What follows belongs to an exercise in optimizing a design on an open flow for small area; a production flow would make more cautious choices.
Where RTL was checked, it was by simulation tests only, not by an equivalence proof against the original.
Some runs may be left out. An edit can pass the tests and still lose a function that they never use.
Only the layout flow was run in runs 6 to 9; the RTL was not checked for function there.
The clock port is modelled as an ideal driver; clocking choices that lean on that would not hold on a real chip.

===== flow/design.v =====
`timescale 1ns / 1ps
module game_clock #(
	 parameter WIDTH = 18
)(
	 input clk,
	 input rst,
	 output gclk
    );
	 reg[WIDTH-1:0] counter;
	 always @(posedge clk)
	 begin
		if (rst) counter <= 0;
		else counter <= counter + 1;
	 end
	 assign gclk = &counter;
endmodule
`timescale 1ns / 1ps
module display_clock(
	input wire clk,		 
	input wire rst,
	output wire dclk		 
   );
	reg [1:0] c;
	always @(posedge clk)
	begin
		if (rst) c <= 0;
		else c <= c+ 1;
	end
	assign dclk = (c == 2'b00);
endmodule
`timescale 1ns / 1ps
module game_reset(
	input game_end,
	input other,
	input hard_reset,
	output reset
 );
 assign reset = (game_end && other) || (hard_reset);
endmodule
`timescale 1ns / 1ps
module nes_controller #(
	parameter DIVIDER_EXPONENT = 13
)(
	input data1,
	input data2,
	input clk,
	input rst,
	output c_clk,
	output latch,
	output[1:0] paddle1,
	output[1:0] paddle2,
	output[1:0] other
    );
	reg [7:0] button_state1;
	reg [7:0] button_state2;
	reg [DIVIDER_EXPONENT:0] sample_count;
	wire sample_clock = sample_count[DIVIDER_EXPONENT];
	wire sample_en = ~sample_count[DIVIDER_EXPONENT] & (&sample_count[DIVIDER_EXPONENT-1:0]);
	always @(posedge clk)
		if (rst) sample_count <= 0;
		else sample_count <= sample_count + 1;
	reg [3:0] cycle_stage;
	reg [7:0] data_1;
	reg [7:0] data_2;
	wire latch_phase = cycle_stage == 0;
	wire data_phase = cycle_stage >= 1 & cycle_stage <= 8;
	wire end_phase = cycle_stage == 9;
	always @(posedge clk) begin
		if (rst) begin
			data_1 <= 8'b11111111;
			button_state1 <= 8'b11111111;
		end
		else if (sample_en) begin
		   if(latch_phase)
			begin
				data_1 <= 8'b11111111;
			end
			else if(data_phase)
			begin
			data_1 <= {data1, data_1[7:1]};
			end
			else if(end_phase) begin
			button_state1[7:0] <= data_1;
			end
		end
	end
	always @(posedge clk) begin
		if (rst) cycle_stage <= 4'h0;
		else if (sample_en) begin
			cycle_stage <= cycle_stage + 1;
			if(end_phase) cycle_stage <= 4'h0;
		end
	end
	always @(posedge clk) begin
		if (rst) begin
			data_2 <= 8'b11111111;
			button_state2 <= 8'b11111111;
		end
		else if (sample_en) begin
		   if(latch_phase)
			begin
				data_2 <= 8'b11111111;
			end
			else if(data_phase)
			begin
			data_2 <= {data2, data_2[7:1]};
			end
			else if(end_phase) begin
			button_state2[7:0] <= data_2;
			end
		end
	end
	assign latch = latch_phase;
	assign c_clk = data_phase & sample_clock;
	assign paddle1[0] = ~(button_state1[6]) | ~(button_state1[4]);
	assign paddle1[1] = ~(button_state1[7]) | ~(button_state1[5]);
	assign paddle2[0] = ~(button_state2[5]) | ~(button_state2[3]);
	assign paddle2[1] = ~(button_state2[6]) | ~(button_state2[4]);
	assign other[0] = ~(&button_state1[3:0]);
	assign other[1] = ~(&button_state2[2:0]) | ~button_state2[7];
endmodule
`timescale 1ns / 1ps
module ball_logic(
    input clk,
    input en,		 
    input hard_reset,	 
    input reset,	 
	 input wire[9:0] paddle1_x1,	 
    input wire[9:0] paddle1_x2,	 
    input wire[9:0] paddle2_x1,	 
    input wire[9:0] paddle2_x2,	 
    output reg[9:0] ball_x,
    output reg[9:0] ball_y,
	 output reg ball_sound,
	 output reg[1:0] paddle_hit,
	 output reg game_end
);
    wire bclk;
	 assign bclk = clk;	
    reg x_increase;
    reg y_increase;
    parameter[9:0] width = 640;
    parameter[9:0] height = 360;
    parameter[9:0] x_default = 20;
    parameter[9:0] y_default = 20;
    reg [9:0] x;
    reg [9:0] y;
    always @(posedge bclk)
    begin
        if(hard_reset || (en && reset)) begin
            x <= x_default ;
            y <= y_default ;
            x_increase <= 1;
            y_increase <= 1;
				ball_sound <= 0;
				game_end <= 0;
				paddle_hit <= 2'b00;
        end 
        else if (en) begin
            if(x <= 2 && x_increase == 0) 
				begin
                x  <= x + 1;
					x_increase <= 1; 
					ball_sound <= 1;
					paddle_hit <= 2'b00;
				end
            else if (x >= width - 4 && x_increase  ==1) 
				begin
                x  <= x - 1;
					x_increase <= 0; 
					ball_sound <= 1; 
					paddle_hit <= 2'b00;
					end
            else begin
                x  <= x_increase == 1? (x + 1): (x - 1 );
					x_increase <= x_increase; 
					ball_sound <= 0;
					paddle_hit <= 2'b00;
					end
            if(y <= 5 && y_increase == 0)
				begin
					if(x < paddle1_x1 || x > paddle1_x2)
					begin
						y  <= y;
						y_increase <= 0; 
						ball_sound <= 0;
						game_end <= 1;
						paddle_hit <= 2'b00;
					end
					else begin
						y  <= y + 1;
						y_increase <= 1; 
						ball_sound <= 1;
						paddle_hit <= 2'b01;
					end
				end
            else if (y >= height - 5 && y_increase  == 1) 
				begin
					if(x < paddle2_x1 || x > paddle2_x2)
					begin
						y  <= y;
						y_increase <= 0; 
						ball_sound <= 0;
						game_end <= 1;
						paddle_hit <= 2'b00;
					end
					else begin
						y  <= y - 1;
						y_increase <= 0; 
						ball_sound <= 1;
						paddle_hit <= 2'b10;
					end
				end
            else begin
            y  <= y_increase == 1? (y + 1): (y - 1 );
            y_increase <= y_increase; 
				ball_sound <= 0; 
				paddle_hit <= 2'b00;
				end
        end
    end
    always @(posedge clk)
    begin
        if(hard_reset || (en && reset))
        begin
            ball_x <= x_default ;
            ball_y <= y_default ;
        end 
        else if (en) begin
				if(game_end) begin
					ball_x <= ball_x ;
					ball_y <= ball_y ;
				end
				else begin
					ball_x <= x ;
					ball_y <= y ;
				end
        end
    end
    endmodule
`timescale 1ns / 1ps
module paddle_logic(
    input[1:0] paddle1,
    input[1:0] paddle2,
    input clk,
    input en,		 
    input hard_reset,	 
    input reset,	 
	 input game_end,
	 input[9:0] paddle1_width,
	 input[9:0] paddle2_width,
    output reg[9:0] paddle1_x1,	 
    output reg[9:0] paddle1_x2,	 
    output reg[9:0] paddle2_x1,	 
    output reg[9:0] paddle2_x2	 
);
parameter[1:0] left = 1;
parameter[1:0] right = 2;
reg[9:0] right_most1;
reg[9:0] right_most2;
parameter[9:0] paddle_default = 260;
parameter[9:0] paddle_width_default = 150;
parameter[9:0] distance = 2;
reg[9:0] paddle_1;
reg[9:0] paddle_2;
always @(posedge clk)
begin
    if(hard_reset || (en && reset)) begin
        paddle_1 <= paddle_default;
    end
    else if (en)
    begin
        if(paddle1 == left) begin
            if(paddle_1 > 1)
                paddle_1 <= paddle_1 - distance;
            else
        paddle_1 <= paddle_1; end
        else if(paddle1 == right) begin
            if(paddle_1 < right_most1)
                paddle_1 <= paddle_1 + distance;
            else
        paddle_1 <= paddle_1; end
        else begin
        paddle_1 <= paddle_1; end
    end
end
always @(posedge clk)
begin
    if(hard_reset || (en && reset)) begin
        paddle_2 <= paddle_default;
    end
    else if (en)
    begin
        if(paddle2 == left) begin
            if(paddle_2 > 1)
                paddle_2 <= paddle_2 - distance;
            else
        paddle_2 <= paddle_2; end
        else if(paddle2 == right) begin
            if(paddle_2 < right_most2)
                paddle_2 <= paddle_2 + distance;
            else
        paddle_2 <= paddle_2; end
        else begin
        paddle_2 <= paddle_2; end
    end
end
always @(posedge clk)
begin
  if (hard_reset) begin
	right_most1 <= 640 - paddle_width_default;
	right_most2 <= 640 - paddle_width_default;
	paddle1_x1 <= paddle_default;
	paddle1_x2 <= paddle_default + paddle_width_default;
	paddle2_x1 <= paddle_default;
	paddle2_x2 <= paddle_default + paddle_width_default;
  end
  else if (en) begin
	right_most1 <= 640 - paddle1_width;
	right_most2 <= 640 - paddle2_width;
        paddle1_x1 <= game_end? paddle1_x1: paddle_1;
        paddle1_x2 <= game_end? paddle1_x2: (paddle_1 + paddle1_width);
        paddle2_x1 <= game_end? paddle2_x1:  paddle_2;
        paddle2_x2 <= game_end? paddle2_x2: (paddle_2 + paddle2_width);
  end
end
endmodule
module paddle_hit_logic(input clk,
								input [1:0] hit,
								input reset,
								output reg [9:0] paddle1_width,
								output reg [9:0] paddle2_width);
	parameter paddle1_hit = 2'b10;
	parameter paddle2_hit = 2'b01;
	parameter paddle_default = 150;
	parameter paddle_min = 50;
	reg [9:0] p1_width;
	reg [9:0] p2_width;
	wire has_hit = ^hit;
	reg has_hit_q;
	wire hit_rise = has_hit & ~has_hit_q;
	always @(posedge clk)
		if (reset) has_hit_q <= 1'b0;
		else has_hit_q <= has_hit;
	always @(posedge clk)
		if (reset) begin p1_width <= 150; p2_width <= 150; end
		else if (hit_rise)
			case (hit)
				paddle1_hit:
					begin
						if (p1_width > paddle_min) p1_width <= p1_width - 11;
						else p1_width <= p1_width;
					end
				paddle2_hit:
					begin
						if (p2_width > paddle_min) p2_width <= p2_width - 11;
						else p2_width <= p2_width;
					end
				default:
					begin
						p1_width <= p1_width;
						p2_width <= p2_width;
					end
			endcase
	always @(posedge clk) begin
		if (reset) begin
			paddle1_width <= 150;
			paddle2_width <= 150;
		end
		else if (hit_rise) begin
			paddle1_width <= p1_width;
			paddle2_width <= p2_width;
		end
	end
endmodule
`timescale 1ns / 1ps
module beep_for_wall #(
  parameter LEN_BITS = 23	 
)(
  input clk, rst, e, game_end,
  output reg speaker
  );
  reg turnOnBeep;
  reg [LEN_BITS-1:0] c;
  reg dclk;
  wire enable = e & ~game_end;
  always @(posedge clk)
    begin
	  if (rst) c <= 0;
	  else if(turnOnBeep)
	   begin
		if (dclk==1)
				c <= c;
			else
				c <= c+ 1;
		end
	 end
  reg [16:0] count;
  always @(posedge clk)
    begin
	  if (rst) count <= 0;
	  else if(turnOnBeep)
	   begin
      if(count==56818/2)
        count<=0;
      else
        count <= count+1;
		end
    end
  always @(posedge clk)
    begin
	 if (rst)
	 begin
		turnOnBeep <= 0;
		dclk <= 0;
		speaker <= 0;
	 end
	 else if (enable)
	 begin
		turnOnBeep <= 1;
		dclk <= 0;
	 end
	 else
		 if(game_end) begin
			speaker <= 0;
			turnOnBeep <= 0; end
		 else begin
		 if(turnOnBeep)
			begin
			if (&c == 1)
				begin
					speaker <= 0;
					turnOnBeep <= 0;
				end
			else
			begin
				dclk <= &c;
				if(count==56818/2)
					speaker <= ~speaker;
				else
					speaker <= speaker;
			end
			end
		end
    end
endmodule
`timescale 1ns / 1ps
module should_display(
    input wire[9:0] paddle1_x1,	 
    input wire[9:0] paddle1_x2,	 
    input wire[9:0] paddle2_x1,	 
    input wire[9:0] paddle2_x2,	 
    input wire[9:0] ball_x,	 
    input wire[9:0] ball_y,	 
    input wire[9:0] hbp, 	 
    input wire[9:0] hfp, 	 
    input wire[9:0] vbp, 		 
    input wire[9:0] vfp, 	 
    input wire[9:0] hc,
    input wire[9:0] vc,
    input wire[9:0] ball_radius, 
    input wire[9:0] paddle_height,
    output reg[1:0] color		 
);
wire[19:0] ball_diff_x = hc >= ball_x + hbp? hc - ball_x - hbp : ball_x + hbp - hc;
wire[19:0] ball_diff_y = vc >= ball_y + vbp? vc - ball_y - vbp : ball_y + vbp - vc;
wire[19:0] ball_square = ball_radius * ball_radius;
always @(*)
begin
    if (hc < hbp || hc > hfp)
    color <= 0;
    else if (vc < vbp || vc > vfp)
    color <= 0;
    else if (((hc >= hbp - 1) && (hc <= hbp + 1))|| ((hc >= hfp -1) && (hc <= hfp + 1)))
    color <= 1;
    else if (vc == vbp || vc == vfp)
    color <= 1;
    else if(( hc >= paddle1_x1+ hbp) && (hc <= paddle1_x2 + hbp) && (vc < (paddle_height + vbp)) || 
    ((hc >= paddle2_x1 + hbp) && (hc <= paddle2_x2 + hbp) && (vc > (vfp - paddle_height))))
    color <= 1;
    else if(ball_diff_x * ball_diff_x  + ball_diff_y * ball_diff_y < ball_square)
    color <= 2'b10;
    else
    color <= 0;
end
endmodule
`timescale 1ns / 1ps
module vga_display(
    input clk,
    input rst,
    input dclk,		 
    input wire[9:0] paddle1_x1,	 
    input wire[9:0] paddle1_x2,	 
    input wire[9:0] paddle2_x1,	 
    input wire[9:0] paddle2_x2,	 
    input wire[9:0] ball_x,	 
    input wire[9:0] ball_y,	 
    output wire hsync,	 
    output wire vsync,	 
    output reg[2:0] red,	 
    output reg[2:0] green,	 
    output reg[2:0] blue	 
);
     parameter hpixels = 800; 
     parameter vlines = 431;  
     parameter hpulse = 96; 	 
     parameter vpulse = 2; 	 
     parameter hbp = 144; 	 
     parameter hfp = 784; 	 
     parameter vbp = 31; 		 
     parameter vfp = 391; 	 
    parameter paddle_height = 7;
    parameter ball_radius = 5;  
    parameter bit_white_3 = 3'b111;	 
    parameter bit_white_2 = 2'b11;	 
    parameter bit_black_3 = 3'b000;	 
    parameter bit_black_2 = 2'b00;	 
    parameter bit_yellow_3 = 3'b110;	 
    reg [9:0] hc;
    reg [9:0] vc;
    always @(posedge clk)
    begin
        if (rst) begin
            hc <= 0;
            vc <= 0;
        end
        else if (dclk) begin
            if (hc < hpixels - 1)
                hc <= hc + 1;
            else
            begin
                hc <= 0;
                if (vc < vlines - 1)
                    vc <= vc + 1;
                else
                    vc <= 0;
            end
        end
    end
    assign hsync = (hc < hpulse) ? 0:1;
    assign vsync = (vc < vpulse) ? 0:1;
    wire[1:0] color;
    should_display SHOULD_DISPLAY(
        .paddle1_x1(paddle1_x1),	 
        .paddle1_x2(paddle1_x2),	 
        .paddle2_x1(paddle2_x1),	 
        .paddle2_x2(paddle2_x2),	 
        .ball_x(ball_x),	 
        .ball_y(ball_y),	 
        .hbp(hbp), 	 
        .hfp(hfp), 	 
        .vbp(vbp), 		 
        .vfp(vfp), 	 
        .hc(hc),
        .vc(vc),
        .ball_radius(ball_radius), 
        .paddle_height(paddle_height),
        .color(color)
    );	
    always @(*)
    begin
        case (color)
            2'b01:
            begin
                red <= bit_white_3;
                green <= bit_white_3;
                blue <= bit_white_2;
            end
            2'b10:
            begin
                red <= bit_white_3;
                green <= bit_yellow_3;
                blue <= bit_black_2;
            end
            default:
            begin
                red <= bit_black_3;
                green <= bit_black_3;
                blue <= bit_black_2;
            end
        endcase
    end
    endmodule
`timescale 1ns / 1ps
module pong_main(
    input clk,
    input hard_reset,
	 input data1,
	 input data2,
	 output c_clk,
	 output latch,
     output wire hsync,	 
     output wire vsync,	 
     output wire[2:0] red,	 
     output wire[2:0] green,	 
     output wire[2:0] blue,	 
	  output wire speaker
 );
     localparam GAME_TICK_BITS = 10;
     localparam NES_DIVIDER_EXPONENT = 6;
     localparam BEEP_LEN_BITS = 20;
 wire[9:0] paddle1_x1;  
 wire[9:0] paddle1_x2;  
 wire[9:0] paddle2_x1;  
 wire[9:0] paddle2_x2;  
     wire[1:0] btn1;
     wire[1:0] btn2;
     wire[9:0] ball_x;
     wire[9:0] ball_y;
	  wire ball_sound;
     wire[9:0] paddle1_width;
	  wire[9:0] paddle2_width;
	  wire[1:0] paddle_hit;
	  wire game_end;
	  wire soft_reset;
	  wire[1:0] other;
	  wire _test_other = &other;
     wire gclk;		 
	  game_reset RESET(
			.game_end(game_end),
			.other(_test_other),
			.hard_reset(hard_reset),
			.reset(soft_reset)
		);
     game_clock #(.WIDTH(GAME_TICK_BITS)) GMAE_CLOCK(
         .clk(clk),
         .rst(hard_reset),
         .gclk(gclk)
     );
     ball_logic BALL_LOGIC(
         .clk(clk),
         .en(gclk),
         .hard_reset(hard_reset),
         .reset(soft_reset),
			.paddle1_x1(paddle1_x1),
         .paddle1_x2(paddle1_x2),
         .paddle2_x1(paddle2_x1),
         .paddle2_x2(paddle2_x2),
         .ball_x(ball_x),
         .ball_y(ball_y),
			.ball_sound(ball_sound),
			.paddle_hit(paddle_hit),
			.game_end(game_end)
     );
	  paddle_hit_logic PADDLE_HIT(
			.hit(paddle_hit),
			.clk(clk),
			.reset(soft_reset),
			.paddle1_width(paddle1_width),
			.paddle2_width(paddle2_width)
			);
	  beep_for_wall #(.LEN_BITS(BEEP_LEN_BITS)) WALL_BEEP(
			.clk(clk),
			.rst(hard_reset),
			.e(ball_sound),
			.game_end(game_end),
			.speaker(speaker)
			);
		 nes_controller #(.DIVIDER_EXPONENT(NES_DIVIDER_EXPONENT)) CONTROLLER(
      .data1(data1),
		.data2(data2),
		.clk(clk),
		.rst(hard_reset),
		.c_clk(c_clk),
		.latch(latch),
		.paddle1(btn1),
		.paddle2(btn2),
		.other(other)
    );
    paddle_logic PADDLE_LOGIC(
        .paddle1(btn1),
        .paddle2(btn2),
        .clk(clk),
        .en(gclk),
        .hard_reset(hard_reset),
		  .game_end(game_end),
		  .paddle1_width(paddle1_width),
		  .paddle2_width(paddle2_width),
        .reset(soft_reset),
        .paddle1_x1(paddle1_x1),
        .paddle1_x2(paddle1_x2),
        .paddle2_x1(paddle2_x1),
        .paddle2_x2(paddle2_x2)
    );
    wire dclk;		 
    display_clock DCLK(
        .clk(clk),
        .rst(hard_reset),
        .dclk(dclk)
    );
    vga_display VGA(
        .clk(clk),
        .rst(hard_reset),
        .dclk(dclk),
        .paddle1_x1(paddle1_x1),
        .paddle1_x2(paddle1_x2),
        .paddle2_x1(paddle2_x1),
        .paddle2_x2(paddle2_x2),
        .ball_x(ball_x),
        .ball_y(ball_y),
        .hsync(hsync),
        .vsync(vsync),
        .red(red),
        .green(green),
        .blue(blue)
    );
    endmodule

===== flow/run.sh =====
#!/bin/bash
# synth_recipe.tcl (not shown) runs the flow's synth.tcl, then flattens the netlist and writes it again
# the make line also repeats each setting of config.mk as NAME=value (left out here)
make -C /OpenROAD-flow-scripts/flow DESIGN_CONFIG=/design/flow/config.mk WORK_HOME=/design/flow/orfs CLKGATE_MAP_FILE= SYNTH_SCRIPT=/design/flow/synth_recipe.tcl finish

===== flow/config.mk =====
export PLATFORM = sky130hd
export DESIGN_NAME = pong_main
export DESIGN_NICKNAME = pong_main
export VERILOG_FILES = /design/flow/design.v
export SDC_FILE = /design/flow/constraint.sdc
export NUM_CORES = 4
export LEC_CHECK = 0
export CAP_MARGIN = 20
export CORE_MARGIN = 2
export CORE_UTILIZATION = 40
export SLEW_MARGIN = 20

===== flow/constraint.sdc =====
create_clock -name core_clock -period 20.0 [get_ports {clk}]
set_input_delay 4.0000 -clock core_clock [delete_from_list [all_inputs] [get_ports {clk}]]
set_output_delay 4.0000 -clock core_clock [all_outputs]
set_load 0.01 [all_outputs]

==> results.yml, run 1 <==
run_status:
  outcome: "finished clean"
layout:
  inverters_excl_clock: 558
  fin_cells: 4376
  seq_share: 0.1791
  antenna_cells_inserted: 0
  mostFrequentLayoutCell: "inv_1"
  multi_input_area_share: 0.6722
  nNonClkBuffers: 47
  top_regs: "WALL_BEEP.c x20, WALL_BEEP.count x17"
floorplanning:
  core_area_um2: 71610
  num_io_pins: 18
  tapCellCount: 950
  initial_core_util: 0.4045
clocking:
  clkSinkCount: 278
  clkTransAtPathRegs_ps: 70
  clkLatencyLatePin_ps: 570
  cts_buffers: 28
place:
  dp_hpwl_mm: 53.06
  dpl.cell_count: 4326
setup_path:
  critPathMostFrequentCell: "inv_1"
  worst_path_max_delay_cell: "nor2_1"
  crit_buf_inv: 11
  crit_cells: 40
hold_path:
  hold_end: "DCLK.c[0]"
synthesis:
  synthSimpleGateAreaFrac: 0.1659
  synth_seq_cells: 278
  ys_warn_count: 15
  ys_top_cells_by_area: "fa_1, dfxtp_1, ha_1, inv_1, xnor2_1"
  synth_top_area_cell: "fa_1"
  yosys_most_used_dff: "dfxtp_1"
  synthMuxAreaShare: 0.01024
  yosys.area.top_type_share: 0.1942
  yosys.cell_types.count: 74
global_routing:
  busiest_layer: "met2"
  grtUsageTotal: 0.1817
routing:
  drtIter0Drc: 992
  drt-pass1-iter-count: 5
timing:
  setup_slack_ps: 3513
  rsz0062_at_grt: "no"
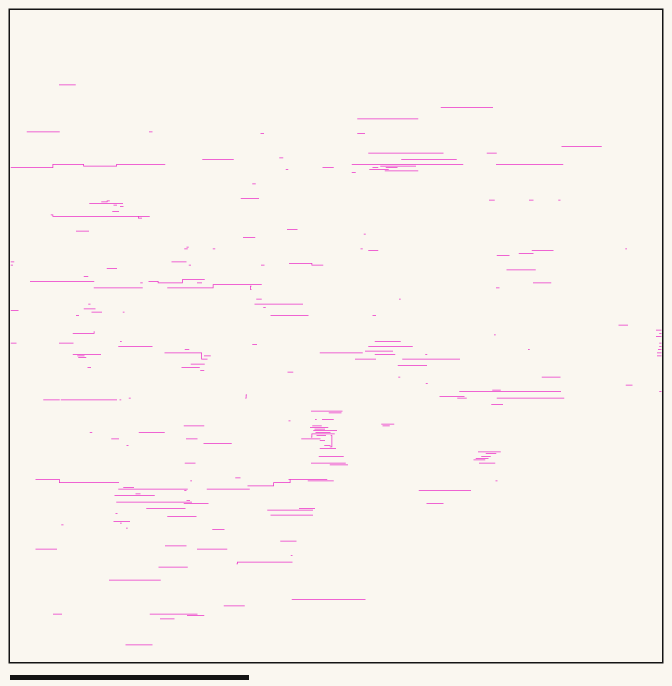
*Metal 3, run 1*
The bar under the picture is 100 µm long.
share of all routed wire = 2.6%
nets with wire on the layer = 133
final WL: 66.50 mm
routing usage on met3: 0.01221
Vias: 22019

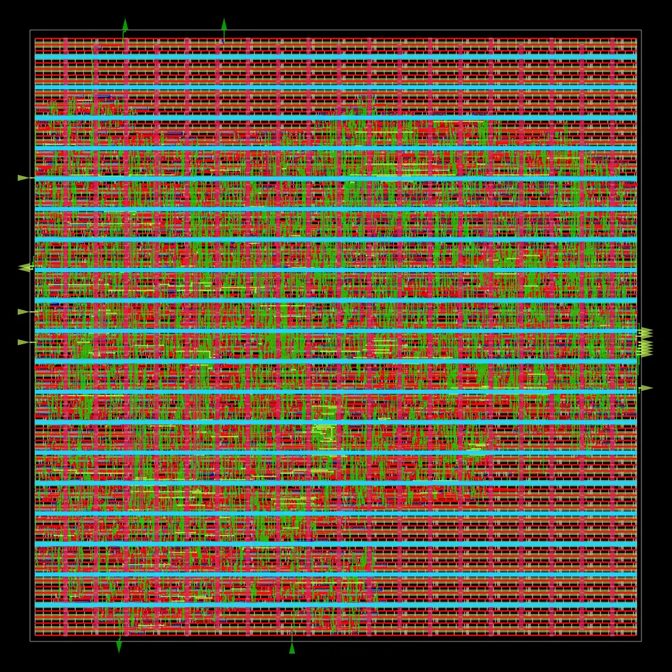
*Top view of the die, run 1*
die height: 273.1 µm
total die area: 74590 µm²
utilization after layout: 0.4338

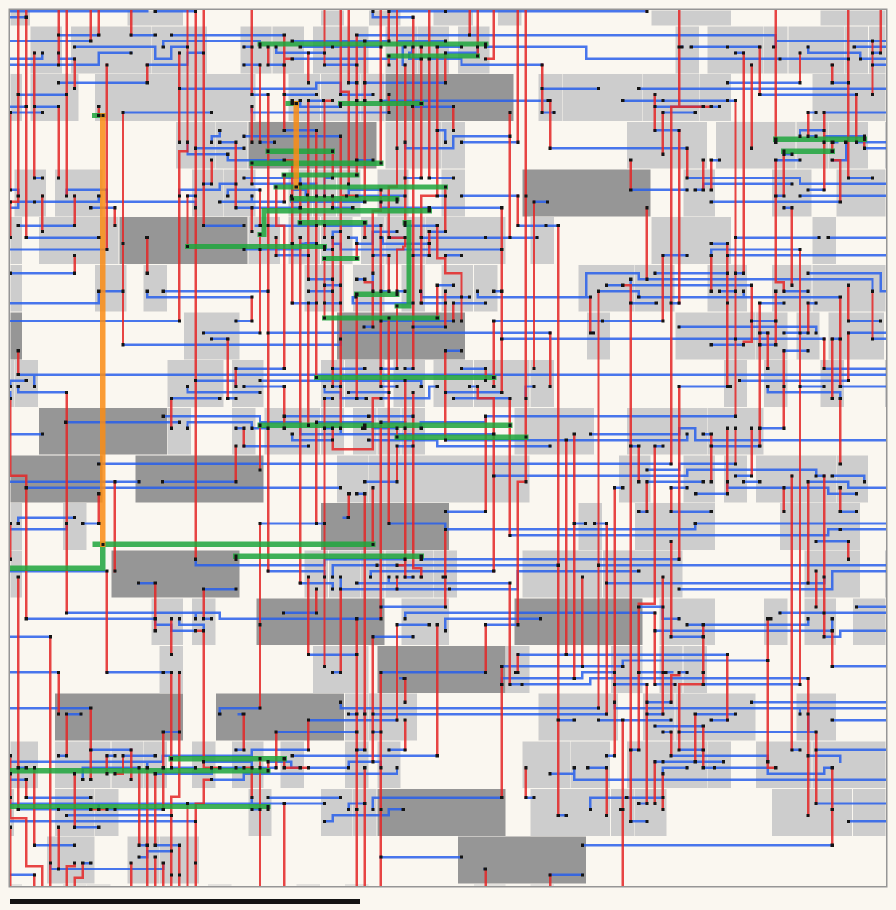
*Layout detail, run 1*
The bar under the picture is 20 µm long. Region (112, 57) to (162, 107) µm. Cells in grey, sequential cells in the stronger grey; small squares are vias.
met1 -> blue
met4 -> orange
met3 -> green
met2 -> red
most frequent = nand2_1 (23), ha_1 (23), inv_1 (18)
sequential cells in the window = 17
cells with their middle in the window = 176
netlist names of flops here include = BALL_LOGIC.ball_y (8), VGA.vc (8)

==> run 2: a larger rewrite; changed files in full <==
==> flow/design.v <==
`timescale 1ns / 1ps
module pong_main(
    input clk,
    input hard_reset,
    input data1,
    input data2,
    output c_clk,
    output latch,
    output wire hsync,
    output wire vsync,
    output wire [2:0] red,
    output wire [2:0] green,
    output wire [2:0] blue,
    output wire speaker
);
    reg [9:0] cnt;
    always @(posedge clk)
        if (hard_reset) cnt <= 0;
        else cnt <= cnt + 1'b1;
    wire tick = &cnt;
    wire pix_en = (cnt[1:0] == 2'b00);
    wire sample_en = ~cnt[6] & (&cnt[5:0]);
    reg [3:0] stage;
    always @(posedge clk)
        if (hard_reset) stage <= 0;
        else if (sample_en) stage <= (stage == 4'd9) ? 4'd0 : stage + 1'b1;
    assign latch = (stage == 4'd0);
    wire data_phase = (stage != 4'd0) & (stage != 4'd9);
    assign c_clk = data_phase & cnt[6];
    wire k1 = ~data1;	 
    wire k2 = ~data2;
    reg a_o1, a_o2, a_p10, a_p11, a_p20, a_p21;
    always @(posedge clk)
        if (sample_en) begin
            case (stage)
                4'd1: begin a_o1 <= k1; a_o2 <= k2; end
                4'd2, 4'd3: begin a_o1 <= a_o1 | k1; a_o2 <= a_o2 | k2; end
                4'd4: begin a_o1 <= a_o1 | k1; a_p20 <= k2; end
                4'd5: begin a_p10 <= k1; a_p21 <= k2; end
                4'd6: begin a_p11 <= k1; a_p20 <= a_p20 | k2; end
                4'd7: begin a_p10 <= a_p10 | k1; a_p21 <= a_p21 | k2; end
                4'd8: begin a_p11 <= a_p11 | k1; a_o2 <= a_o2 | k2; end
                default: ;
            endcase
        end
    reg [1:0] btn1, btn2;
    reg other;
    always @(posedge clk)
        if (hard_reset) begin
            btn1 <= 2'b00; btn2 <= 2'b00; other <= 1'b0;
        end else if (sample_en && stage == 4'd9) begin
            btn1 <= {a_p11, a_p10};
            btn2 <= {a_p21, a_p20};
            other <= a_o1 & a_o2;
        end
    reg game_end;
    reg fresh;		 
    reg xinc, yinc;
    reg hit;		 
    reg [9:0] bx;	 
    reg [8:0] by;
    reg [4:0] nhit;	 
    reg [9:0] p1x1, p1x2, p2x1, p2x2;
    reg [1:0] m1, m2;	 
    wire restart = game_end & other;
    wire sreset = hard_reset | (tick & restart);
    wire [9:0] x = fresh ? bx : (xinc ? bx + 10'd1 : bx - 10'd1);
    wire [8:0] y = (fresh | game_end) ? by : (yinc ? by + 9'd1 : by - 9'd1);
    wire top_edge = (y <= 9'd5) & ~yinc;
    wire bot_edge = (y >= 9'd355) & yinc;
    wire miss1 = (x < p1x1) | (x > p1x2);
    wire miss2 = (x < p2x1) | (x > p2x2);
    wire hit_now = (top_edge & ~miss1) | (bot_edge & ~miss2);
    wire miss_now = (top_edge & miss1) | (bot_edge & miss2);
    always @(posedge clk)
        if (sreset) begin
            game_end <= 1'b0;
            fresh <= 1'b1;
            xinc <= 1'b1;
            yinc <= 1'b1;
            hit <= 1'b0;
            bx <= 10'd20;
            by <= 9'd20;
            nhit <= 5'd0;
        end else if (tick & ~game_end) begin
            fresh <= 1'b0;
            if (x <= 10'd2 && !xinc) xinc <= 1'b1;
            else if (x >= 10'd636 && xinc) xinc <= 1'b0;
            if (top_edge & ~miss1) yinc <= 1'b1;
            if (bot_edge & ~miss2) yinc <= 1'b0;
            game_end <= miss_now;
            hit <= hit_now;
            if (hit_now && nhit != 5'd21) nhit <= nhit + 1'b1;
            bx <= x;
            by <= y;
        end
    wire [3:0] d1 = (nhit[4:1] > 4'd10) ? 4'd10 : nhit[4:1];
    wire [4:0] nm1 = (nhit == 5'd0) ? 5'd0 : nhit - 1'b1;
    wire [3:0] d2 = (nm1[4:1] > 4'd10) ? 4'd10 : nm1[4:1];
    wire [7:0] w1 = 8'd150 - 8'd11 * d1;
    wire [7:0] w2 = 8'd150 - 8'd11 * d2;
    wire [9:0] pm1 = {{8{m1[1]}}, m1[0], 1'b0};
    wire [9:0] pm2 = {{8{m2[1]}}, m2[0], 1'b0};
    wire [9:0] pd1 = fresh ? 10'd260 : p1x1 + pm1;
    wire [9:0] pd2 = fresh ? 10'd260 : p2x1 + pm2;
    wire [10:0] r1 = {1'b0, p1x2} + {pm1[9], pm1};
    wire [10:0] r2 = {1'b0, p2x2} + {pm2[9], pm2};
    wire room1 = fresh | (r1 < 11'd640);
    wire room2 = fresh | (r2 < 11'd640);
    always @(posedge clk)
        if (hard_reset) begin
            m1 <= 2'b00; m2 <= 2'b00;
        end else if (tick) begin
            if (btn1 == 2'd1 && pd1 > 10'd1) m1 <= 2'b11;
            else if (btn1 == 2'd2 && room1) m1 <= 2'b01;
            else m1 <= 2'b00;
            if (btn2 == 2'd1 && pd2 > 10'd1) m2 <= 2'b11;
            else if (btn2 == 2'd2 && room2) m2 <= 2'b01;
            else m2 <= 2'b00;
        end
    always @(posedge clk)
        if (hard_reset) begin
            p1x1 <= 10'd260; p1x2 <= 10'd410;
            p2x1 <= 10'd260; p2x2 <= 10'd410;
        end else if (tick & ~game_end) begin
            p1x1 <= pd1; p1x2 <= pd1 + w1;
            p2x1 <= pd2; p2x2 <= pd2 + w2;
        end
    reg [19:0] bc;
    reg [14:0] bcount;
    reg ton, spk;
    wire bwrap = (bcount == 15'd28409);
    wire beep_en = hit & ~game_end;
    always @(posedge clk)
        if (hard_reset) begin
            bc <= 0; bcount <= 0;
        end else if (ton) begin
            bc <= bc + 1'b1;
            bcount <= bwrap ? 15'd0 : bcount + 1'b1;
        end
    always @(posedge clk)
        if (hard_reset) begin
            ton <= 1'b0; spk <= 1'b0;
        end else if (beep_en) ton <= 1'b1;
        else if (game_end) begin
            ton <= 1'b0; spk <= 1'b0;
        end else if (ton) begin
            if (&bc) begin
                ton <= 1'b0; spk <= 1'b0;
            end else if (bwrap) spk <= ~spk;
        end
    assign speaker = spk;
    reg [9:0] h;
    reg [8:0] v;
    always @(posedge clk)
        if (hard_reset) begin
            h <= 10'd880; v <= 9'd481;
        end else if (pix_en) begin
            if (h == 10'd655) begin
                h <= 10'd880;
                v <= (v == 9'd399) ? 9'd481 : v + 1'b1;
            end else h <= h + 1'b1;
        end
    assign hsync = ~((h >= 10'd880) & (h <= 10'd975));
    assign vsync = ~((v == 9'd481) | (v == 9'd482));
    wire vis = (h <= 10'd640) & (v <= 9'd360);
    wire border = (h <= 10'd1) | (h >= 10'd639) | (v == 9'd0) | (v == 9'd360);
    wire pad = ((h >= p1x1) & (h <= p1x2) & (v < 9'd7)) |
               ((h >= p2x1) & (h <= p2x2) & (v > 9'd353));
    wire [9:0] ex = h - bx;
    wire [8:0] ey = v - by;
    wire [2:0] ax = ex[9] ? (~ex[2:0] + 1'b1) : ex[2:0];
    wire [2:0] ay = ey[8] ? (~ey[2:0] + 1'b1) : ey[2:0];
    wire nearx = (ex[9:2] == 8'h00) | (ex[9:2] == 8'hff) | (ex == 10'd4);
    wire neary = (ey[8:2] == 7'h00) | (ey[8:2] == 7'h7f) | (ey == 9'd4);
    wire [5:0] sq = ax * ax + ay * ay;
    wire ball = nearx & neary & (sq < 6'd25);
    wire c1 = vis & (border | pad);
    wire c2 = vis & ~border & ~pad & ball;
    assign red = {3{c1 | c2}};
    assign green = {c1 | c2, c1 | c2, c1};
    assign blue = {1'b0, c1, c1};
endmodule
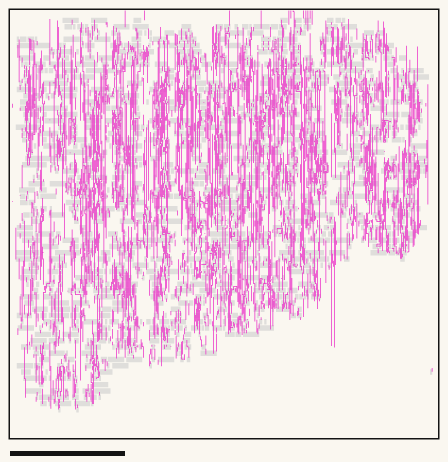
*M2 wires, run 2*
The bar under the picture is 50 µm long. Cells faint in the background.
nets with wire on the layer = 1516
share of all routed wire = 48%
wire length on this layer = 16700 µm
main direction = vertical
Vias: 11497
GR Util met2: 0.3688

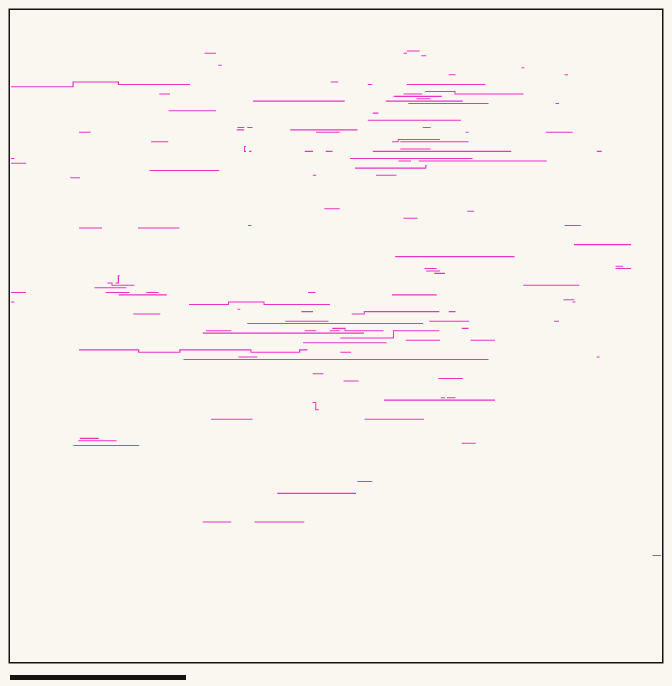
*Metal 3, run 2*
The bar under the picture is 50 µm long.
main direction = horizontal
longest straight run = 86.5 µm
nets with wire on the layer = 75
share of all routed wire = 3.8%
final WL: 34.49 mm
routing usage on met3: 0.03323

==> results.yml, run 2 <==
setup_path:
  path_cells: "ha_1, nor2b_1, o2111a_1, or3_1, and2_1, a211oi_1, mux2i_1, inv_1, ha_1, a21oi_1, fa_1, inv_1, ha_1, inv_1, fa_1, xor2_1, nor3_1, o221ai_1, o22ai_1, clkdlybuf4s50_1"
  setup.worst_path.class: "register to output port"
  crit_cells: 20
  worst_path_max_delay_cell: "clkdlybuf4s50_1"
  crit_buf_inv: 4
floorplanning:
  core_area_um2: 32450
  num_io_pins: 18
  tapCellCount: 442
  initial_core_util: 0.4055
  die_area_um2: 34360
  die_h_um: 185.4
clocking:
  clkTransAtPathRegs_ps: 70
  clkLatencyLatePin_ps: 450
  clkSinkCount: 154
  cts_buffers: 17
global_routing:
  antenna_found_initial: 1
  grt_max_degree: 72
  busiest_layer: "met2"
  grtUsageTotal: 0.2078
synthesis:
  yosys.area.top_type_share: 0.2252
  synth_seq_cells: 154
  yosys_most_used_dff: "dfxtp_1"
  yosys.cell_types.count: 73
  synth_top_area_cell: "dfxtp_1"
  ys_top_cells_by_area: "dfxtp_1, ha_1, nor2_1, xor2_1, a21oi_1"
  synthMuxAreaShare: 0.01445
  ys_async_sr_fraction: 0
layout:
  nNonClkBuffers: 25
  inverters_excl_clock: 123
  antenna_cells_inserted: 0
  seq_share: 0.2212
  top_regs: "bc x20, bcount x15"
  fin_util: 0.4379
run_status:
  outcome: "finished clean"
routing:
  routed.top_layer: "met5"
  wl_met3_mm: 1.317
  drtIter0Drc: 602
hold_path:
  hold_end: "cnt[0]"
  min-delay-start: "cnt[0]"
  min_path_type: "register to register"
timing:
  rsz0062_at_grt: "no"
  setup_slack_ps: 10000
  holdWs_ps: 463.9
place:
  dp_hpwl_mm: 26.54
  dpl.cell_count: 2055
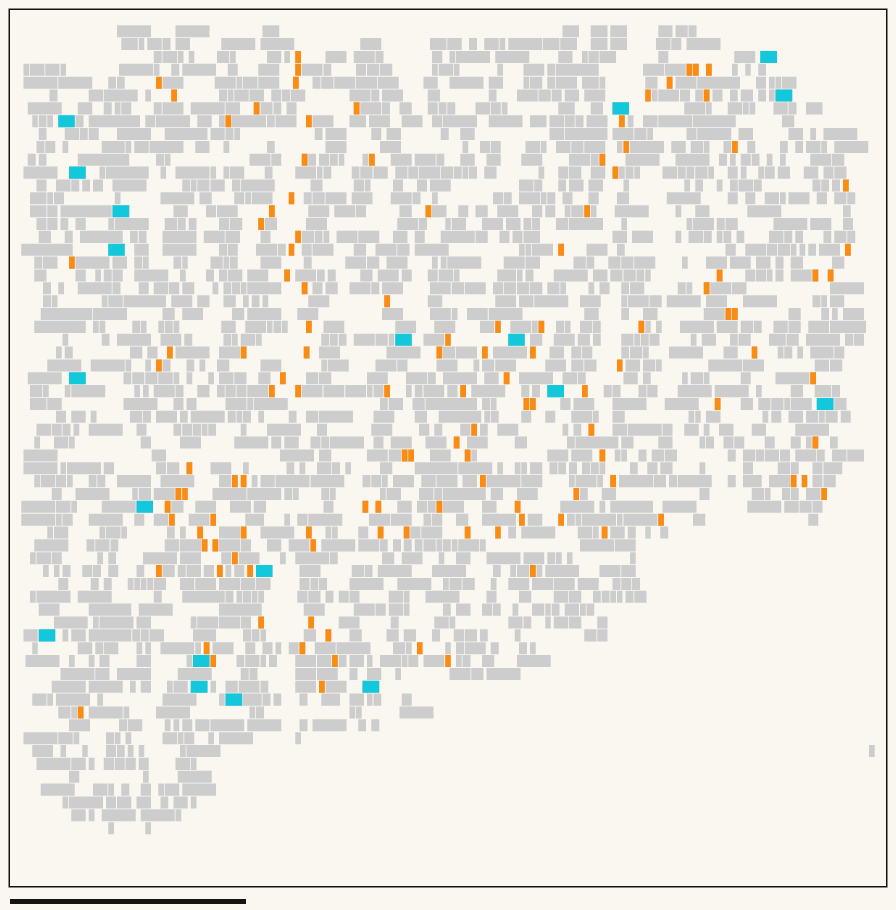
*Selected gate families, run 2*
The bar under the picture is 50 µm long.
multiplexers -> cyan  # cells 19, where widely spread
inverters -> orange  # cells 123
multi-input combinational area share: 0.6532
Non-Filler Instances: 2084
commonest non-fill, non-tap cell in the layout: ha_1

==> run 3: a larger rewrite; changed files in full <==
==> flow/design.v <==
`timescale 1ns / 1ps
module game_clock(
    input clk,
    input rst,
    output tick,
    output pix_en,
    output sample_en,
    output sample_clock
);
    reg [9:0] cnt;
    always @(posedge clk)
        if (rst) cnt <= 0;
        else cnt <= cnt + 1'b1;
    assign tick = &cnt;
    assign pix_en = (cnt[1:0] == 2'b00);
    assign sample_en = ~cnt[6] & (&cnt[5:0]);
    assign sample_clock = cnt[6];
endmodule
`timescale 1ns / 1ps
module nes_controller(
    input clk,
    input rst,
    input sample_en,
    input sample_clock,
    input data1,
    input data2,
    output c_clk,
    output latch,
    output reg [1:0] btn1,
    output reg [1:0] btn2,
    output reg other
);
    reg [3:0] stage;
    always @(posedge clk)
        if (rst) stage <= 0;
        else if (sample_en) stage <= (stage == 4'd9) ? 4'd0 : stage + 1'b1;
    assign latch = (stage == 4'd0);
    assign c_clk = (stage != 4'd0) & (stage != 4'd9) & sample_clock;
    wire k1 = ~data1;	 
    wire k2 = ~data2;
    reg a_o1, a_o2, a_p10, a_p11, a_p20, a_p21;
    always @(posedge clk)
        if (sample_en) begin
            case (stage)
                4'd1: begin a_o1 <= k1; a_o2 <= k2; end
                4'd2, 4'd3: begin a_o1 <= a_o1 | k1; a_o2 <= a_o2 | k2; end
                4'd4: begin a_o1 <= a_o1 | k1; a_p20 <= k2; end
                4'd5: begin a_p10 <= k1; a_p21 <= k2; end
                4'd6: begin a_p11 <= k1; a_p20 <= a_p20 | k2; end
                4'd7: begin a_p10 <= a_p10 | k1; a_p21 <= a_p21 | k2; end
                4'd8: begin a_p11 <= a_p11 | k1; a_o2 <= a_o2 | k2; end
                default: ;
            endcase
        end
    always @(posedge clk)
        if (rst) begin
            btn1 <= 2'b00; btn2 <= 2'b00; other <= 1'b0;
        end else if (sample_en && stage == 4'd9) begin
            btn1 <= {a_p11, a_p10};
            btn2 <= {a_p21, a_p20};
            other <= a_o1 & a_o2;
        end
endmodule
`timescale 1ns / 1ps
module ball_logic(
    input clk,
    input hard_reset,
    input tick,
    input [1:0] btn1,
    input [1:0] btn2,
    input other,
    output reg [9:0] x,
    output reg [8:0] y,
    output reg xinc,
    output reg yinc,
    output reg fresh,
    output reg [9:1] p1x1,
    output reg [9:0] p1x2,
    output reg [9:1] p2x1,
    output reg [9:0] p2x2,
    output reg game_end,
    output reg hit
);
    reg [4:0] nhit;	 
    reg [1:0] m1, m2;	 
    wire sreset = hard_reset | (tick & game_end & other);
    wire top_edge = (y <= 9'd5) & ~yinc;
    wire bot_edge = (y >= 9'd355) & yinc;
    wire miss1 = (x < {p1x1, 1'b0}) | (x > p1x2);
    wire miss2 = (x < {p2x1, 1'b0}) | (x > p2x2);
    wire hit_now = (top_edge & ~miss1) | (bot_edge & ~miss2);
    wire miss_now = (top_edge & miss1) | (bot_edge & miss2);
    wire xinc_n = (x <= 10'd2 && !xinc) ? 1'b1 : (x >= 10'd636 && xinc) ? 1'b0 : xinc;
    wire yinc_n = top_edge ? 1'b1 : bot_edge ? 1'b0 : yinc;
    always @(posedge clk)
        if (sreset) begin
            game_end <= 1'b0;
            fresh <= 1'b1;
            xinc <= 1'b1;
            yinc <= 1'b1;
            hit <= 1'b0;
            x <= 10'd20;
            y <= 9'd20;
            nhit <= 5'd0;
        end else if (tick & ~game_end) begin
            fresh <= 1'b0;
            xinc <= xinc_n;
            x <= xinc_n ? x + 10'd1 : x - 10'd1;
            if (!miss_now) begin
                yinc <= yinc_n;
                y <= yinc_n ? y + 9'd1 : y - 9'd1;
            end
            game_end <= miss_now;
            hit <= hit_now;
            if (hit_now && nhit != 5'd22) nhit <= nhit + 1'b1;
        end
    wire chg1 = hit & ~nhit[0] & (nhit <= 5'd20);
    wire chg2 = hit & nhit[0] & (nhit >= 5'd3) & (nhit <= 5'd21);
    wire left1 = fresh | (m1 == 2'b11 ? (p1x1[9:2] != 0) : (m1 == 2'b01) ? 1'b1 : (p1x1 != 0));
    wire left2 = fresh | (m2 == 2'b11 ? (p2x1[9:2] != 0) : (m2 == 2'b01) ? 1'b1 : (p2x1 != 0));
    wire room1 = fresh | (m1 == 2'b11 ? (p1x2 < 10'd642) : (m1 == 2'b01) ? (p1x2 < 10'd638) : (p1x2 < 10'd640));
    wire room2 = fresh | (m2 == 2'b11 ? (p2x2 < 10'd642) : (m2 == 2'b01) ? (p2x2 < 10'd638) : (p2x2 < 10'd640));
    always @(posedge clk)
        if (tick) begin
            m1 <= (btn1 == 2'd1 && left1) ? 2'b11 : (btn1 == 2'd2 && room1) ? 2'b01 : 2'b00;
            m2 <= (btn2 == 2'd1 && left2) ? 2'b11 : (btn2 == 2'd2 && room2) ? 2'b01 : 2'b00;
        end
    wire [9:1] mv1 = {{8{m1[1]}}, m1[0]};
    wire [9:1] mv2 = {{8{m2[1]}}, m2[0]};
    wire [9:0] dx1 = {{8{m1[1]}}, m1[0], 1'b0} - (chg1 ? 10'd11 : 10'd0);
    wire [9:0] dx2 = {{8{m2[1]}}, m2[0], 1'b0} - (chg2 ? 10'd11 : 10'd0);
    always @(posedge clk)
        if (hard_reset) begin
            p1x1 <= 9'd130; p1x2 <= 10'd410;
            p2x1 <= 9'd130; p2x2 <= 10'd410;
        end else if (tick & ~game_end) begin
            if (fresh) begin
                p1x1 <= 9'd130; p1x2 <= 10'd410;
                p2x1 <= 9'd130; p2x2 <= 10'd410;
            end else begin
                p1x1 <= p1x1 + mv1; p1x2 <= p1x2 + dx1;
                p2x1 <= p2x1 + mv2; p2x2 <= p2x2 + dx2;
            end
        end
endmodule
`timescale 1ns / 1ps
module beep_for_wall(
    input clk,
    input rst,
    input e,
    input game_end,
    output reg speaker
);
    reg [19:0] bc;
    reg [14:0] bcount;
    reg ton;
    wire bwrap = (bcount == 15'd16484);
    wire bend = (bc == 20'h80000);
    wire enable = e & ~game_end;
    always @(posedge clk)
        if (rst) begin
            bc <= 20'd0; bcount <= 15'd1;
        end else if (ton) begin
            bc <= {bc[18:0], bc[19] ^ bc[16] ^ (bc[18:0] == 19'd0)};
            bcount <= bwrap ? 15'd1 : {bcount[13:0], bcount[14] ^ bcount[13]};
        end
    always @(posedge clk)
        if (rst) begin
            ton <= 1'b0; speaker <= 1'b0;
        end else if (enable) ton <= 1'b1;
        else if (game_end) begin
            ton <= 1'b0; speaker <= 1'b0;
        end else if (ton) begin
            if (bend) begin
                ton <= 1'b0; speaker <= 1'b0;
            end else if (bwrap) speaker <= ~speaker;
        end
endmodule
`timescale 1ns / 1ps
module vga_display(
    input clk,
    input rst,
    input pix_en,
    input [9:1] p1x1,
    input [9:0] p1x2,
    input [9:1] p2x1,
    input [9:0] p2x2,
    input [9:0] x,
    input [8:0] y,
    input xinc,
    input yinc,
    input fresh,
    input game_end,
    output hsync,
    output vsync,
    output [2:0] red,
    output [2:0] green,
    output [2:0] blue
);
    reg [9:0] h;
    reg [8:0] v;
    always @(posedge clk)
        if (rst) begin
            h <= 10'd880; v <= 9'd481;
        end else if (pix_en) begin
            if (h == 10'd655) begin
                h <= 10'd880;
                v <= (v == 9'd399) ? 9'd481 : v + 1'b1;
            end else h <= h + 1'b1;
        end
    assign hsync = ~((h >= 10'd880) & (h <= 10'd975));
    assign vsync = ~((v == 9'd481) | (v == 9'd482));
    wire vis = (h <= 10'd640) & (v <= 9'd360);
    wire border = (h <= 10'd1) | (h >= 10'd639) | (v == 9'd0) | (v == 9'd360);
    wire pad = ((h >= {p1x1, 1'b0}) & (h <= p1x2) & (v < 9'd7)) |
               ((h >= {p2x1, 1'b0}) & (h <= p2x2) & (v > 9'd353));
    wire [9:0] e = h - x;
    wire [8:0] f = v - y;
    wire ex_ok = (e[9:3] == 7'h00) | (e[9:3] == 7'h7f);
    wire ey_ok = (f[8:3] == 6'h00) | (f[8:3] == 6'h3f);
    wire [4:0] sx = fresh ? 5'd0 : (xinc ? 5'd1 : 5'h1f);
    wire [4:0] sy = (fresh | game_end) ? 5'd0 : (yinc ? 5'd1 : 5'h1f);
    wire [4:0] ex = {e[3], e[3:0]} + sx;
    wire [4:0] ey = {f[3], f[3:0]} + sy;
    wire [2:0] ax = ex[4] ? (~ex[2:0] + 1'b1) : ex[2:0];
    wire [2:0] ay = ey[4] ? (~ey[2:0] + 1'b1) : ey[2:0];
    wire nx = (ex[4:2] == 3'b000) | (ex[4:2] == 3'b111) | (ex == 5'd4);
    wire ny = (ey[4:2] == 3'b000) | (ey[4:2] == 3'b111) | (ey == 5'd4);
    wire [5:0] sq = ax * ax + ay * ay;
    wire ball = ex_ok & ey_ok & nx & ny & (sq < 6'd25);
    wire c1 = vis & (border | pad);
    wire c2 = vis & ~border & ~pad & ball;
    assign red = {3{c1 | c2}};
    assign green = {c1 | c2, c1 | c2, c1};
    assign blue = {1'b0, c1, c1};
endmodule
`timescale 1ns / 1ps
module pong_main(
    input clk,
    input hard_reset,
    input data1,
    input data2,
    output c_clk,
    output latch,
    output wire hsync,
    output wire vsync,
    output wire [2:0] red,
    output wire [2:0] green,
    output wire [2:0] blue,
    output wire speaker
);
    wire tick, pix_en, sample_en, sample_clock;
    wire [1:0] btn1, btn2;
    wire other;
    wire [9:0] x, p1x2, p2x2;
    wire [9:1] p1x1, p2x1;
    wire [8:0] y;
    wire xinc, yinc, fresh, game_end, hit;
    game_clock TB(.clk(clk), .rst(hard_reset), .tick(tick), .pix_en(pix_en),
        .sample_en(sample_en), .sample_clock(sample_clock));
    nes_controller NES(.clk(clk), .rst(hard_reset), .sample_en(sample_en),
        .sample_clock(sample_clock), .data1(data1), .data2(data2),
        .c_clk(c_clk), .latch(latch), .btn1(btn1), .btn2(btn2), .other(other));
    ball_logic GAME(.clk(clk), .hard_reset(hard_reset), .tick(tick),
        .btn1(btn1), .btn2(btn2), .other(other), .x(x), .y(y),
        .xinc(xinc), .yinc(yinc), .fresh(fresh),
        .p1x1(p1x1), .p1x2(p1x2), .p2x1(p2x1), .p2x2(p2x2),
        .game_end(game_end), .hit(hit));
    beep_for_wall BEEP(.clk(clk), .rst(hard_reset), .e(hit), .game_end(game_end),
        .speaker(speaker));
    vga_display VGA(.clk(clk), .rst(hard_reset), .pix_en(pix_en),
        .p1x1(p1x1), .p1x2(p1x2), .p2x1(p2x1), .p2x2(p2x2),
        .x(x), .y(y), .xinc(xinc), .yinc(yinc), .fresh(fresh), .game_end(game_end),
        .hsync(hsync), .vsync(vsync), .red(red), .green(green), .blue(blue));
endmodule
==> flow/config.mk <==
export PLATFORM = sky130hd
export DESIGN_NAME = pong_main
export DESIGN_NICKNAME = pong_main
export VERILOG_FILES = /design/flow/design.v
export SDC_FILE = /design/flow/constraint.sdc
export NUM_CORES = 4
export LEC_CHECK = 0
export ABC_AREA = 1
export CAP_MARGIN = 20
export CORE_MARGIN = 2
export CORE_UTILIZATION = 40
export SLEW_MARGIN = 20
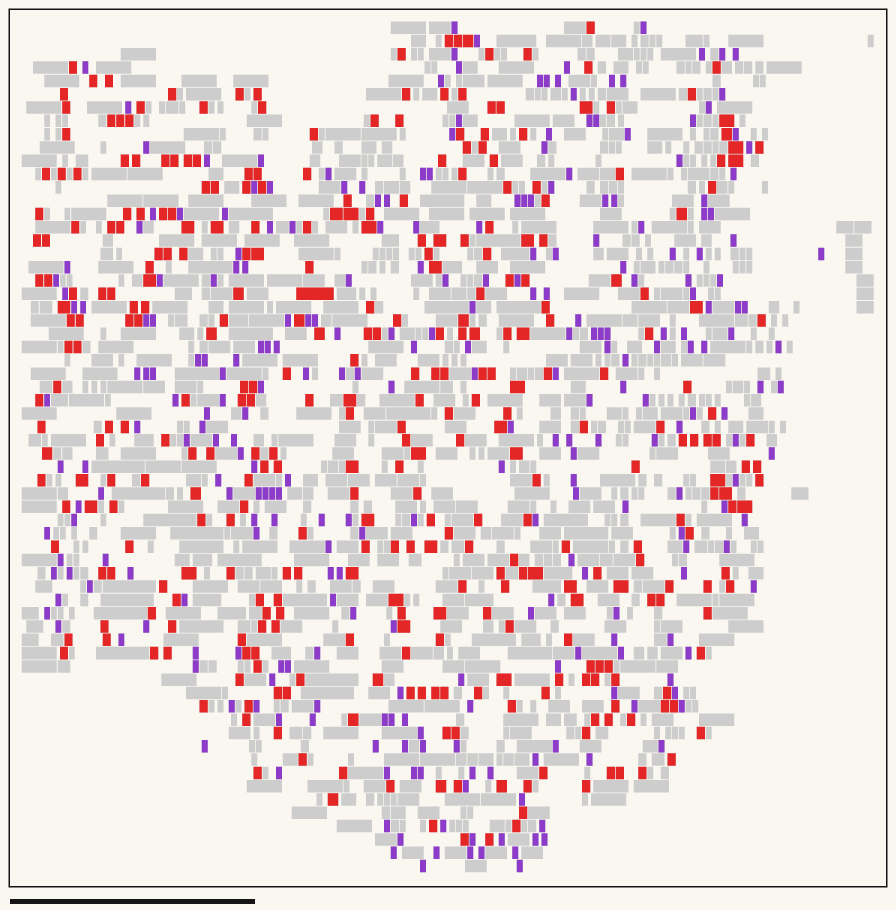
*Selected gate families, run 3*
The bar under the picture is 50 µm long.
inverters -> purple  # cells 285, where widely spread
inverting AOI/OAI gates -> red  # cells 354, where widely spread
commonest non-fill, non-tap cell in the layout: nand2_1
multi-input combinational area share: 0.5875
Non-Filler Instances: 2140

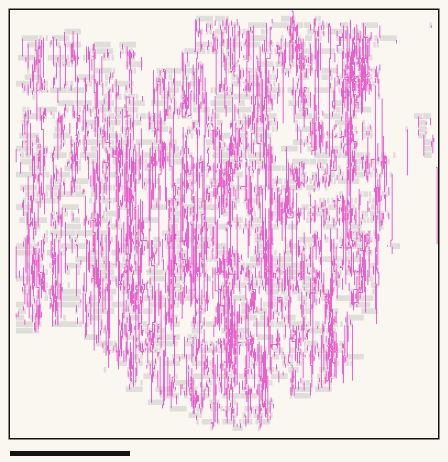
*M2 wires, run 3*
The bar under the picture is 50 µm long. Cells faint in the background.
wire length on this layer = 14400 µm
main direction = vertical
longest straight run = 97.2 µm
share of all routed wire = 45%
nets with wire on the layer = 1494
GR Util met2: 0.3452
Vias: 11040
final WL: 31.58 mm

==> results.yml, run 3 <==
layout:
  seq_share: 0.2357
  top_regs: "BEEP.bc x20, BEEP.bcount x15"
  inverters_excl_clock: 285
  antenna_cells_inserted: 0
synthesis:
  synth_top_area_cell: "dfxtp_1"
  yosys_most_used_dff: "dfxtp_1"
  ys_async_sr_fraction: 0
  yosys.area.top_type_share: 0.2319
routing:
  drtIter0Drc: 826
  routed.top_layer: "met4"
floorplanning:
  die_area_um2: 32060
  initial_core_util: 0.4039
  tapCellCount: 396
run_status:
  outcome: "finished clean"
clocking:
  cts_buffers: 17
  clkTransAtPathRegs_ps: 70
  clkSinkCount: 152
hold_path:
  min_path_type: "register to register"
global_routing:
  met3_usage: 0.03032
  grt_max_degree: 56
  busiest_layer: "met2"
  antenna_found_initial: 0
place:
  dpl.cell_count: 2108
  dp_hpwl_mm: 23.37
setup_path:
  crit_cells: 25
  crit_buf_inv: 6
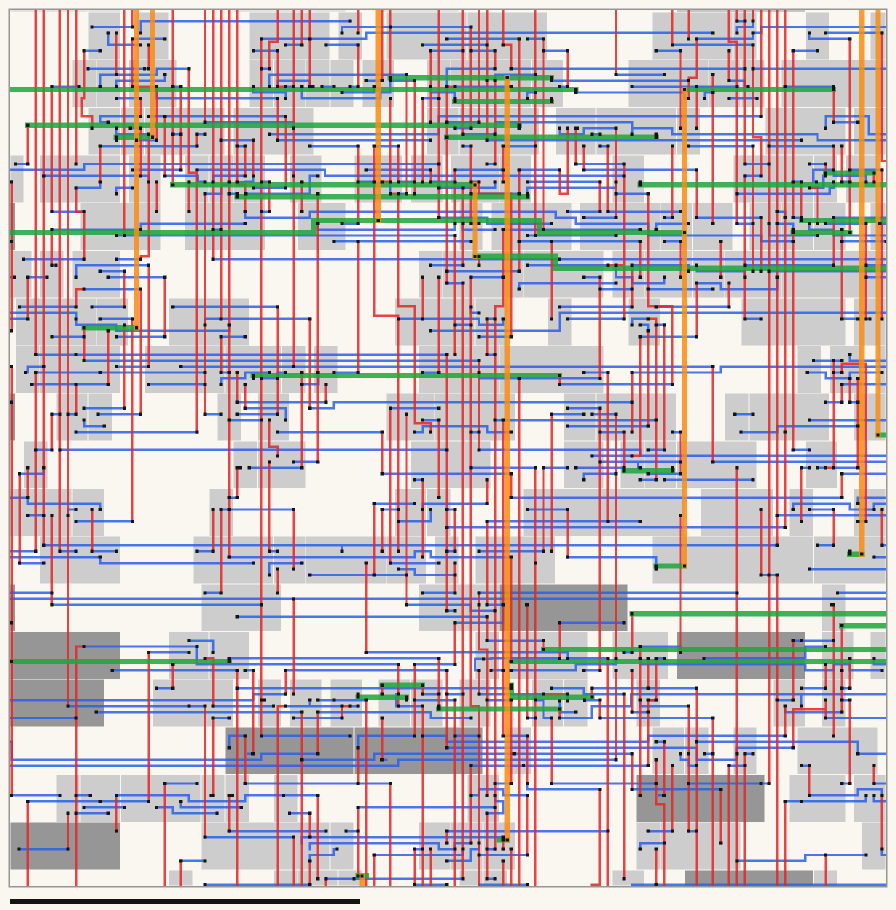
*Layout detail, run 3*
The bar under the picture is 20 µm long. Region (65, 29) to (115, 79) µm. Cells in grey, sequential cells in the stronger grey; small squares are vias.
met3 -> green
met1 -> blue
met2 -> red
met4 -> orange
netlist names of flops here include = GAME.p2x2 (4), GAME.p2x1 (2)
cells with their middle in the window = 179
sequential cells in the window = 7
most frequent = ha_1 (43), nand2_1 (26), a21oi_1 (22)

==> run 4: changes to the inputs <==
--- a/flow/design.v
+++ b/flow/design.v
@@ -88,8 +88,17 @@
     wire bot_edge = (y >= 9'd355) & yinc;
-    wire miss1 = (x < {p1x1, 1'b0}) | (x > p1x2);
-    wire miss2 = (x < {p2x1, 1'b0}) | (x > p2x2);
-    wire hit_now = (top_edge & ~miss1) | (bot_edge & ~miss2);
-    wire miss_now = (top_edge & miss1) | (bot_edge & miss2);
+    wire [9:1] qx1 = yinc ? p2x1 : p1x1;
+    wire [9:0] qx2 = yinc ? p2x2 : p1x2;
+    wire below, above;
+    lt_ripple #(10) LT1(.a(x), .b({qx1, 1'b0}), .y(below));
+    lt_ripple #(10) LT2(.a(qx2), .b(x), .y(above));
+    wire miss = below | above;
+    wire edge_ = top_edge | bot_edge;
+    wire hit_now = edge_ & ~miss;
+    wire miss_now = edge_ & miss;
     wire xinc_n = (x <= 10'd2 && !xinc) ? 1'b1 : (x >= 10'd636 && xinc) ? 1'b0 : xinc;
     wire yinc_n = top_edge ? 1'b1 : bot_edge ? 1'b0 : yinc;
+    wire [9:0] x_n;
+    wire [8:0] y_n;
+    incdec #(10) XN(.a(x), .en(1'b1), .up(xinc_n), .s(x_n));
+    incdec #(9) YN(.a(y), .en(1'b1), .up(yinc_n), .s(y_n));
     always @(posedge clk)
@@ -107,6 +116,6 @@
             xinc <= xinc_n;
-            x <= xinc_n ? x + 10'd1 : x - 10'd1;
+            x <= x_n;
             if (!miss_now) begin
                 yinc <= yinc_n;
-                y <= yinc_n ? y + 9'd1 : y - 9'd1;
+                y <= y_n;
             end
@@ -127,6 +136,10 @@
         end
-    wire [9:1] mv1 = {{8{m1[1]}}, m1[0]};
-    wire [9:1] mv2 = {{8{m2[1]}}, m2[0]};
-    wire [9:0] dx1 = {{8{m1[1]}}, m1[0], 1'b0} - (chg1 ? 10'd11 : 10'd0);
-    wire [9:0] dx2 = {{8{m2[1]}}, m2[0], 1'b0} - (chg2 ? 10'd11 : 10'd0);
+    wire [9:1] p1x1_n, p2x1_n;
+    incdec #(9) P1A(.a(p1x1), .en(m1[0]), .up(~m1[1]), .s(p1x1_n));
+    incdec #(9) P2A(.a(p2x1), .en(m2[0]), .up(~m2[1]), .s(p2x1_n));
+    wire [4:0] dx1 = {m1[1], m1[1], m1[1], m1[0], 1'b0} - (chg1 ? 5'd11 : 5'd0);
+    wire [4:0] dx2 = {m2[1], m2[1], m2[1], m2[0], 1'b0} - (chg2 ? 5'd11 : 5'd0);
+    wire [9:0] p1x2_n, p2x2_n;
+    add_ripple #(10) P1B(.a(p1x2), .b({{5{dx1[4]}}, dx1}), .ci(1'b0), .s(p1x2_n));
+    add_ripple #(10) P2B(.a(p2x2), .b({{5{dx2[4]}}, dx2}), .ci(1'b0), .s(p2x2_n));
     always @(posedge clk)
@@ -140,4 +153,4 @@
             end else begin
-                p1x1 <= p1x1 + mv1; p1x2 <= p1x2 + dx1;
-                p2x1 <= p2x1 + mv2; p2x2 <= p2x2 + dx2;
+                p1x1 <= p1x1_n; p1x2 <= p1x2_n;
+                p2x1 <= p2x1_n; p2x2 <= p2x2_n;
             end
@@ -179,2 +192,44 @@
 `timescale 1ns / 1ps
+module lt_ripple #(parameter W = 10) (
+    input [W-1:0] a,
+    input [W-1:0] b,
+    output y
+);
+    wire [W:0] c;
+    assign c[0] = 1'b0;
+    genvar i;
+    generate for (i = 0; i < W; i = i + 1) begin : g
+        assign c[i+1] = (~a[i] & b[i]) | (~a[i] & c[i]) | (b[i] & c[i]);
+    end endgenerate
+    assign y = c[W];
+endmodule
+module incdec #(parameter W = 10) (
+    input [W-1:0] a,
+    input en,
+    input up,
+    output [W-1:0] s
+);
+    wire [W:0] c;
+    assign c[0] = en;
+    genvar i;
+    generate for (i = 0; i < W; i = i + 1) begin : g
+        assign s[i] = a[i] ^ c[i];
+        assign c[i+1] = c[i] & (a[i] ^ ~up);
+    end endgenerate
+endmodule
+module add_ripple #(parameter W = 10) (
+    input [W-1:0] a,
+    input [W-1:0] b,
+    input ci,
+    output [W-1:0] s
+);
+    wire [W:0] c;
+    assign c[0] = ci;
+    genvar i;
+    generate for (i = 0; i < W; i = i + 1) begin : g
+        assign s[i] = a[i] ^ b[i] ^ c[i];
+        assign c[i+1] = (a[i] & b[i]) | (a[i] & c[i]) | (b[i] & c[i]);
+    end endgenerate
+endmodule
+`timescale 1ns / 1ps
 module vga_display(
@@ -214,6 +269,12 @@
     wire border = (h <= 10'd1) | (h >= 10'd639) | (v == 9'd0) | (v == 9'd360);
-    wire pad = ((h >= {p1x1, 1'b0}) & (h <= p1x2) & (v < 9'd7)) |
-               ((h >= {p2x1, 1'b0}) & (h <= p2x2) & (v > 9'd353));
-    wire [9:0] e = h - x;
-    wire [8:0] f = v - y;
+    wire [9:1] qx1 = v[8] ? p2x1 : p1x1;
+    wire [9:0] qx2 = v[8] ? p2x2 : p1x2;
+    wire left_of, right_of;
+    lt_ripple #(10) LT1(.a(h), .b({qx1, 1'b0}), .y(left_of));
+    lt_ripple #(10) LT2(.a(qx2), .b(h), .y(right_of));
+    wire pad = ~left_of & ~right_of & (((v != 9'd0) & (v < 9'd7)) | ((v > 9'd353) & (v < 9'd360)));
+    wire [9:0] e;
+    wire [8:0] f;
+    add_ripple #(10) EX(.a(h), .b(~x), .ci(1'b1), .s(e));
+    add_ripple #(9) EY(.a(v), .b(~y), .ci(1'b1), .s(f));
     wire ex_ok = (e[9:3] == 7'h00) | (e[9:3] == 7'h7f);
==> flow/flow/run.sh (new file) <==
#!/bin/bash
# Layout flow: the standard flow (standard.sh), except that the
# combinational logic of the standard synthesis is mapped again by ABC with
# an area-oriented script. The registers of the standard synthesis are kept
# as they are (same instances, names and cells); the re-mapped netlist is
# proven equivalent to the standard one before it is used, else the
# standard netlist is kept. Every tool writes its full output to a log here.
set -euo pipefail
W=$(pwd)
F=$W/flow
R=$W/orfs/results/$FLOW_PLATFORM/pong_main/base
PDIR=$FLOW_HOME/platforms/$FLOW_PLATFORM
LIB=$(ls $PDIR/lib/sky130_fd_sc_hd__tt_025C_1v80.lib)
YOSYS=yosys
if [[ -x $FLOW_HOME/../tools/install/yosys/bin/yosys ]]; then
  YOSYS=$FLOW_HOME/../tools/install/yosys/bin/yosys
fi

# 1. standard synthesis
bash standard.sh synth > $W/log_1_standard_synth.log 2>&1
cp $R/1_2_yosys.v $W/std_synth.v

# 2. re-map the combinational logic
SEQ=$(awk '/^[ \t]*cell[ \t]*\(/{match($0,/"[^"]+"/); c=substr($0,RSTART+1,RLENGTH-2)} /^[ \t]*(ff|latch|ff_bank|statetable)[ \t]*\(/{print c}' $LIB | sort -u | tr '\n' ' ')
DU=$(sed -n '/DONT_USE_CELLS/,/^$/p' $PDIR/config.mk | grep -o "sky130_fd_sc_hd__[a-z0-9_]*" | sed 's/^/-dont_use /' | tr '\n' ' ')
cat > $W/remap.ys <<EOY
read_liberty -ignore_miss_func $LIB
blackbox $SEQ sky130_fd_sc_hd__conb_1
read_verilog $W/std_synth.v
hierarchy -top $FLOW_TOP
flatten
opt -purge
abc -liberty $LIB $DU -script $F/area.abc
opt_clean -purge
select $FLOW_TOP
write_verilog -selected -noattr -noexpr -nohex -nodec $W/remap_raw.v
design -reset
read_liberty -lib -ignore_miss_func $LIB
read_verilog $W/remap_raw.v
hierarchy -top $FLOW_TOP
hilomap -singleton -hicell sky130_fd_sc_hd__conb_1 HI -locell sky130_fd_sc_hd__conb_1 LO
insbuf -buf sky130_fd_sc_hd__buf_4 A X
splitnets
opt_clean -purge
check -assert
stat -liberty $LIB
write_verilog -noattr -noexpr -nohex -nodec $W/remap.v
EOY
ok=1
$YOSYS -s $W/remap.ys > $W/log_2_remap.log 2>&1 || ok=0

regs() { grep -E "^ *sky130_fd_sc_hd__[a-z0-9_]+ " "$1" | awk -v seq=" $SEQ " '{ if (index(seq, " " $1 " ")) print $1, $2 }' | sort; }
if [[ $ok == 1 ]]; then
  regs $W/std_synth.v > $W/regs_std.txt
  regs $W/remap.v > $W/regs_remap.txt
  if ! cmp -s $W/regs_std.txt $W/regs_remap.txt || [[ ! -s $W/regs_std.txt ]]; then ok=0; fi
fi
if [[ $ok == 1 ]]; then
  cat > $W/equiv.ys <<EOY
read_liberty -ignore_miss_func $LIB
read_verilog $W/std_synth.v
rename $FLOW_TOP gold
read_verilog $W/remap.v
rename $FLOW_TOP gate
hierarchy -check
flatten gold gate
opt_clean
equiv_make gold gate equiv
hierarchy -top equiv
equiv_simple -undef
equiv_induct -undef
equiv_status -assert
EOY
  $YOSYS -s $W/equiv.ys > $W/log_3_equiv.log 2>&1 || ok=0
fi
echo "remap used: $ok" > $W/remap_status.txt
if [[ $ok == 1 ]]; then
  cp $W/remap.v $R/1_2_yosys.v
  rm -f $R/1_synth.odb $R/1_synth.sdc
  touch $R/1_2_yosys.v
fi

# 4. the rest of the standard flow, with a clock tree of small buffers and
# no dummy loads
export CTS_ARGS="-sink_clustering_enable -repair_clock_nets -dont_use_dummy_load -buf_list sky130_fd_sc_hd__clkbuf_8"
bash standard.sh finish > $W/log_4_standard_finish.log 2>&1
==> flow/flow/area.abc (new file) <==
&get -n
&st
&deepsyn -T 90
&put
dch -f
amap
topo
==> flow/standard.sh (new file) <==
#!/bin/bash
# synth_recipe.tcl (not shown) runs the flow's synth.tcl, then flattens the netlist and writes it again
# the make line also repeats each setting of config.mk as NAME=value (left out here)
make -C /OpenROAD-flow-scripts/flow DESIGN_CONFIG=/design/flow/config.mk WORK_HOME=/design/flow/orfs CLKGATE_MAP_FILE= SYNTH_SCRIPT=/design/flow/synth_recipe.tcl "${@:-finish}"
--- a/flow/config.mk
+++ b/flow/config.mk
@@ -10,3 +10,3 @@
 export CORE_MARGIN = 2
-export CORE_UTILIZATION = 40
+export CORE_UTILIZATION = 60
 export SLEW_MARGIN = 20
removed: flow/run.sh
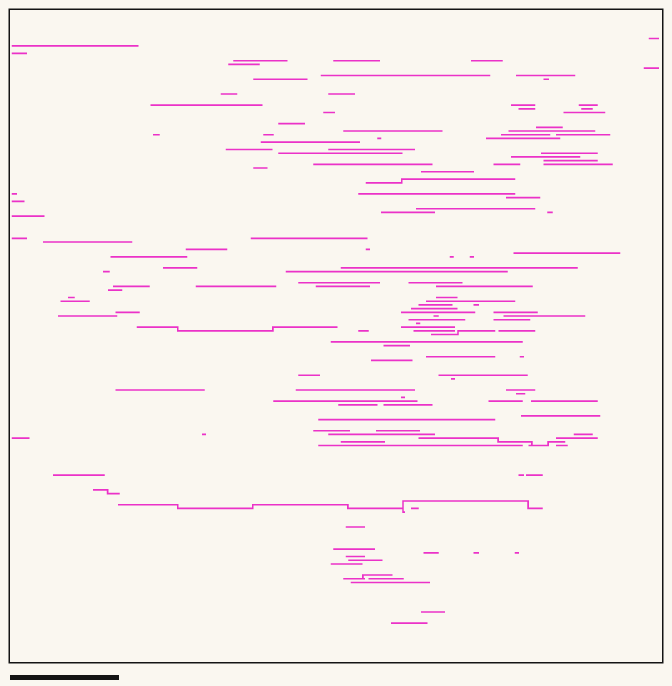
*Metal 3, run 4*
The bar under the picture is 20 µm long.
main direction = horizontal
share of all routed wire = 7.0%
longest straight run = 43.2 µm
wire length on this layer = 1440 µm
final WL: 20.68 mm
routing usage on met3: 0.05086
Vias: 8089

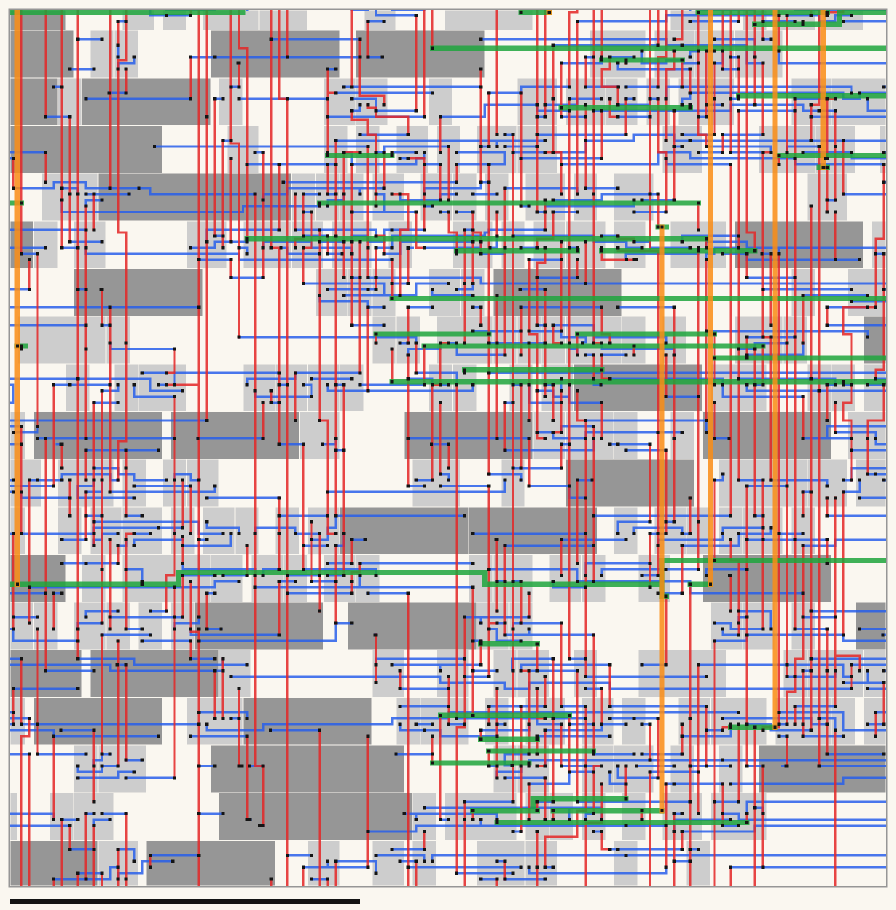
*Layout detail, run 4*
The bar under the picture is 20 µm long. Region (35, 11) to (85, 61) µm. Cells in grey, sequential cells in the stronger grey; small squares are vias.
met2 -> red
met4 -> orange
met1 -> blue
met3 -> green
netlist names of flops here include = GAME.p1x2 (10), BEEP.bc (4), GAME.p2x2 (4)
sequential cells in the window = 28
cells with their middle in the window = 219
most frequent = clkinv_1 (40), nor2_1 (39), dfxtp_1 (24)

==> results.yml, run 4 <==
global_routing:
  use_met1: 0.4216
  grtUsageTotal: 0.2988
  use_met2: 0.4646
  grt_pass1_vias: 7247
  busiest_layer: "met2"
  antenna_found_initial: 0
  grt_max_degree: 33
clocking:
  clkLatencyLatePin_ps: 450
  clkSinkCount: 152
  h-tree-depth: 4
  cts-resized-gates: 0
  clkTransAtPathRegs_ps: 90
  cts_buffers: 17
floorplanning:
  initial_core_util: 0.6102
  tapCellCount: 176
routing:
  drtIter0Drc: 795
  drc_errors: 0
  routed.top_layer: "met4"
hold_path:
  hold_end: "TB.cnt[0]"
  min_path_type: "register to register"
layout:
  antenna_cells_inserted: 0
  multi_input_cells: 782
  clkCellAreaFrac: 0.02709
  largest_register: "BEEP.bc"
  top_regs: "BEEP.bc x20, BEEP.bcount x15"
  inverters_excl_clock: 186
  mostFrequentLayoutCell: "nor2_1"
  dominant-cell-class: "multi-input gates"
  largest_register_ffs: 20
  fin_nets: 1162
  multi_input_area_share: 0.4815
  seq_share: 0.3639
run_status:
  outcome: "finished clean"
setup_path:
  r2r_cells: 24
  cp.required_ps: 16000
  crit_buf_inv: 2
  crit_cells: 22
  startpoint: "VGA.v[8]"
timing:
  hold_viol_final: 0
  post-route-period-util: 0.4789
  finalMaxSlewViolations: 0
  holdWs_ps: 441.4
  rsz0062_at_grt: "no"
  fmax_mhz: 104.4
  finalSetupViolations: 0
synthesis:
  netlist_area_um2: 8049
place:
  port_buffers: 16
  dpl.cell_count: 1315
  dp_hpwl_mm: 15.39
  place_area_um2: 8403
run:
  max-cap-violations: 0
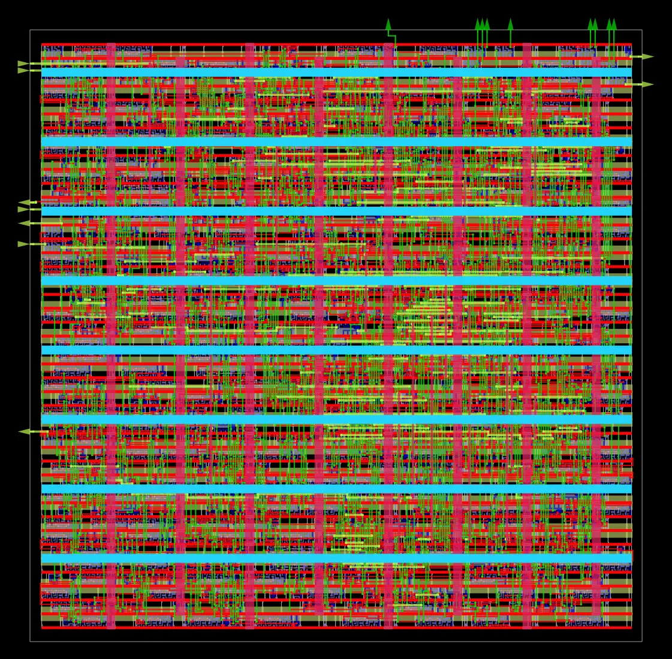
*Top view of the die, run 4*
total die area: 14360 µm²
utilization after layout: 0.6548
Non-Filler Instances: 1332
Finished Cell Area: 8637 µm²

==> run 5: changes to the inputs <==
--- a/flow/flow/run.sh
+++ b/flow/flow/run.sh
@@ -82,5 +82,3 @@
 
-# 4. the rest of the standard flow, with a clock tree of small buffers and
-# no dummy loads
-export CTS_ARGS="-sink_clustering_enable -repair_clock_nets -dont_use_dummy_load -buf_list sky130_fd_sc_hd__clkbuf_8"
+# 4. the rest of the standard flow
 bash standard.sh finish > $W/log_4_standard_finish.log 2>&1
--- a/flow/config.mk
+++ b/flow/config.mk
@@ -11,2 +11,3 @@
 export CORE_UTILIZATION = 60
+export CTS_BUF_LIST = sky130_fd_sc_hd__clkbuf_8
 export SLEW_MARGIN = 20
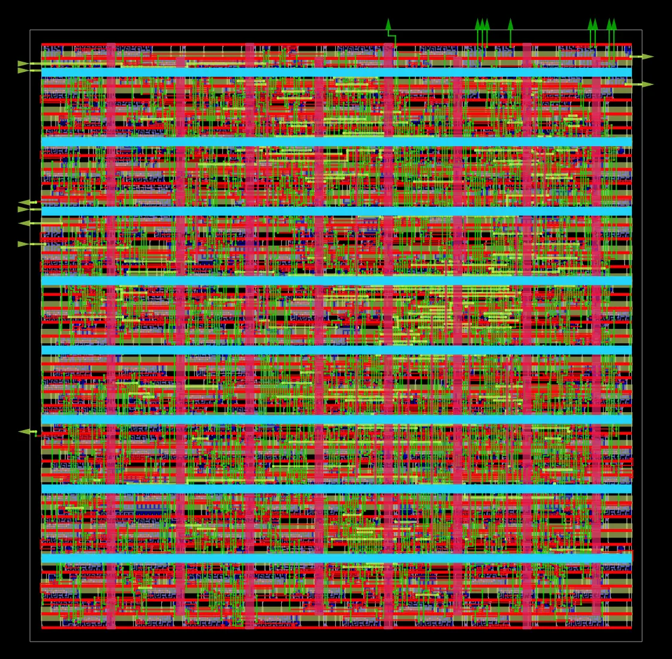
*Top view of the die, run 5*
final WL: 20.93 mm
utilization after layout: 0.6681
row count: 42

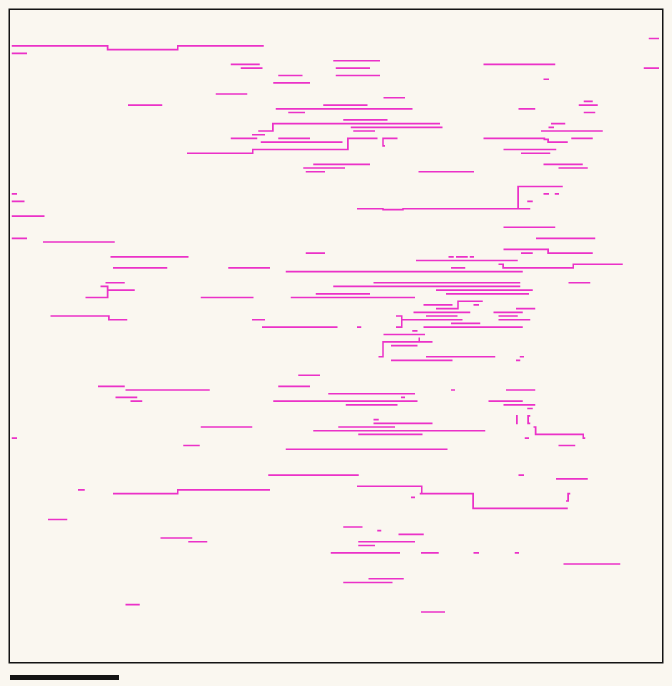
*Metal 3, run 5*
The bar under the picture is 20 µm long.
share of all routed wire = 6.4%
wire length on this layer = 1350 µm
longest straight run = 43.2 µm
Vias: 8209

==> results.yml, run 5 <==
timing:
  fmax_mhz: 103.4
  hold_viol_final: 0
  holdWs_ps: 443.1
  rsz0062_at_grt: "no"
setup_path:
  r2r_cells: 24
  crit_cells: 22
  cp.required_ps: 16000
layout:
  inverters_excl_clock: 186
  antenna_cells_inserted: 0
  clkCellAreaFrac: 0.04643
global_routing:
  use_met1: 0.4190
  grt_pass1_vias: 7311
  busiest_layer: "met2"
routing:
  drtIter0Drc: 826
  routed.top_layer: "met4"
run_status:
  outcome: "finished clean"
floorplanning:
  tapCellCount: 176
  die_area_um2: 14360
place:
  port_buffers: 16
  place_area_um2: 8403
clocking:
  cts-resized-gates: 0
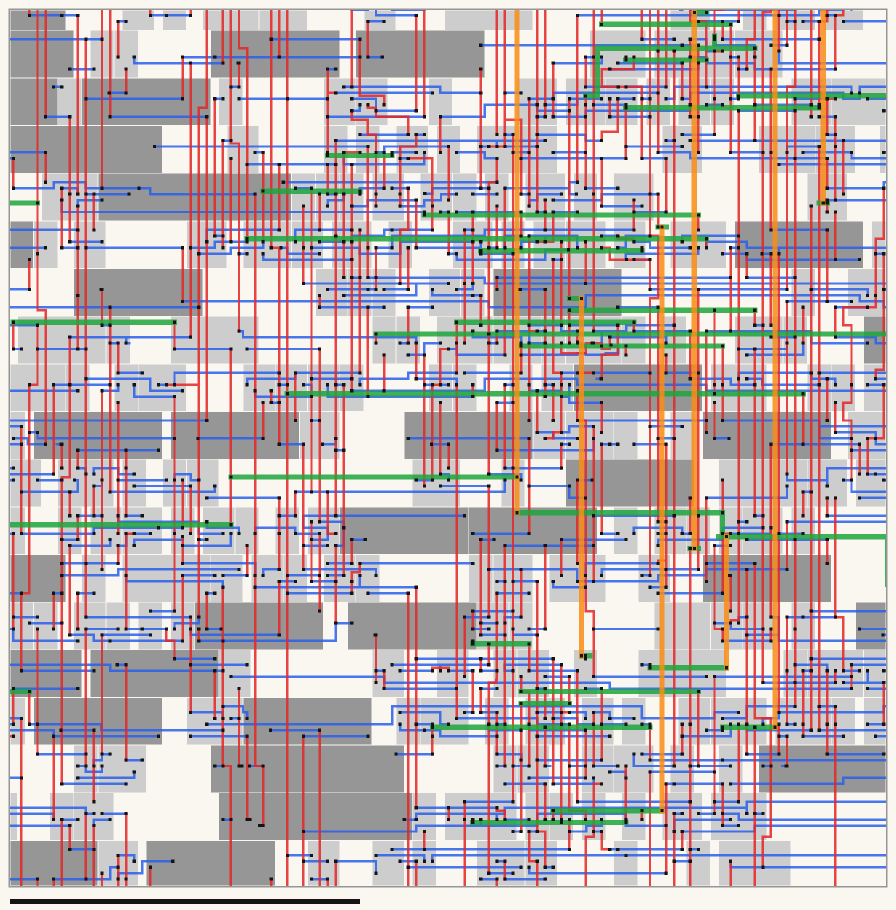
*Layout detail, run 5*
The bar under the picture is 20 µm long. Region (35, 11) to (85, 61) µm. Cells in grey, sequential cells in the stronger grey; small squares are vias.
met1 -> blue
met2 -> red
met3 -> green
met4 -> orange
sequential cells in the window = 28
cells with their middle in the window = 223
most frequent = clkinv_1 (40), nor2_1 (39), dfxtp_1 (24)
netlist names of flops here include = GAME.p1x2 (10), BEEP.bc (4), GAME.p2x2 (4)

==> run 6: changes to the inputs <==
--- a/flow/design.v
+++ b/flow/design.v
@@ -33,5 +33,7 @@
     reg [3:0] stage;
+    wire [3:0] stage_inc;
+    incdec #(4) SI(.a(stage), .en(sample_en), .up(1'b1), .s(stage_inc));
     always @(posedge clk)
-        if (rst) stage <= 0;
-        else if (sample_en) stage <= (stage == 4'd9) ? 4'd0 : stage + 1'b1;
+        if (rst | (sample_en & (stage == 4'd9))) stage <= 4'd0;
+        else stage <= stage_inc;
     assign latch = (stage == 4'd0);
@@ -71,7 +73,4 @@
     input other,
-    output reg [9:0] x,
-    output reg [8:0] y,
-    output reg xinc,
-    output reg yinc,
-    output reg fresh,
+    output reg [9:0] bx,
+    output reg [8:0] by,
     output reg [9:1] p1x1,
@@ -83,2 +82,4 @@
 );
+    reg fresh;		 
+    reg xinc, yinc;
     reg [4:0] nhit;	 
@@ -86,2 +87,7 @@
     wire sreset = hard_reset | (tick & game_end & other);
+    wire step = tick & ~game_end;
+    wire [9:0] x;
+    wire [8:0] y;
+    incdec #(10) XN(.a(bx), .en(step & ~fresh), .up(xinc), .s(x));
+    incdec #(9) YN(.a(by), .en(step & ~fresh), .up(yinc), .s(y));
     wire top_edge = (y <= 9'd5) & ~yinc;
@@ -99,6 +105,9 @@
     wire yinc_n = top_edge ? 1'b1 : bot_edge ? 1'b0 : yinc;
-    wire [9:0] x_n;
-    wire [8:0] y_n;
-    incdec #(10) XN(.a(x), .en(1'b1), .up(xinc_n), .s(x_n));
-    incdec #(9) YN(.a(y), .en(1'b1), .up(yinc_n), .s(y_n));
+    wire [4:0] nhit_n;
+    incdec #(5) NH(.a(nhit), .en(step & hit_now & (nhit != 5'd22)), .up(1'b1), .s(nhit_n));
+    always @(posedge clk) begin
+        bx <= sreset ? 10'd20 : x;
+        by <= sreset ? 9'd20 : y;
+        nhit <= sreset ? 5'd0 : nhit_n;
+    end
     always @(posedge clk)
@@ -110,16 +119,8 @@
             hit <= 1'b0;
-            x <= 10'd20;
-            y <= 9'd20;
-            nhit <= 5'd0;
-        end else if (tick & ~game_end) begin
+        end else if (step) begin
             fresh <= 1'b0;
             xinc <= xinc_n;
-            x <= x_n;
-            if (!miss_now) begin
-                yinc <= yinc_n;
-                y <= y_n;
-            end
+            if (!miss_now) yinc <= yinc_n;
             game_end <= miss_now;
             hit <= hit_now;
-            if (hit_now && nhit != 5'd22) nhit <= nhit + 1'b1;
         end
@@ -136,5 +137,7 @@
         end
+    wire pstep = step & ~fresh;
+    wire pload = hard_reset | (step & fresh);
     wire [9:1] p1x1_n, p2x1_n;
-    incdec #(9) P1A(.a(p1x1), .en(m1[0]), .up(~m1[1]), .s(p1x1_n));
-    incdec #(9) P2A(.a(p2x1), .en(m2[0]), .up(~m2[1]), .s(p2x1_n));
+    incdec #(9) P1A(.a(p1x1), .en(pstep & m1[0]), .up(~m1[1]), .s(p1x1_n));
+    incdec #(9) P2A(.a(p2x1), .en(pstep & m2[0]), .up(~m2[1]), .s(p2x1_n));
     wire [4:0] dx1 = {m1[1], m1[1], m1[1], m1[0], 1'b0} - (chg1 ? 5'd11 : 5'd0);
@@ -142,17 +145,12 @@
     wire [9:0] p1x2_n, p2x2_n;
-    add_ripple #(10) P1B(.a(p1x2), .b({{5{dx1[4]}}, dx1}), .ci(1'b0), .s(p1x2_n));
-    add_ripple #(10) P2B(.a(p2x2), .b({{5{dx2[4]}}, dx2}), .ci(1'b0), .s(p2x2_n));
-    always @(posedge clk)
-        if (hard_reset) begin
-            p1x1 <= 9'd130; p1x2 <= 10'd410;
-            p2x1 <= 9'd130; p2x2 <= 10'd410;
-        end else if (tick & ~game_end) begin
-            if (fresh) begin
-                p1x1 <= 9'd130; p1x2 <= 10'd410;
-                p2x1 <= 9'd130; p2x2 <= 10'd410;
-            end else begin
-                p1x1 <= p1x1_n; p1x2 <= p1x2_n;
-                p2x1 <= p2x1_n; p2x2 <= p2x2_n;
-            end
-        end
+    wire [4:0] ex1 = pstep ? dx1 : 5'd0;
+    wire [4:0] ex2 = pstep ? dx2 : 5'd0;
+    add_ripple #(10) P1B(.a(p1x2), .b({{5{ex1[4]}}, ex1}), .ci(1'b0), .s(p1x2_n));
+    add_ripple #(10) P2B(.a(p2x2), .b({{5{ex2[4]}}, ex2}), .ci(1'b0), .s(p2x2_n));
+    always @(posedge clk) begin
+        p1x1 <= pload ? 9'd130 : p1x1_n;
+        p2x1 <= pload ? 9'd130 : p2x1_n;
+        p1x2 <= pload ? 10'd410 : p1x2_n;
+        p2x2 <= pload ? 10'd410 : p2x2_n;
+    end
 endmodule
@@ -242,8 +240,4 @@
     input [9:0] p2x2,
-    input [9:0] x,
-    input [8:0] y,
-    input xinc,
-    input yinc,
-    input fresh,
-    input game_end,
+    input [9:0] bx,
+    input [8:0] by,
     output hsync,
@@ -256,11 +250,12 @@
     reg [8:0] v;
-    always @(posedge clk)
-        if (rst) begin
-            h <= 10'd880; v <= 9'd481;
-        end else if (pix_en) begin
-            if (h == 10'd655) begin
-                h <= 10'd880;
-                v <= (v == 9'd399) ? 9'd481 : v + 1'b1;
-            end else h <= h + 1'b1;
-        end
+    wire hwrap = pix_en & (h == 10'd655);
+    wire vwrap = hwrap & (v == 9'd399);
+    wire [9:0] h_inc;
+    wire [8:0] v_inc;
+    incdec #(10) HI(.a(h), .en(pix_en), .up(1'b1), .s(h_inc));
+    incdec #(9) VI(.a(v), .en(hwrap), .up(1'b1), .s(v_inc));
+    always @(posedge clk) begin
+        h <= (rst | hwrap) ? 10'd880 : h_inc;
+        v <= (rst | vwrap) ? 9'd481 : v_inc;
+    end
     assign hsync = ~((h >= 10'd880) & (h <= 10'd975));
@@ -277,14 +272,10 @@
     wire [8:0] f;
-    add_ripple #(10) EX(.a(h), .b(~x), .ci(1'b1), .s(e));
-    add_ripple #(9) EY(.a(v), .b(~y), .ci(1'b1), .s(f));
+    add_ripple #(10) EX(.a(h), .b(~bx), .ci(1'b1), .s(e));
+    add_ripple #(9) EY(.a(v), .b(~by), .ci(1'b1), .s(f));
     wire ex_ok = (e[9:3] == 7'h00) | (e[9:3] == 7'h7f);
     wire ey_ok = (f[8:3] == 6'h00) | (f[8:3] == 6'h3f);
-    wire [4:0] sx = fresh ? 5'd0 : (xinc ? 5'd1 : 5'h1f);
-    wire [4:0] sy = (fresh | game_end) ? 5'd0 : (yinc ? 5'd1 : 5'h1f);
-    wire [4:0] ex = {e[3], e[3:0]} + sx;
-    wire [4:0] ey = {f[3], f[3:0]} + sy;
-    wire [2:0] ax = ex[4] ? (~ex[2:0] + 1'b1) : ex[2:0];
-    wire [2:0] ay = ey[4] ? (~ey[2:0] + 1'b1) : ey[2:0];
-    wire nx = (ex[4:2] == 3'b000) | (ex[4:2] == 3'b111) | (ex == 5'd4);
-    wire ny = (ey[4:2] == 3'b000) | (ey[4:2] == 3'b111) | (ey == 5'd4);
+    wire [2:0] ax = e[3] ? (~e[2:0] + 1'b1) : e[2:0];
+    wire [2:0] ay = f[3] ? (~f[2:0] + 1'b1) : f[2:0];
+    wire nx = e[3] ? e[2] : (~e[2] | (e[1:0] == 2'b00));
+    wire ny = f[3] ? f[2] : (~f[2] | (f[1:0] == 2'b00));
     wire [5:0] sq = ax * ax + ay * ay;
@@ -315,6 +306,6 @@
     wire other;
-    wire [9:0] x, p1x2, p2x2;
+    wire [9:0] bx, p1x2, p2x2;
     wire [9:1] p1x1, p2x1;
-    wire [8:0] y;
-    wire xinc, yinc, fresh, game_end, hit;
+    wire [8:0] by;
+    wire game_end, hit;
     game_clock TB(.clk(clk), .rst(hard_reset), .tick(tick), .pix_en(pix_en),
@@ -325,4 +316,3 @@
     ball_logic GAME(.clk(clk), .hard_reset(hard_reset), .tick(tick),
-        .btn1(btn1), .btn2(btn2), .other(other), .x(x), .y(y),
-        .xinc(xinc), .yinc(yinc), .fresh(fresh),
+        .btn1(btn1), .btn2(btn2), .other(other), .bx(bx), .by(by),
         .p1x1(p1x1), .p1x2(p1x2), .p2x1(p2x1), .p2x2(p2x2),
@@ -333,3 +323,3 @@
         .p1x1(p1x1), .p1x2(p1x2), .p2x1(p2x1), .p2x2(p2x2),
-        .x(x), .y(y), .xinc(xinc), .yinc(yinc), .fresh(fresh), .game_end(game_end),
+        .bx(bx), .by(by),
         .hsync(hsync), .vsync(vsync), .red(red), .green(green), .blue(blue));
--- a/flow/flow/run.sh
+++ b/flow/flow/run.sh
@@ -82,3 +82,6 @@
 
-# 4. the rest of the standard flow
+# 4. the rest of the standard flow, with a clock tree of small buffers and
+# no dummy loads, and the smallest buffer on each port
+export BUFFER_PORTS_ARGS="-buffer_cell sky130_fd_sc_hd__buf_1"
+export CTS_ARGS="-sink_clustering_enable -repair_clock_nets -dont_use_dummy_load -buf_list sky130_fd_sc_hd__clkbuf_8 -sink_clustering_size 20"
 bash standard.sh finish > $W/log_4_standard_finish.log 2>&1
--- a/flow/config.mk
+++ b/flow/config.mk
@@ -11,3 +11,2 @@
 export CORE_UTILIZATION = 60
-export CTS_BUF_LIST = sky130_fd_sc_hd__clkbuf_8
 export SLEW_MARGIN = 20
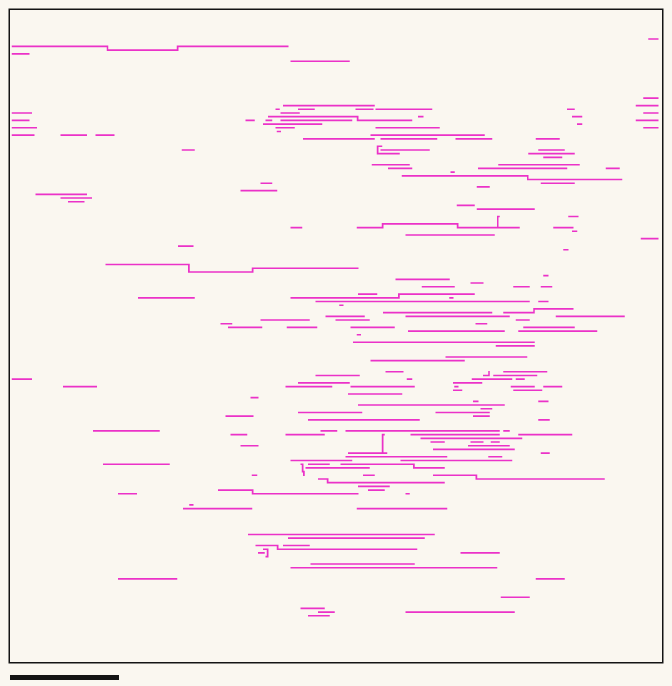
*Metal 3, run 6*
The bar under the picture is 20 µm long.
longest straight run = 39.1 µm
share of all routed wire = 7.6%
wire length on this layer = 1640 µm
final WL: 21.48 mm
routing usage on met3: 0.05751
Vias: 8243

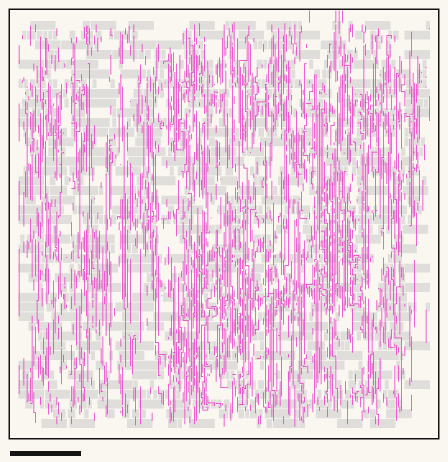
*M2 wires, run 6*
The bar under the picture is 20 µm long. Cells faint in the background.
nets with wire on the layer = 972
wire length on this layer = 9600 µm
share of all routed wire = 45%
longest straight run = 46.1 µm
GR Util met2: 0.4634

==> results.yml, run 6 <==
run_status:
  outcome: "finished clean"
setup_path:
  r2r_cells: 25
  cp.required_ps: 16000
  r2r_start: "TB.cnt[0]"
routing:
  ant_nets: 0
  routed.top_layer: "met4"
place:
  port_buffers: 16
  place_area_um2: 8308
clocking:
  clkTransAtPathRegs_ps: 80
timing:
  fmax_mhz: 113.9
  hold_viol_final: 0
  rsz0062_at_grt: "no"
global_routing:
  grt_pass1_vias: 7124
  use_met1: 0.4130
  busiest_layer: "met2"
floorplanning:
  rows: 42
  tapCellCount: 176
layout:
  antenna_cells_inserted: 0
  final_area_um2: 8542
  inverters_excl_clock: 195
synthesis:
  synth_nets: 1137
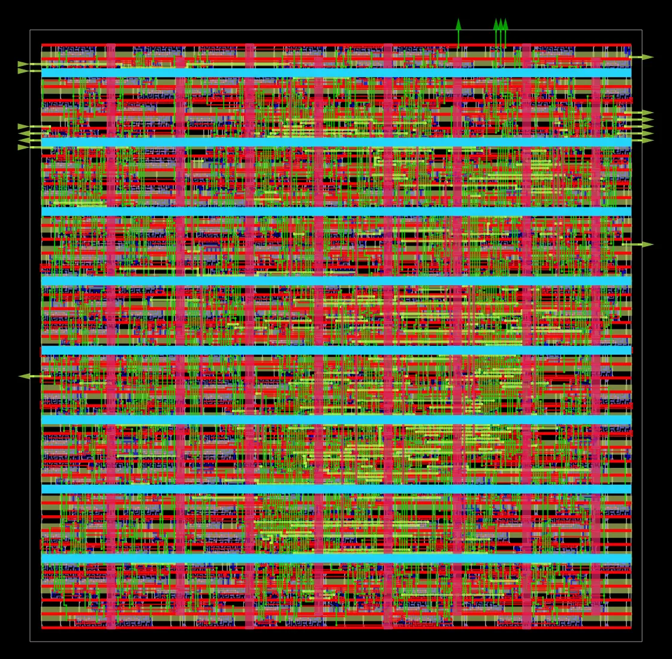
*Top view of the die, run 6*
utilization after layout: 0.6476
die height: 119.9 µm
total die area: 14380 µm²

==> run 7: changes to the inputs <==
--- a/flow/flow/run.sh
+++ b/flow/flow/run.sh
@@ -83,5 +83,7 @@
 # 4. the rest of the standard flow, with a clock tree of small buffers and
-# no dummy loads, and the smallest buffer on each port
+# no dummy loads, clock buffers then downsized where the clock slew allows,
+# and the smallest buffer on each port
 export BUFFER_PORTS_ARGS="-buffer_cell sky130_fd_sc_hd__buf_1"
-export CTS_ARGS="-sink_clustering_enable -repair_clock_nets -dont_use_dummy_load -buf_list sky130_fd_sc_hd__clkbuf_8 -sink_clustering_size 20"
+export POST_CTS_TCL=$F/downsize.tcl
+export CTS_ARGS="-sink_clustering_enable -repair_clock_nets -dont_use_dummy_load -buf_list sky130_fd_sc_hd__clkbuf_8"
 bash standard.sh finish > $W/log_4_standard_finish.log 2>&1
==> flow/flow/downsize.tcl (new file) <==
set ds_slew_limit 0.110
set ds_sizes {sky130_fd_sc_hd__clkbuf_1 sky130_fd_sc_hd__clkbuf_2 sky130_fd_sc_hd__clkbuf_4}
proc ds_max_clk_slew {} {
  set mx 0
  foreach pin [get_pins -hierarchical */CLK] {
    set s [get_property $pin slew_max]
    if {$s > $mx} { set mx $s }
  }
  return $mx
}
estimate_parasitics -placement
set ds_bufs {}
foreach inst [get_cells *] {
  set m [get_property $inst ref_name]
  if {[string match "sky130_fd_sc_hd__clkbuf_*" $m] && [string match "clkbuf_*" [get_property $inst name]]} {
    lappend ds_bufs $inst
  }
}
puts "downsize: [llength $ds_bufs] clock buffers, max clock slew [ds_max_clk_slew]"
foreach inst $ds_bufs {
  set orig [get_property $inst ref_name]
  foreach size $ds_sizes {
    if {$size == $orig} { break }
    if {[catch { replace_cell $inst $size } err]} { continue }
    estimate_parasitics -placement
    if {[ds_max_clk_slew] <= $ds_slew_limit} {
      puts "downsize: [get_property $inst name] $orig -> $size"
      break
    }
    replace_cell $inst $orig
    estimate_parasitics -placement
  }
}
puts "downsize: max clock slew now [ds_max_clk_slew]"
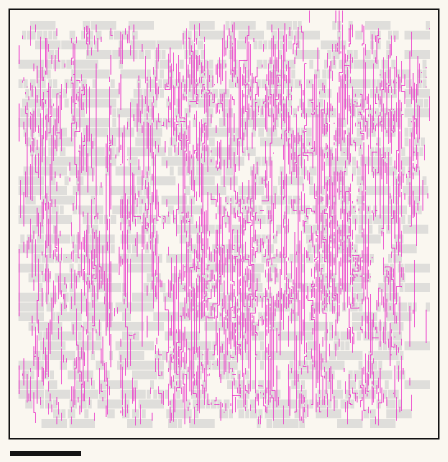
*M2 wires, run 7*
The bar under the picture is 20 µm long. Cells faint in the background.
nets with wire on the layer = 964
wire length on this layer = 9560 µm
share of all routed wire = 45%
main direction = vertical
GR Util met2: 0.4599
Vias: 8265

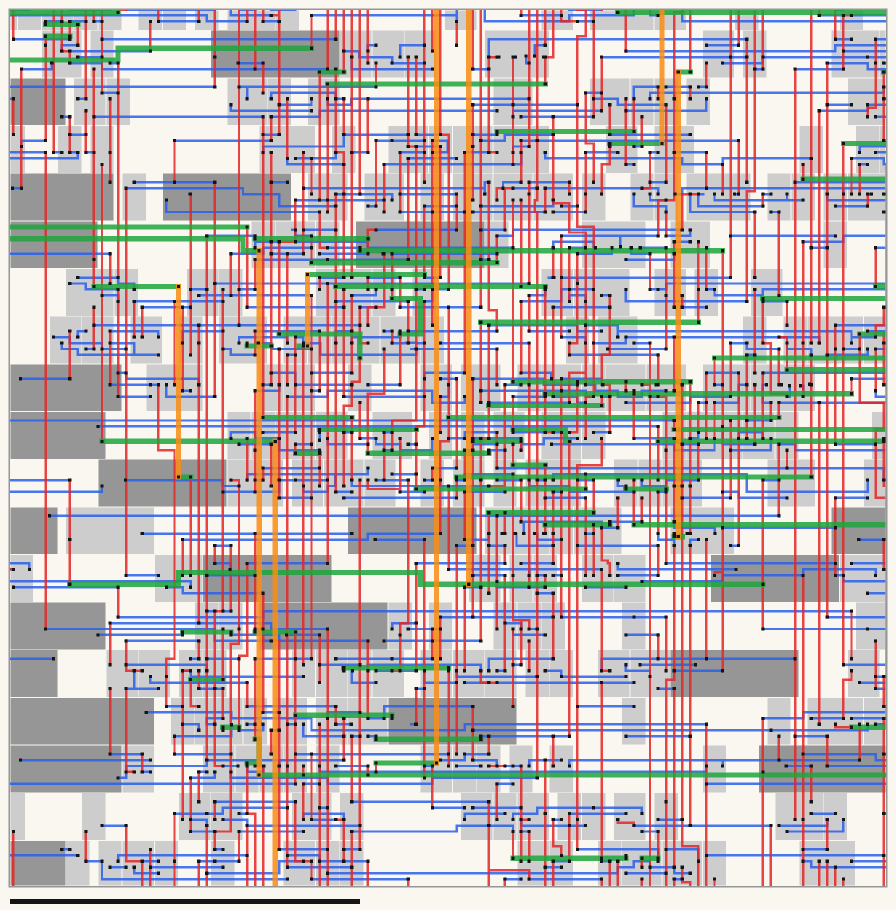
*Layout detail, run 7*
The bar under the picture is 20 µm long. Region (35, 11) to (85, 61) µm. Cells in grey, sequential cells in the stronger grey; small squares are vias.
met4 -> orange
met3 -> green
met2 -> red
met1 -> blue
sequential cells in the window = 16
netlist names of flops here include = GAME.p2x2 (8), GAME.p1x2 (5)
cells with their middle in the window = 227
most frequent = nor2_1 (49), clkinv_1 (41), o22ai_1 (23)

==> results.yml, run 7 <==
run_status:
  outcome: "finished clean"
setup_path:
  critical-path-top-delay-family: "compound AO/OA/AOI/OAI gates"
  r2r_start: "TB.cnt[0]"
  crit_buf_inv: 2
  start_kind: "register"
  r2r_cells: 25
  cp.required_ps: 16000
synthesis:
  netlist_area_um2: 8063
  synth_nets: 1137
layout:
  inverters_excl_clock: 195
  clkbuf_count: 17
  fin_util: 0.6429
  seq_share: 0.3707
  final_area_um2: 8479
  multi_input_cells: 779
  seq_cells: 152
  antenna_cells_inserted: 1
global_routing:
  use_met1: 0.4127
  grt_pass1_vias: 7117
  busiest_layer: "met2"
  grt_overflow: 0
  met3_usage: 0.06036
floorplanning:
  core_area_um2: 13190
  tapCellCount: 176
  rows: 42
  die_area_um2: 14380
  die_h_um: 119.9
hold_path:
  min_path_type: "register to register"
routing:
  met1_length_mm: 9.726
  routed.top_layer: "met4"
  ant_nets: 0
  wl_mm: 21.47
timing:
  hold_viol_final: 0
  fmax_mhz: 110.1
  rsz0062_at_grt: "no"
  period_minus_slack_ps: 9085
  finalSetupViolations: 0
  tightestPinTransition_ps: 1021
clocking:
  clkTransAtPathRegs_ps: 90
run:
  max-cap-violations: 0
place:
  place_area_um2: 8308
  dp_hpwl_mm: 15.94
  port_buffers: 16
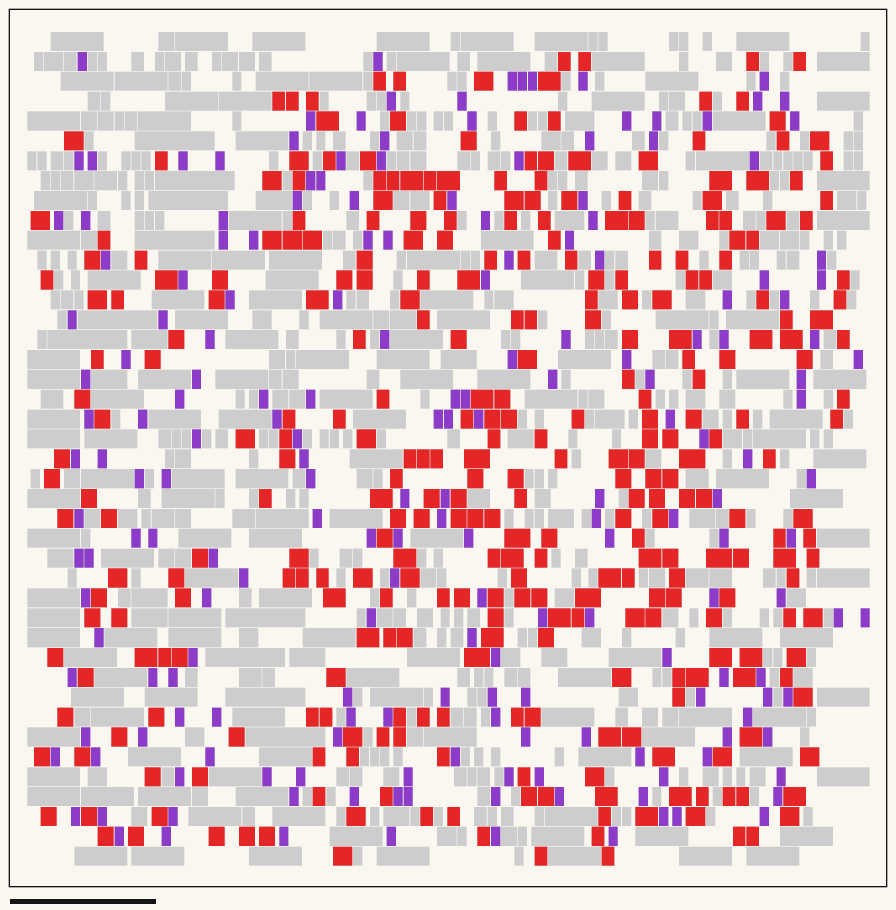
*Selected gate families, run 7*
The bar under the picture is 20 µm long.
inverting AOI/OAI gates -> red  # cells 327, where widely spread
inverters -> purple  # cells 195, where widely spread
multi-input combinational area share: 0.4880
commonest non-fill, non-tap cell in the layout: nor2_1
Non-Filler Instances: 1338

==> run 8: changes to the inputs <==
--- a/flow/config.mk
+++ b/flow/config.mk
@@ -10,3 +10,3 @@
 export CORE_MARGIN = 2
-export CORE_UTILIZATION = 60
+export CORE_UTILIZATION = 75
 export SLEW_MARGIN = 20
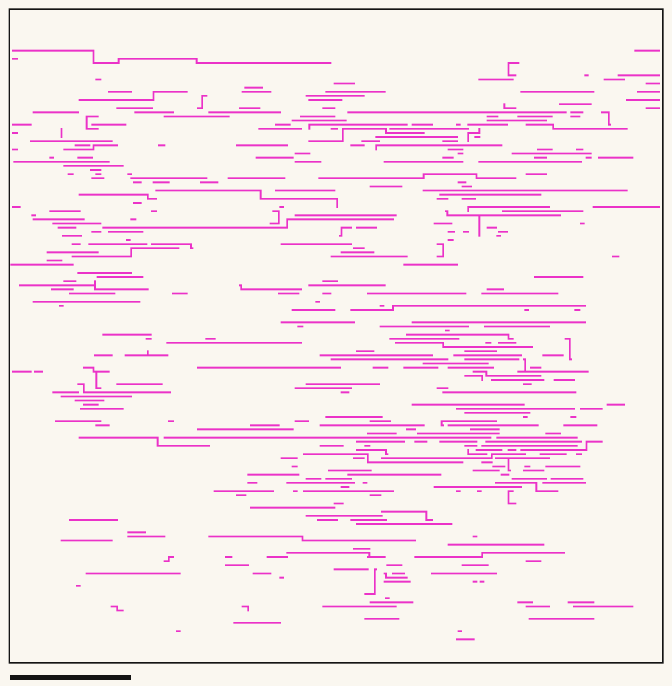
*Metal 3, run 8*
The bar under the picture is 20 µm long.
share of all routed wire = 11%
main direction = horizontal
nets with wire on the layer = 243
longest straight run = 53.8 µm
wire length on this layer = 2570 µm
Vias: 8877
final WL: 23.56 mm
routing usage on met3: 0.09262

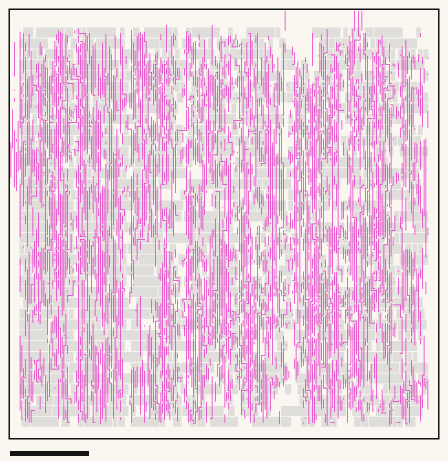
*M2 wires, run 8*
The bar under the picture is 20 µm long. Cells faint in the background.
main direction = vertical
share of all routed wire = 46%
wire length on this layer = 10900 µm
longest straight run = 55.8 µm
GR Util met2: 0.6837

==> results.yml, run 8 <==
timing:
  rsz0062_at_grt: "no"
  tightestPinTransition_ps: 1004
  finalSetupViolations: 0
layout:
  mostFrequentLayoutCell: "nor2_1"
  fin_cells: 1297
  final_area_um2: 8431
  seq_cells: 152
  antenna_cells_inserted: 0
  seq_share: 0.3728
  fin_util: 0.8130
synthesis:
  synth_nets: 1137
run_status:
  outcome: "finished clean"
global_routing:
  use_met1: 0.5093
  grt_overflow: 0
place:
  place_area_um2: 8258
  port_buffers: 16
setup_path:
  critical-path-top-delay-family: "compound AO/OA/AOI/OAI gates"
  start_kind: "register"
  cp.required_ps: 16000
  r2r_start: "TB.cnt[1]"
hold_path:
  min_path_type: "register to register"
routing:
  met1_length_mm: 9.146
floorplanning:
  core_area_um2: 10370
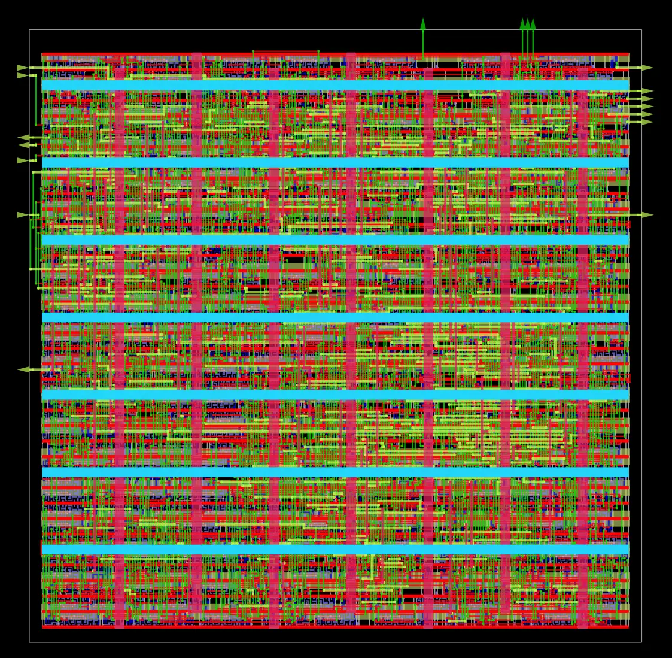
*Top view of the die, run 8*
Top-Level Pins: 18
row count: 37

==> run 9: changes to the inputs <==
--- a/flow/flow/run.sh
+++ b/flow/flow/run.sh
@@ -22,6 +22,10 @@
 
-# 2. re-map the combinational logic
+# 2. re-map the combinational logic: ABC's deepsyn with a few random seeds
+# in parallel, keeping the smallest result
 SEQ=$(awk '/^[ \t]*cell[ \t]*\(/{match($0,/"[^"]+"/); c=substr($0,RSTART+1,RLENGTH-2)} /^[ \t]*(ff|latch|ff_bank|statetable)[ \t]*\(/{print c}' $LIB | sort -u | tr '\n' ' ')
 DU=$(sed -n '/DONT_USE_CELLS/,/^$/p' $PDIR/config.mk | grep -o "sky130_fd_sc_hd__[a-z0-9_]*" | sed 's/^/-dont_use /' | tr '\n' ' ')
-cat > $W/remap.ys <<EOY
+remap() {
+  local k=$1
+  printf '&get -n\n&st\n&deepsyn -T 150 -S %s\n&put\ndch -f\namap\ntopo\n' $k > $W/area_$k.abc
+  cat > $W/remap_$k.ys <<EOY
 read_liberty -ignore_miss_func $LIB
@@ -32,9 +36,9 @@
 opt -purge
-abc -liberty $LIB $DU -script $F/area.abc
+abc -liberty $LIB $DU -script $W/area_$k.abc
 opt_clean -purge
 select $FLOW_TOP
-write_verilog -selected -noattr -noexpr -nohex -nodec $W/remap_raw.v
+write_verilog -selected -noattr -noexpr -nohex -nodec $W/remap_raw_$k.v
 design -reset
 read_liberty -lib -ignore_miss_func $LIB
-read_verilog $W/remap_raw.v
+read_verilog $W/remap_raw_$k.v
 hierarchy -top $FLOW_TOP
@@ -45,7 +49,19 @@
 check -assert
-stat -liberty $LIB
-write_verilog -noattr -noexpr -nohex -nodec $W/remap.v
+tee -o $W/remap_area_$k.txt stat -liberty $LIB
+write_verilog -noattr -noexpr -nohex -nodec $W/remap_$k.v
 EOY
-ok=1
-$YOSYS -s $W/remap.ys > $W/log_2_remap.log 2>&1 || ok=0
+  $YOSYS -s $W/remap_$k.ys > $W/log_2_remap_$k.log 2>&1 || rm -f $W/remap_$k.v
+}
+for k in 1 2 3 4; do remap $k & done
+wait
+ok=0
+best=""
+for k in 1 2 3 4; do
+  if [[ -s $W/remap_$k.v ]]; then
+    a=$(grep "Chip area" $W/remap_area_$k.txt | awk "{print \$NF}" || true)
+    echo "seed $k: $a" >> $W/remap_areas.txt
+    if [[ -z "$best" ]] || awk -v a=$a -v b=$barea 'BEGIN{exit !(a < b)}'; then best=$k; barea=$a; fi
+  fi
+done
+if [[ -n "$best" ]]; then cp $W/remap_$best.v $W/remap.v; ok=1; echo "chosen: seed $best" >> $W/remap_areas.txt; fi
 
--- a/flow/config.mk
+++ b/flow/config.mk
@@ -10,3 +10,3 @@
 export CORE_MARGIN = 2
-export CORE_UTILIZATION = 75
+export CORE_UTILIZATION = 60
 export SLEW_MARGIN = 20
removed: flow/flow/area.abc
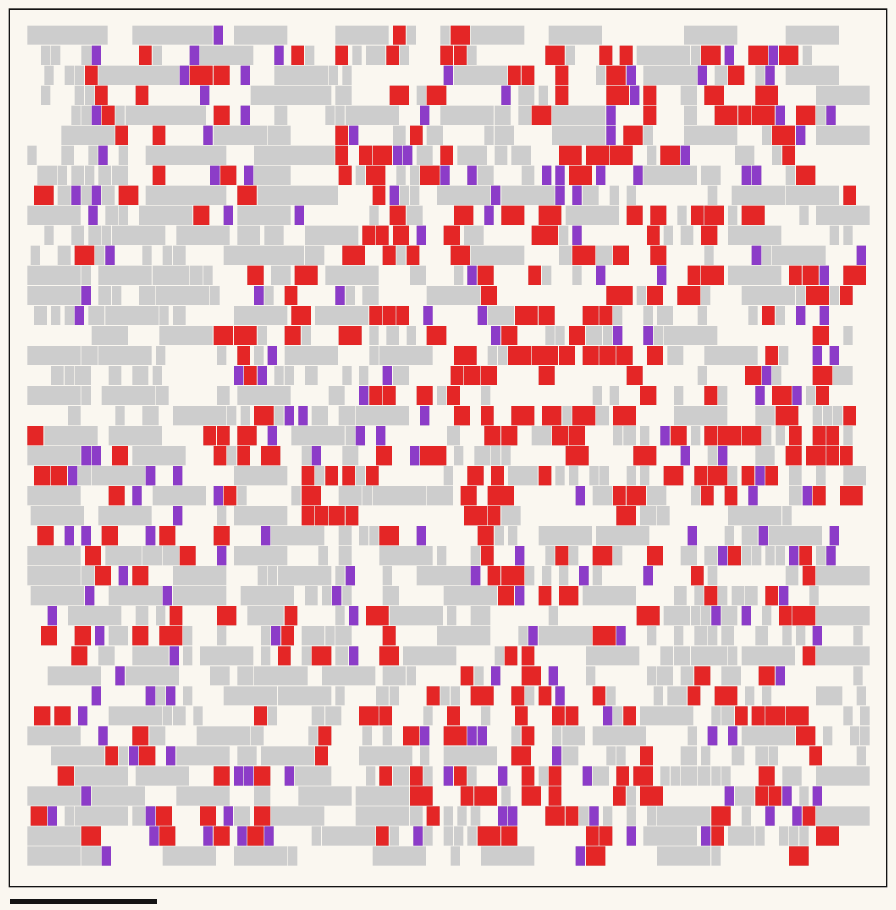
*Selected gate families, run 9*
The bar under the picture is 20 µm long.
inverting AOI/OAI gates -> red  # cells 343, where widely spread
inverters -> purple  # cells 182, where widely spread
Non-Filler Instances: 1302
multi-input combinational area share: 0.4855

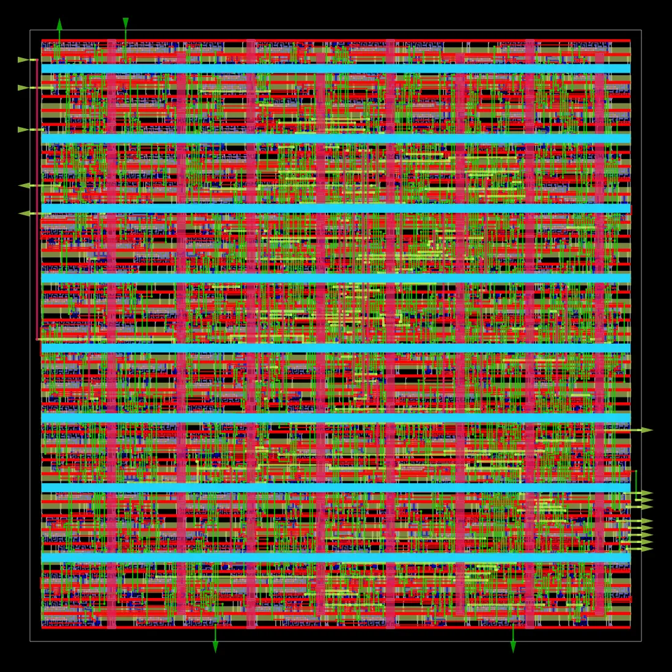
*Top view of the die, run 9*
utilization after layout: 0.6397
final WL: 20.23 mm
row count: 42

==> results.yml, run 9 <==
layout:
  fin_nets: 1131
  seq_cells: 152
  top_regs: "BEEP.bc x20, BEEP.bcount x15"
  seq_share: 0.3755
  multi_input_area_um2: 4064
  final-seq-area_um2: 3143
  antenna_cells_inserted: 1
  mostFrequentLayoutCell: "nor2_1"
  final_area_um2: 8371
floorplanning:
  initial_core_util: 0.6067
  num_io_pins: 18
  core_area_um2: 13090
timing:
  finalSetupViolations: 0
  rsz0062_at_grt: "no"
  tightestPinTransition_ps: 1047
  finalMaxSlewViolations: 0
global_routing:
  grt_overflow: 0
  met3_usage: 0.06466
  use_met1: 0.3940
  grt_pass1_vias: 7054
  use_met2: 0.4655
routing:
  wl_met2_mm: 9.040
  routed_via_density: 6.055
  vias: 7883
  met1_length_mm: 9.456
setup_path:
  start_kind: "register"
  r2r_start: "TB.cnt[0]"
  critical-path-top-delay-family: "compound AO/OA/AOI/OAI gates"
  cp_slowest_stage_delay_ps: 840
  setup.worst_path.class: "register to output port"
  cp.required_ps: 16000
hold_path:
  min_path_type: "register to register"
place:
  place_area_um2: 8193
  port_buffers: 16
synthesis:
  synth_nets: 1100
  syn_area_per_cell_um2: 7.243
  synthCells: 1096
run_status:
  outcome: "finished clean"
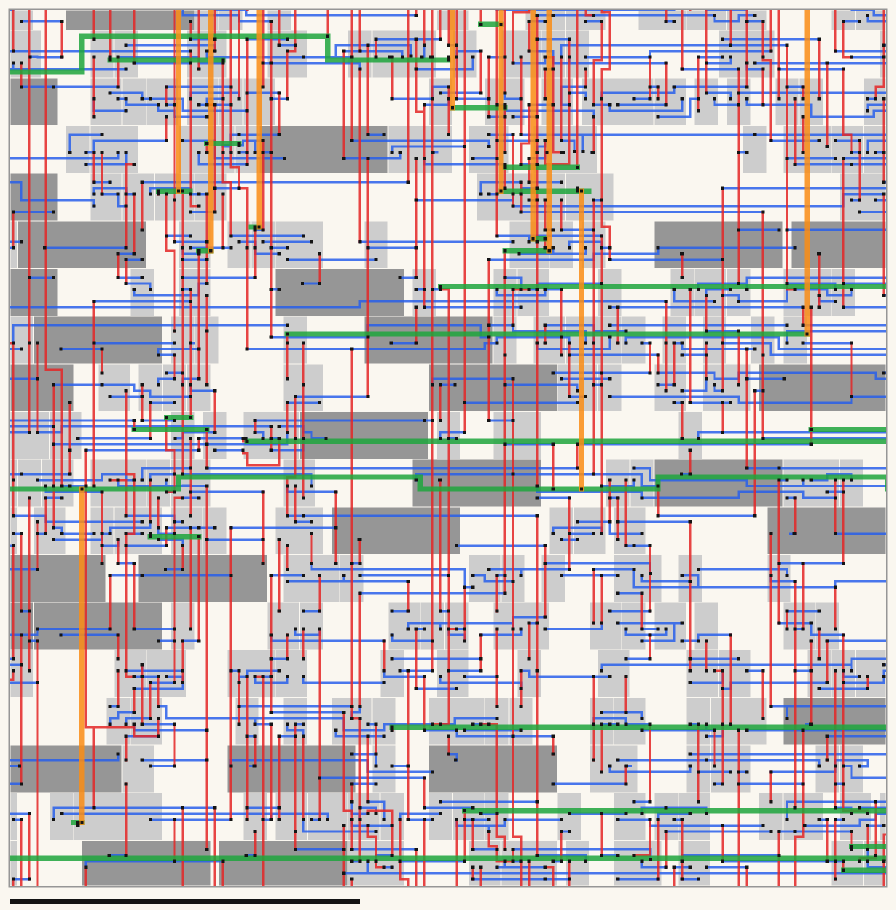
*Layout detail, run 9*
The bar under the picture is 20 µm long. Region (35, 11) to (85, 61) µm. Cells in grey, sequential cells in the stronger grey; small squares are vias.
met3 -> green
met4 -> orange
met2 -> red
met1 -> blue
cells with their middle in the window = 215
netlist names of flops here include = GAME.by (5), GAME.nhit (5), VGA.h (4)
sequential cells in the window = 23
most frequent = nor2_1 (51), clkinv_1 (27), o21ai_0 (25)


==> gallery <==
Selected gate families.
shot_01.png
The bar under the picture is 20 µm long.
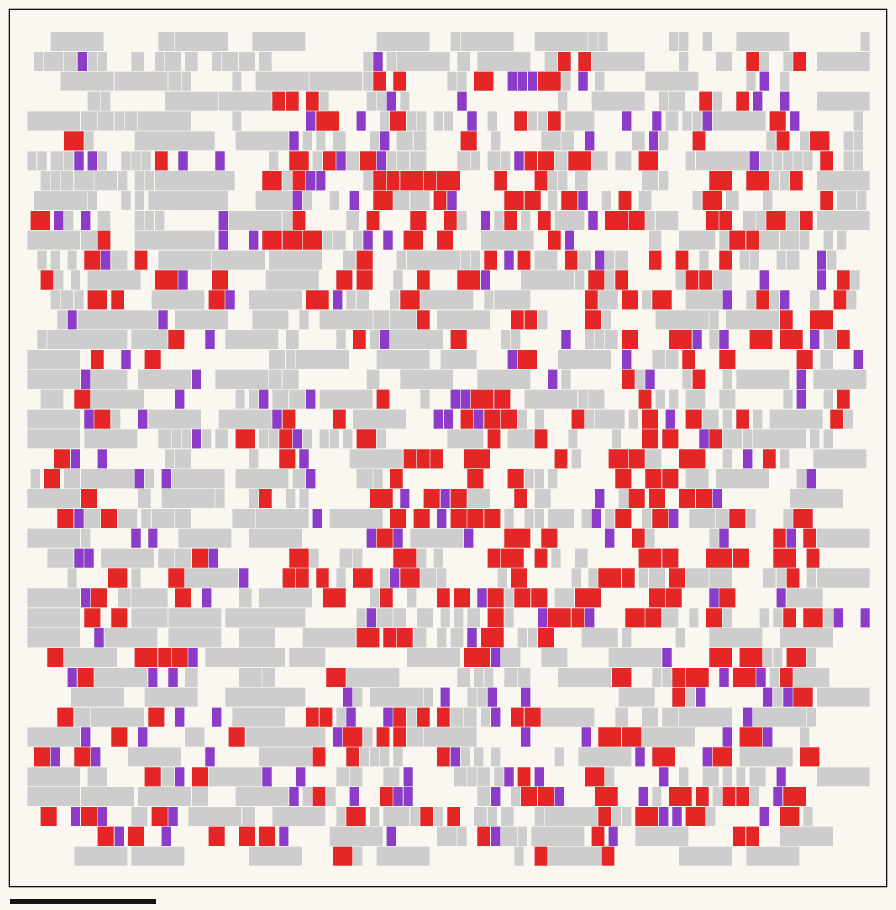
shot_02.png
The bar under the picture is 100 µm long.
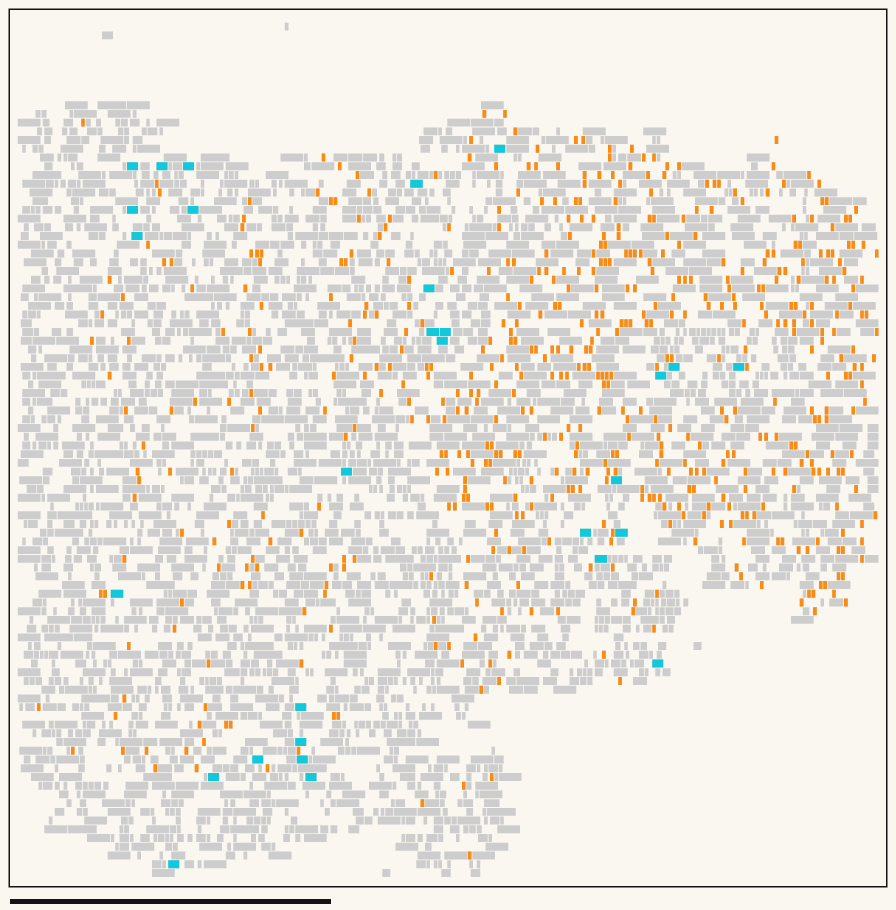
shot_03.png
The bar under the picture is 20 µm long.
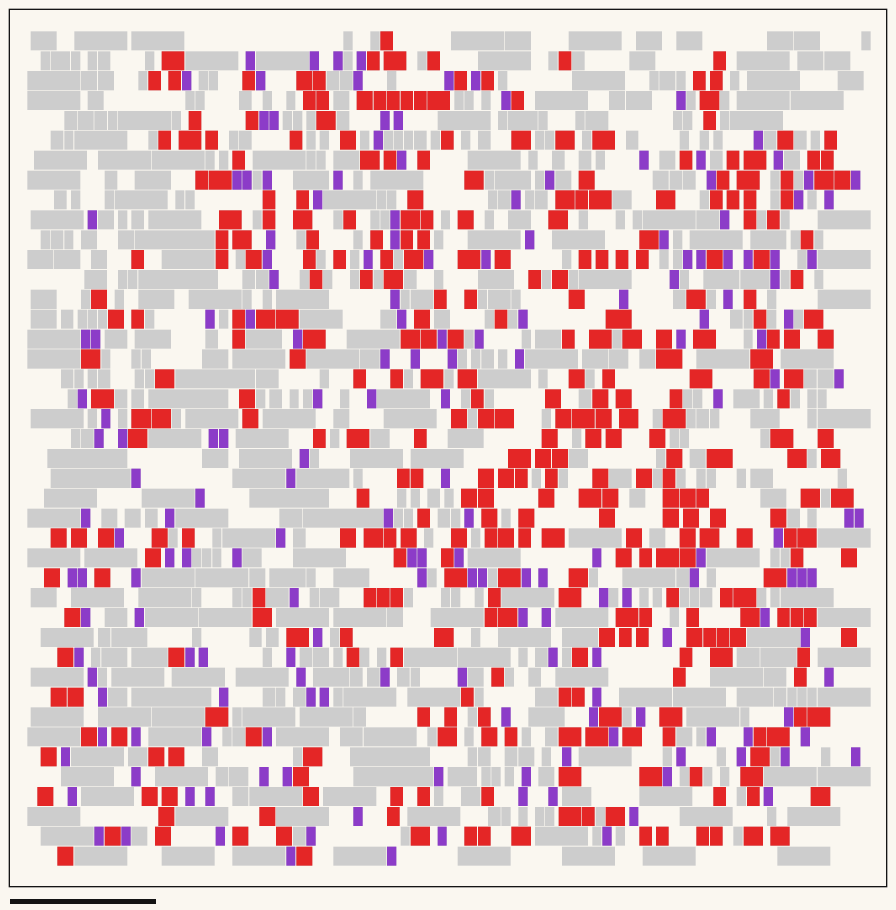
shot_03.png is run 5.
shot_02.png is run 1.
shot_01.png is run 6.
Of these, most cells: shot_02.png

afterwards: timing with drivers on the ports:
The results above use ideal ports. As a check the final layouts listed here were re-extracted and re-timed, cells and wires unchanged.
Step 1 (the two cells are an assumption about what drives the block):
set clk [get_ports {clk}]
set_driving_cell -lib_cell sky130_fd_sc_hd__clkbuf_16 $clk
set_driving_cell -lib_cell sky130_fd_sc_hd__buf_2 [delete_from_list [all_inputs] $clk]
Step 2 adds t to the input delays and takes it off the output delays; t is the mean of the earliest and latest rising clock arrival at the registers after step 1. Input paths then give back, and output paths get back, about the clock's delay inside the block.
a / b / c = ideal / step 1 / step 2; a / b = the first two.
run	t (ns)	setup slack, ns	worst setup path at the end	worst slew at a driven data input, ns	pins driven straight from the clock port
run 1	0.614	3.513 / 3.460 / 4.074	register to output	0.04	1
run 2	0.493	10.002 / 9.949 / 10.442	register to output	0.03	1
run 3	0.486	10.163 / 10.117 / 10.603	register to output	0.03	1
run 4	0.473	10.422 / 10.385 / 10.857	register to output	0.03	1
run 5	0.500	10.325 / 10.286 / 10.786	register to output	0.03	1
run 6	0.473	11.222 / 11.183 / 11.656	register to output	0.03	1
run 7	0.749	10.915 / 10.881 / 11.630	register to output	0.03	1
run 8	0.830	10.903 / 10.871 / 11.700	register to output	0.03	1
run 9	0.789	11.003 / 10.967 / 11.756	register to output	0.03	1
After both steps setup and hold are still met in every run listed.
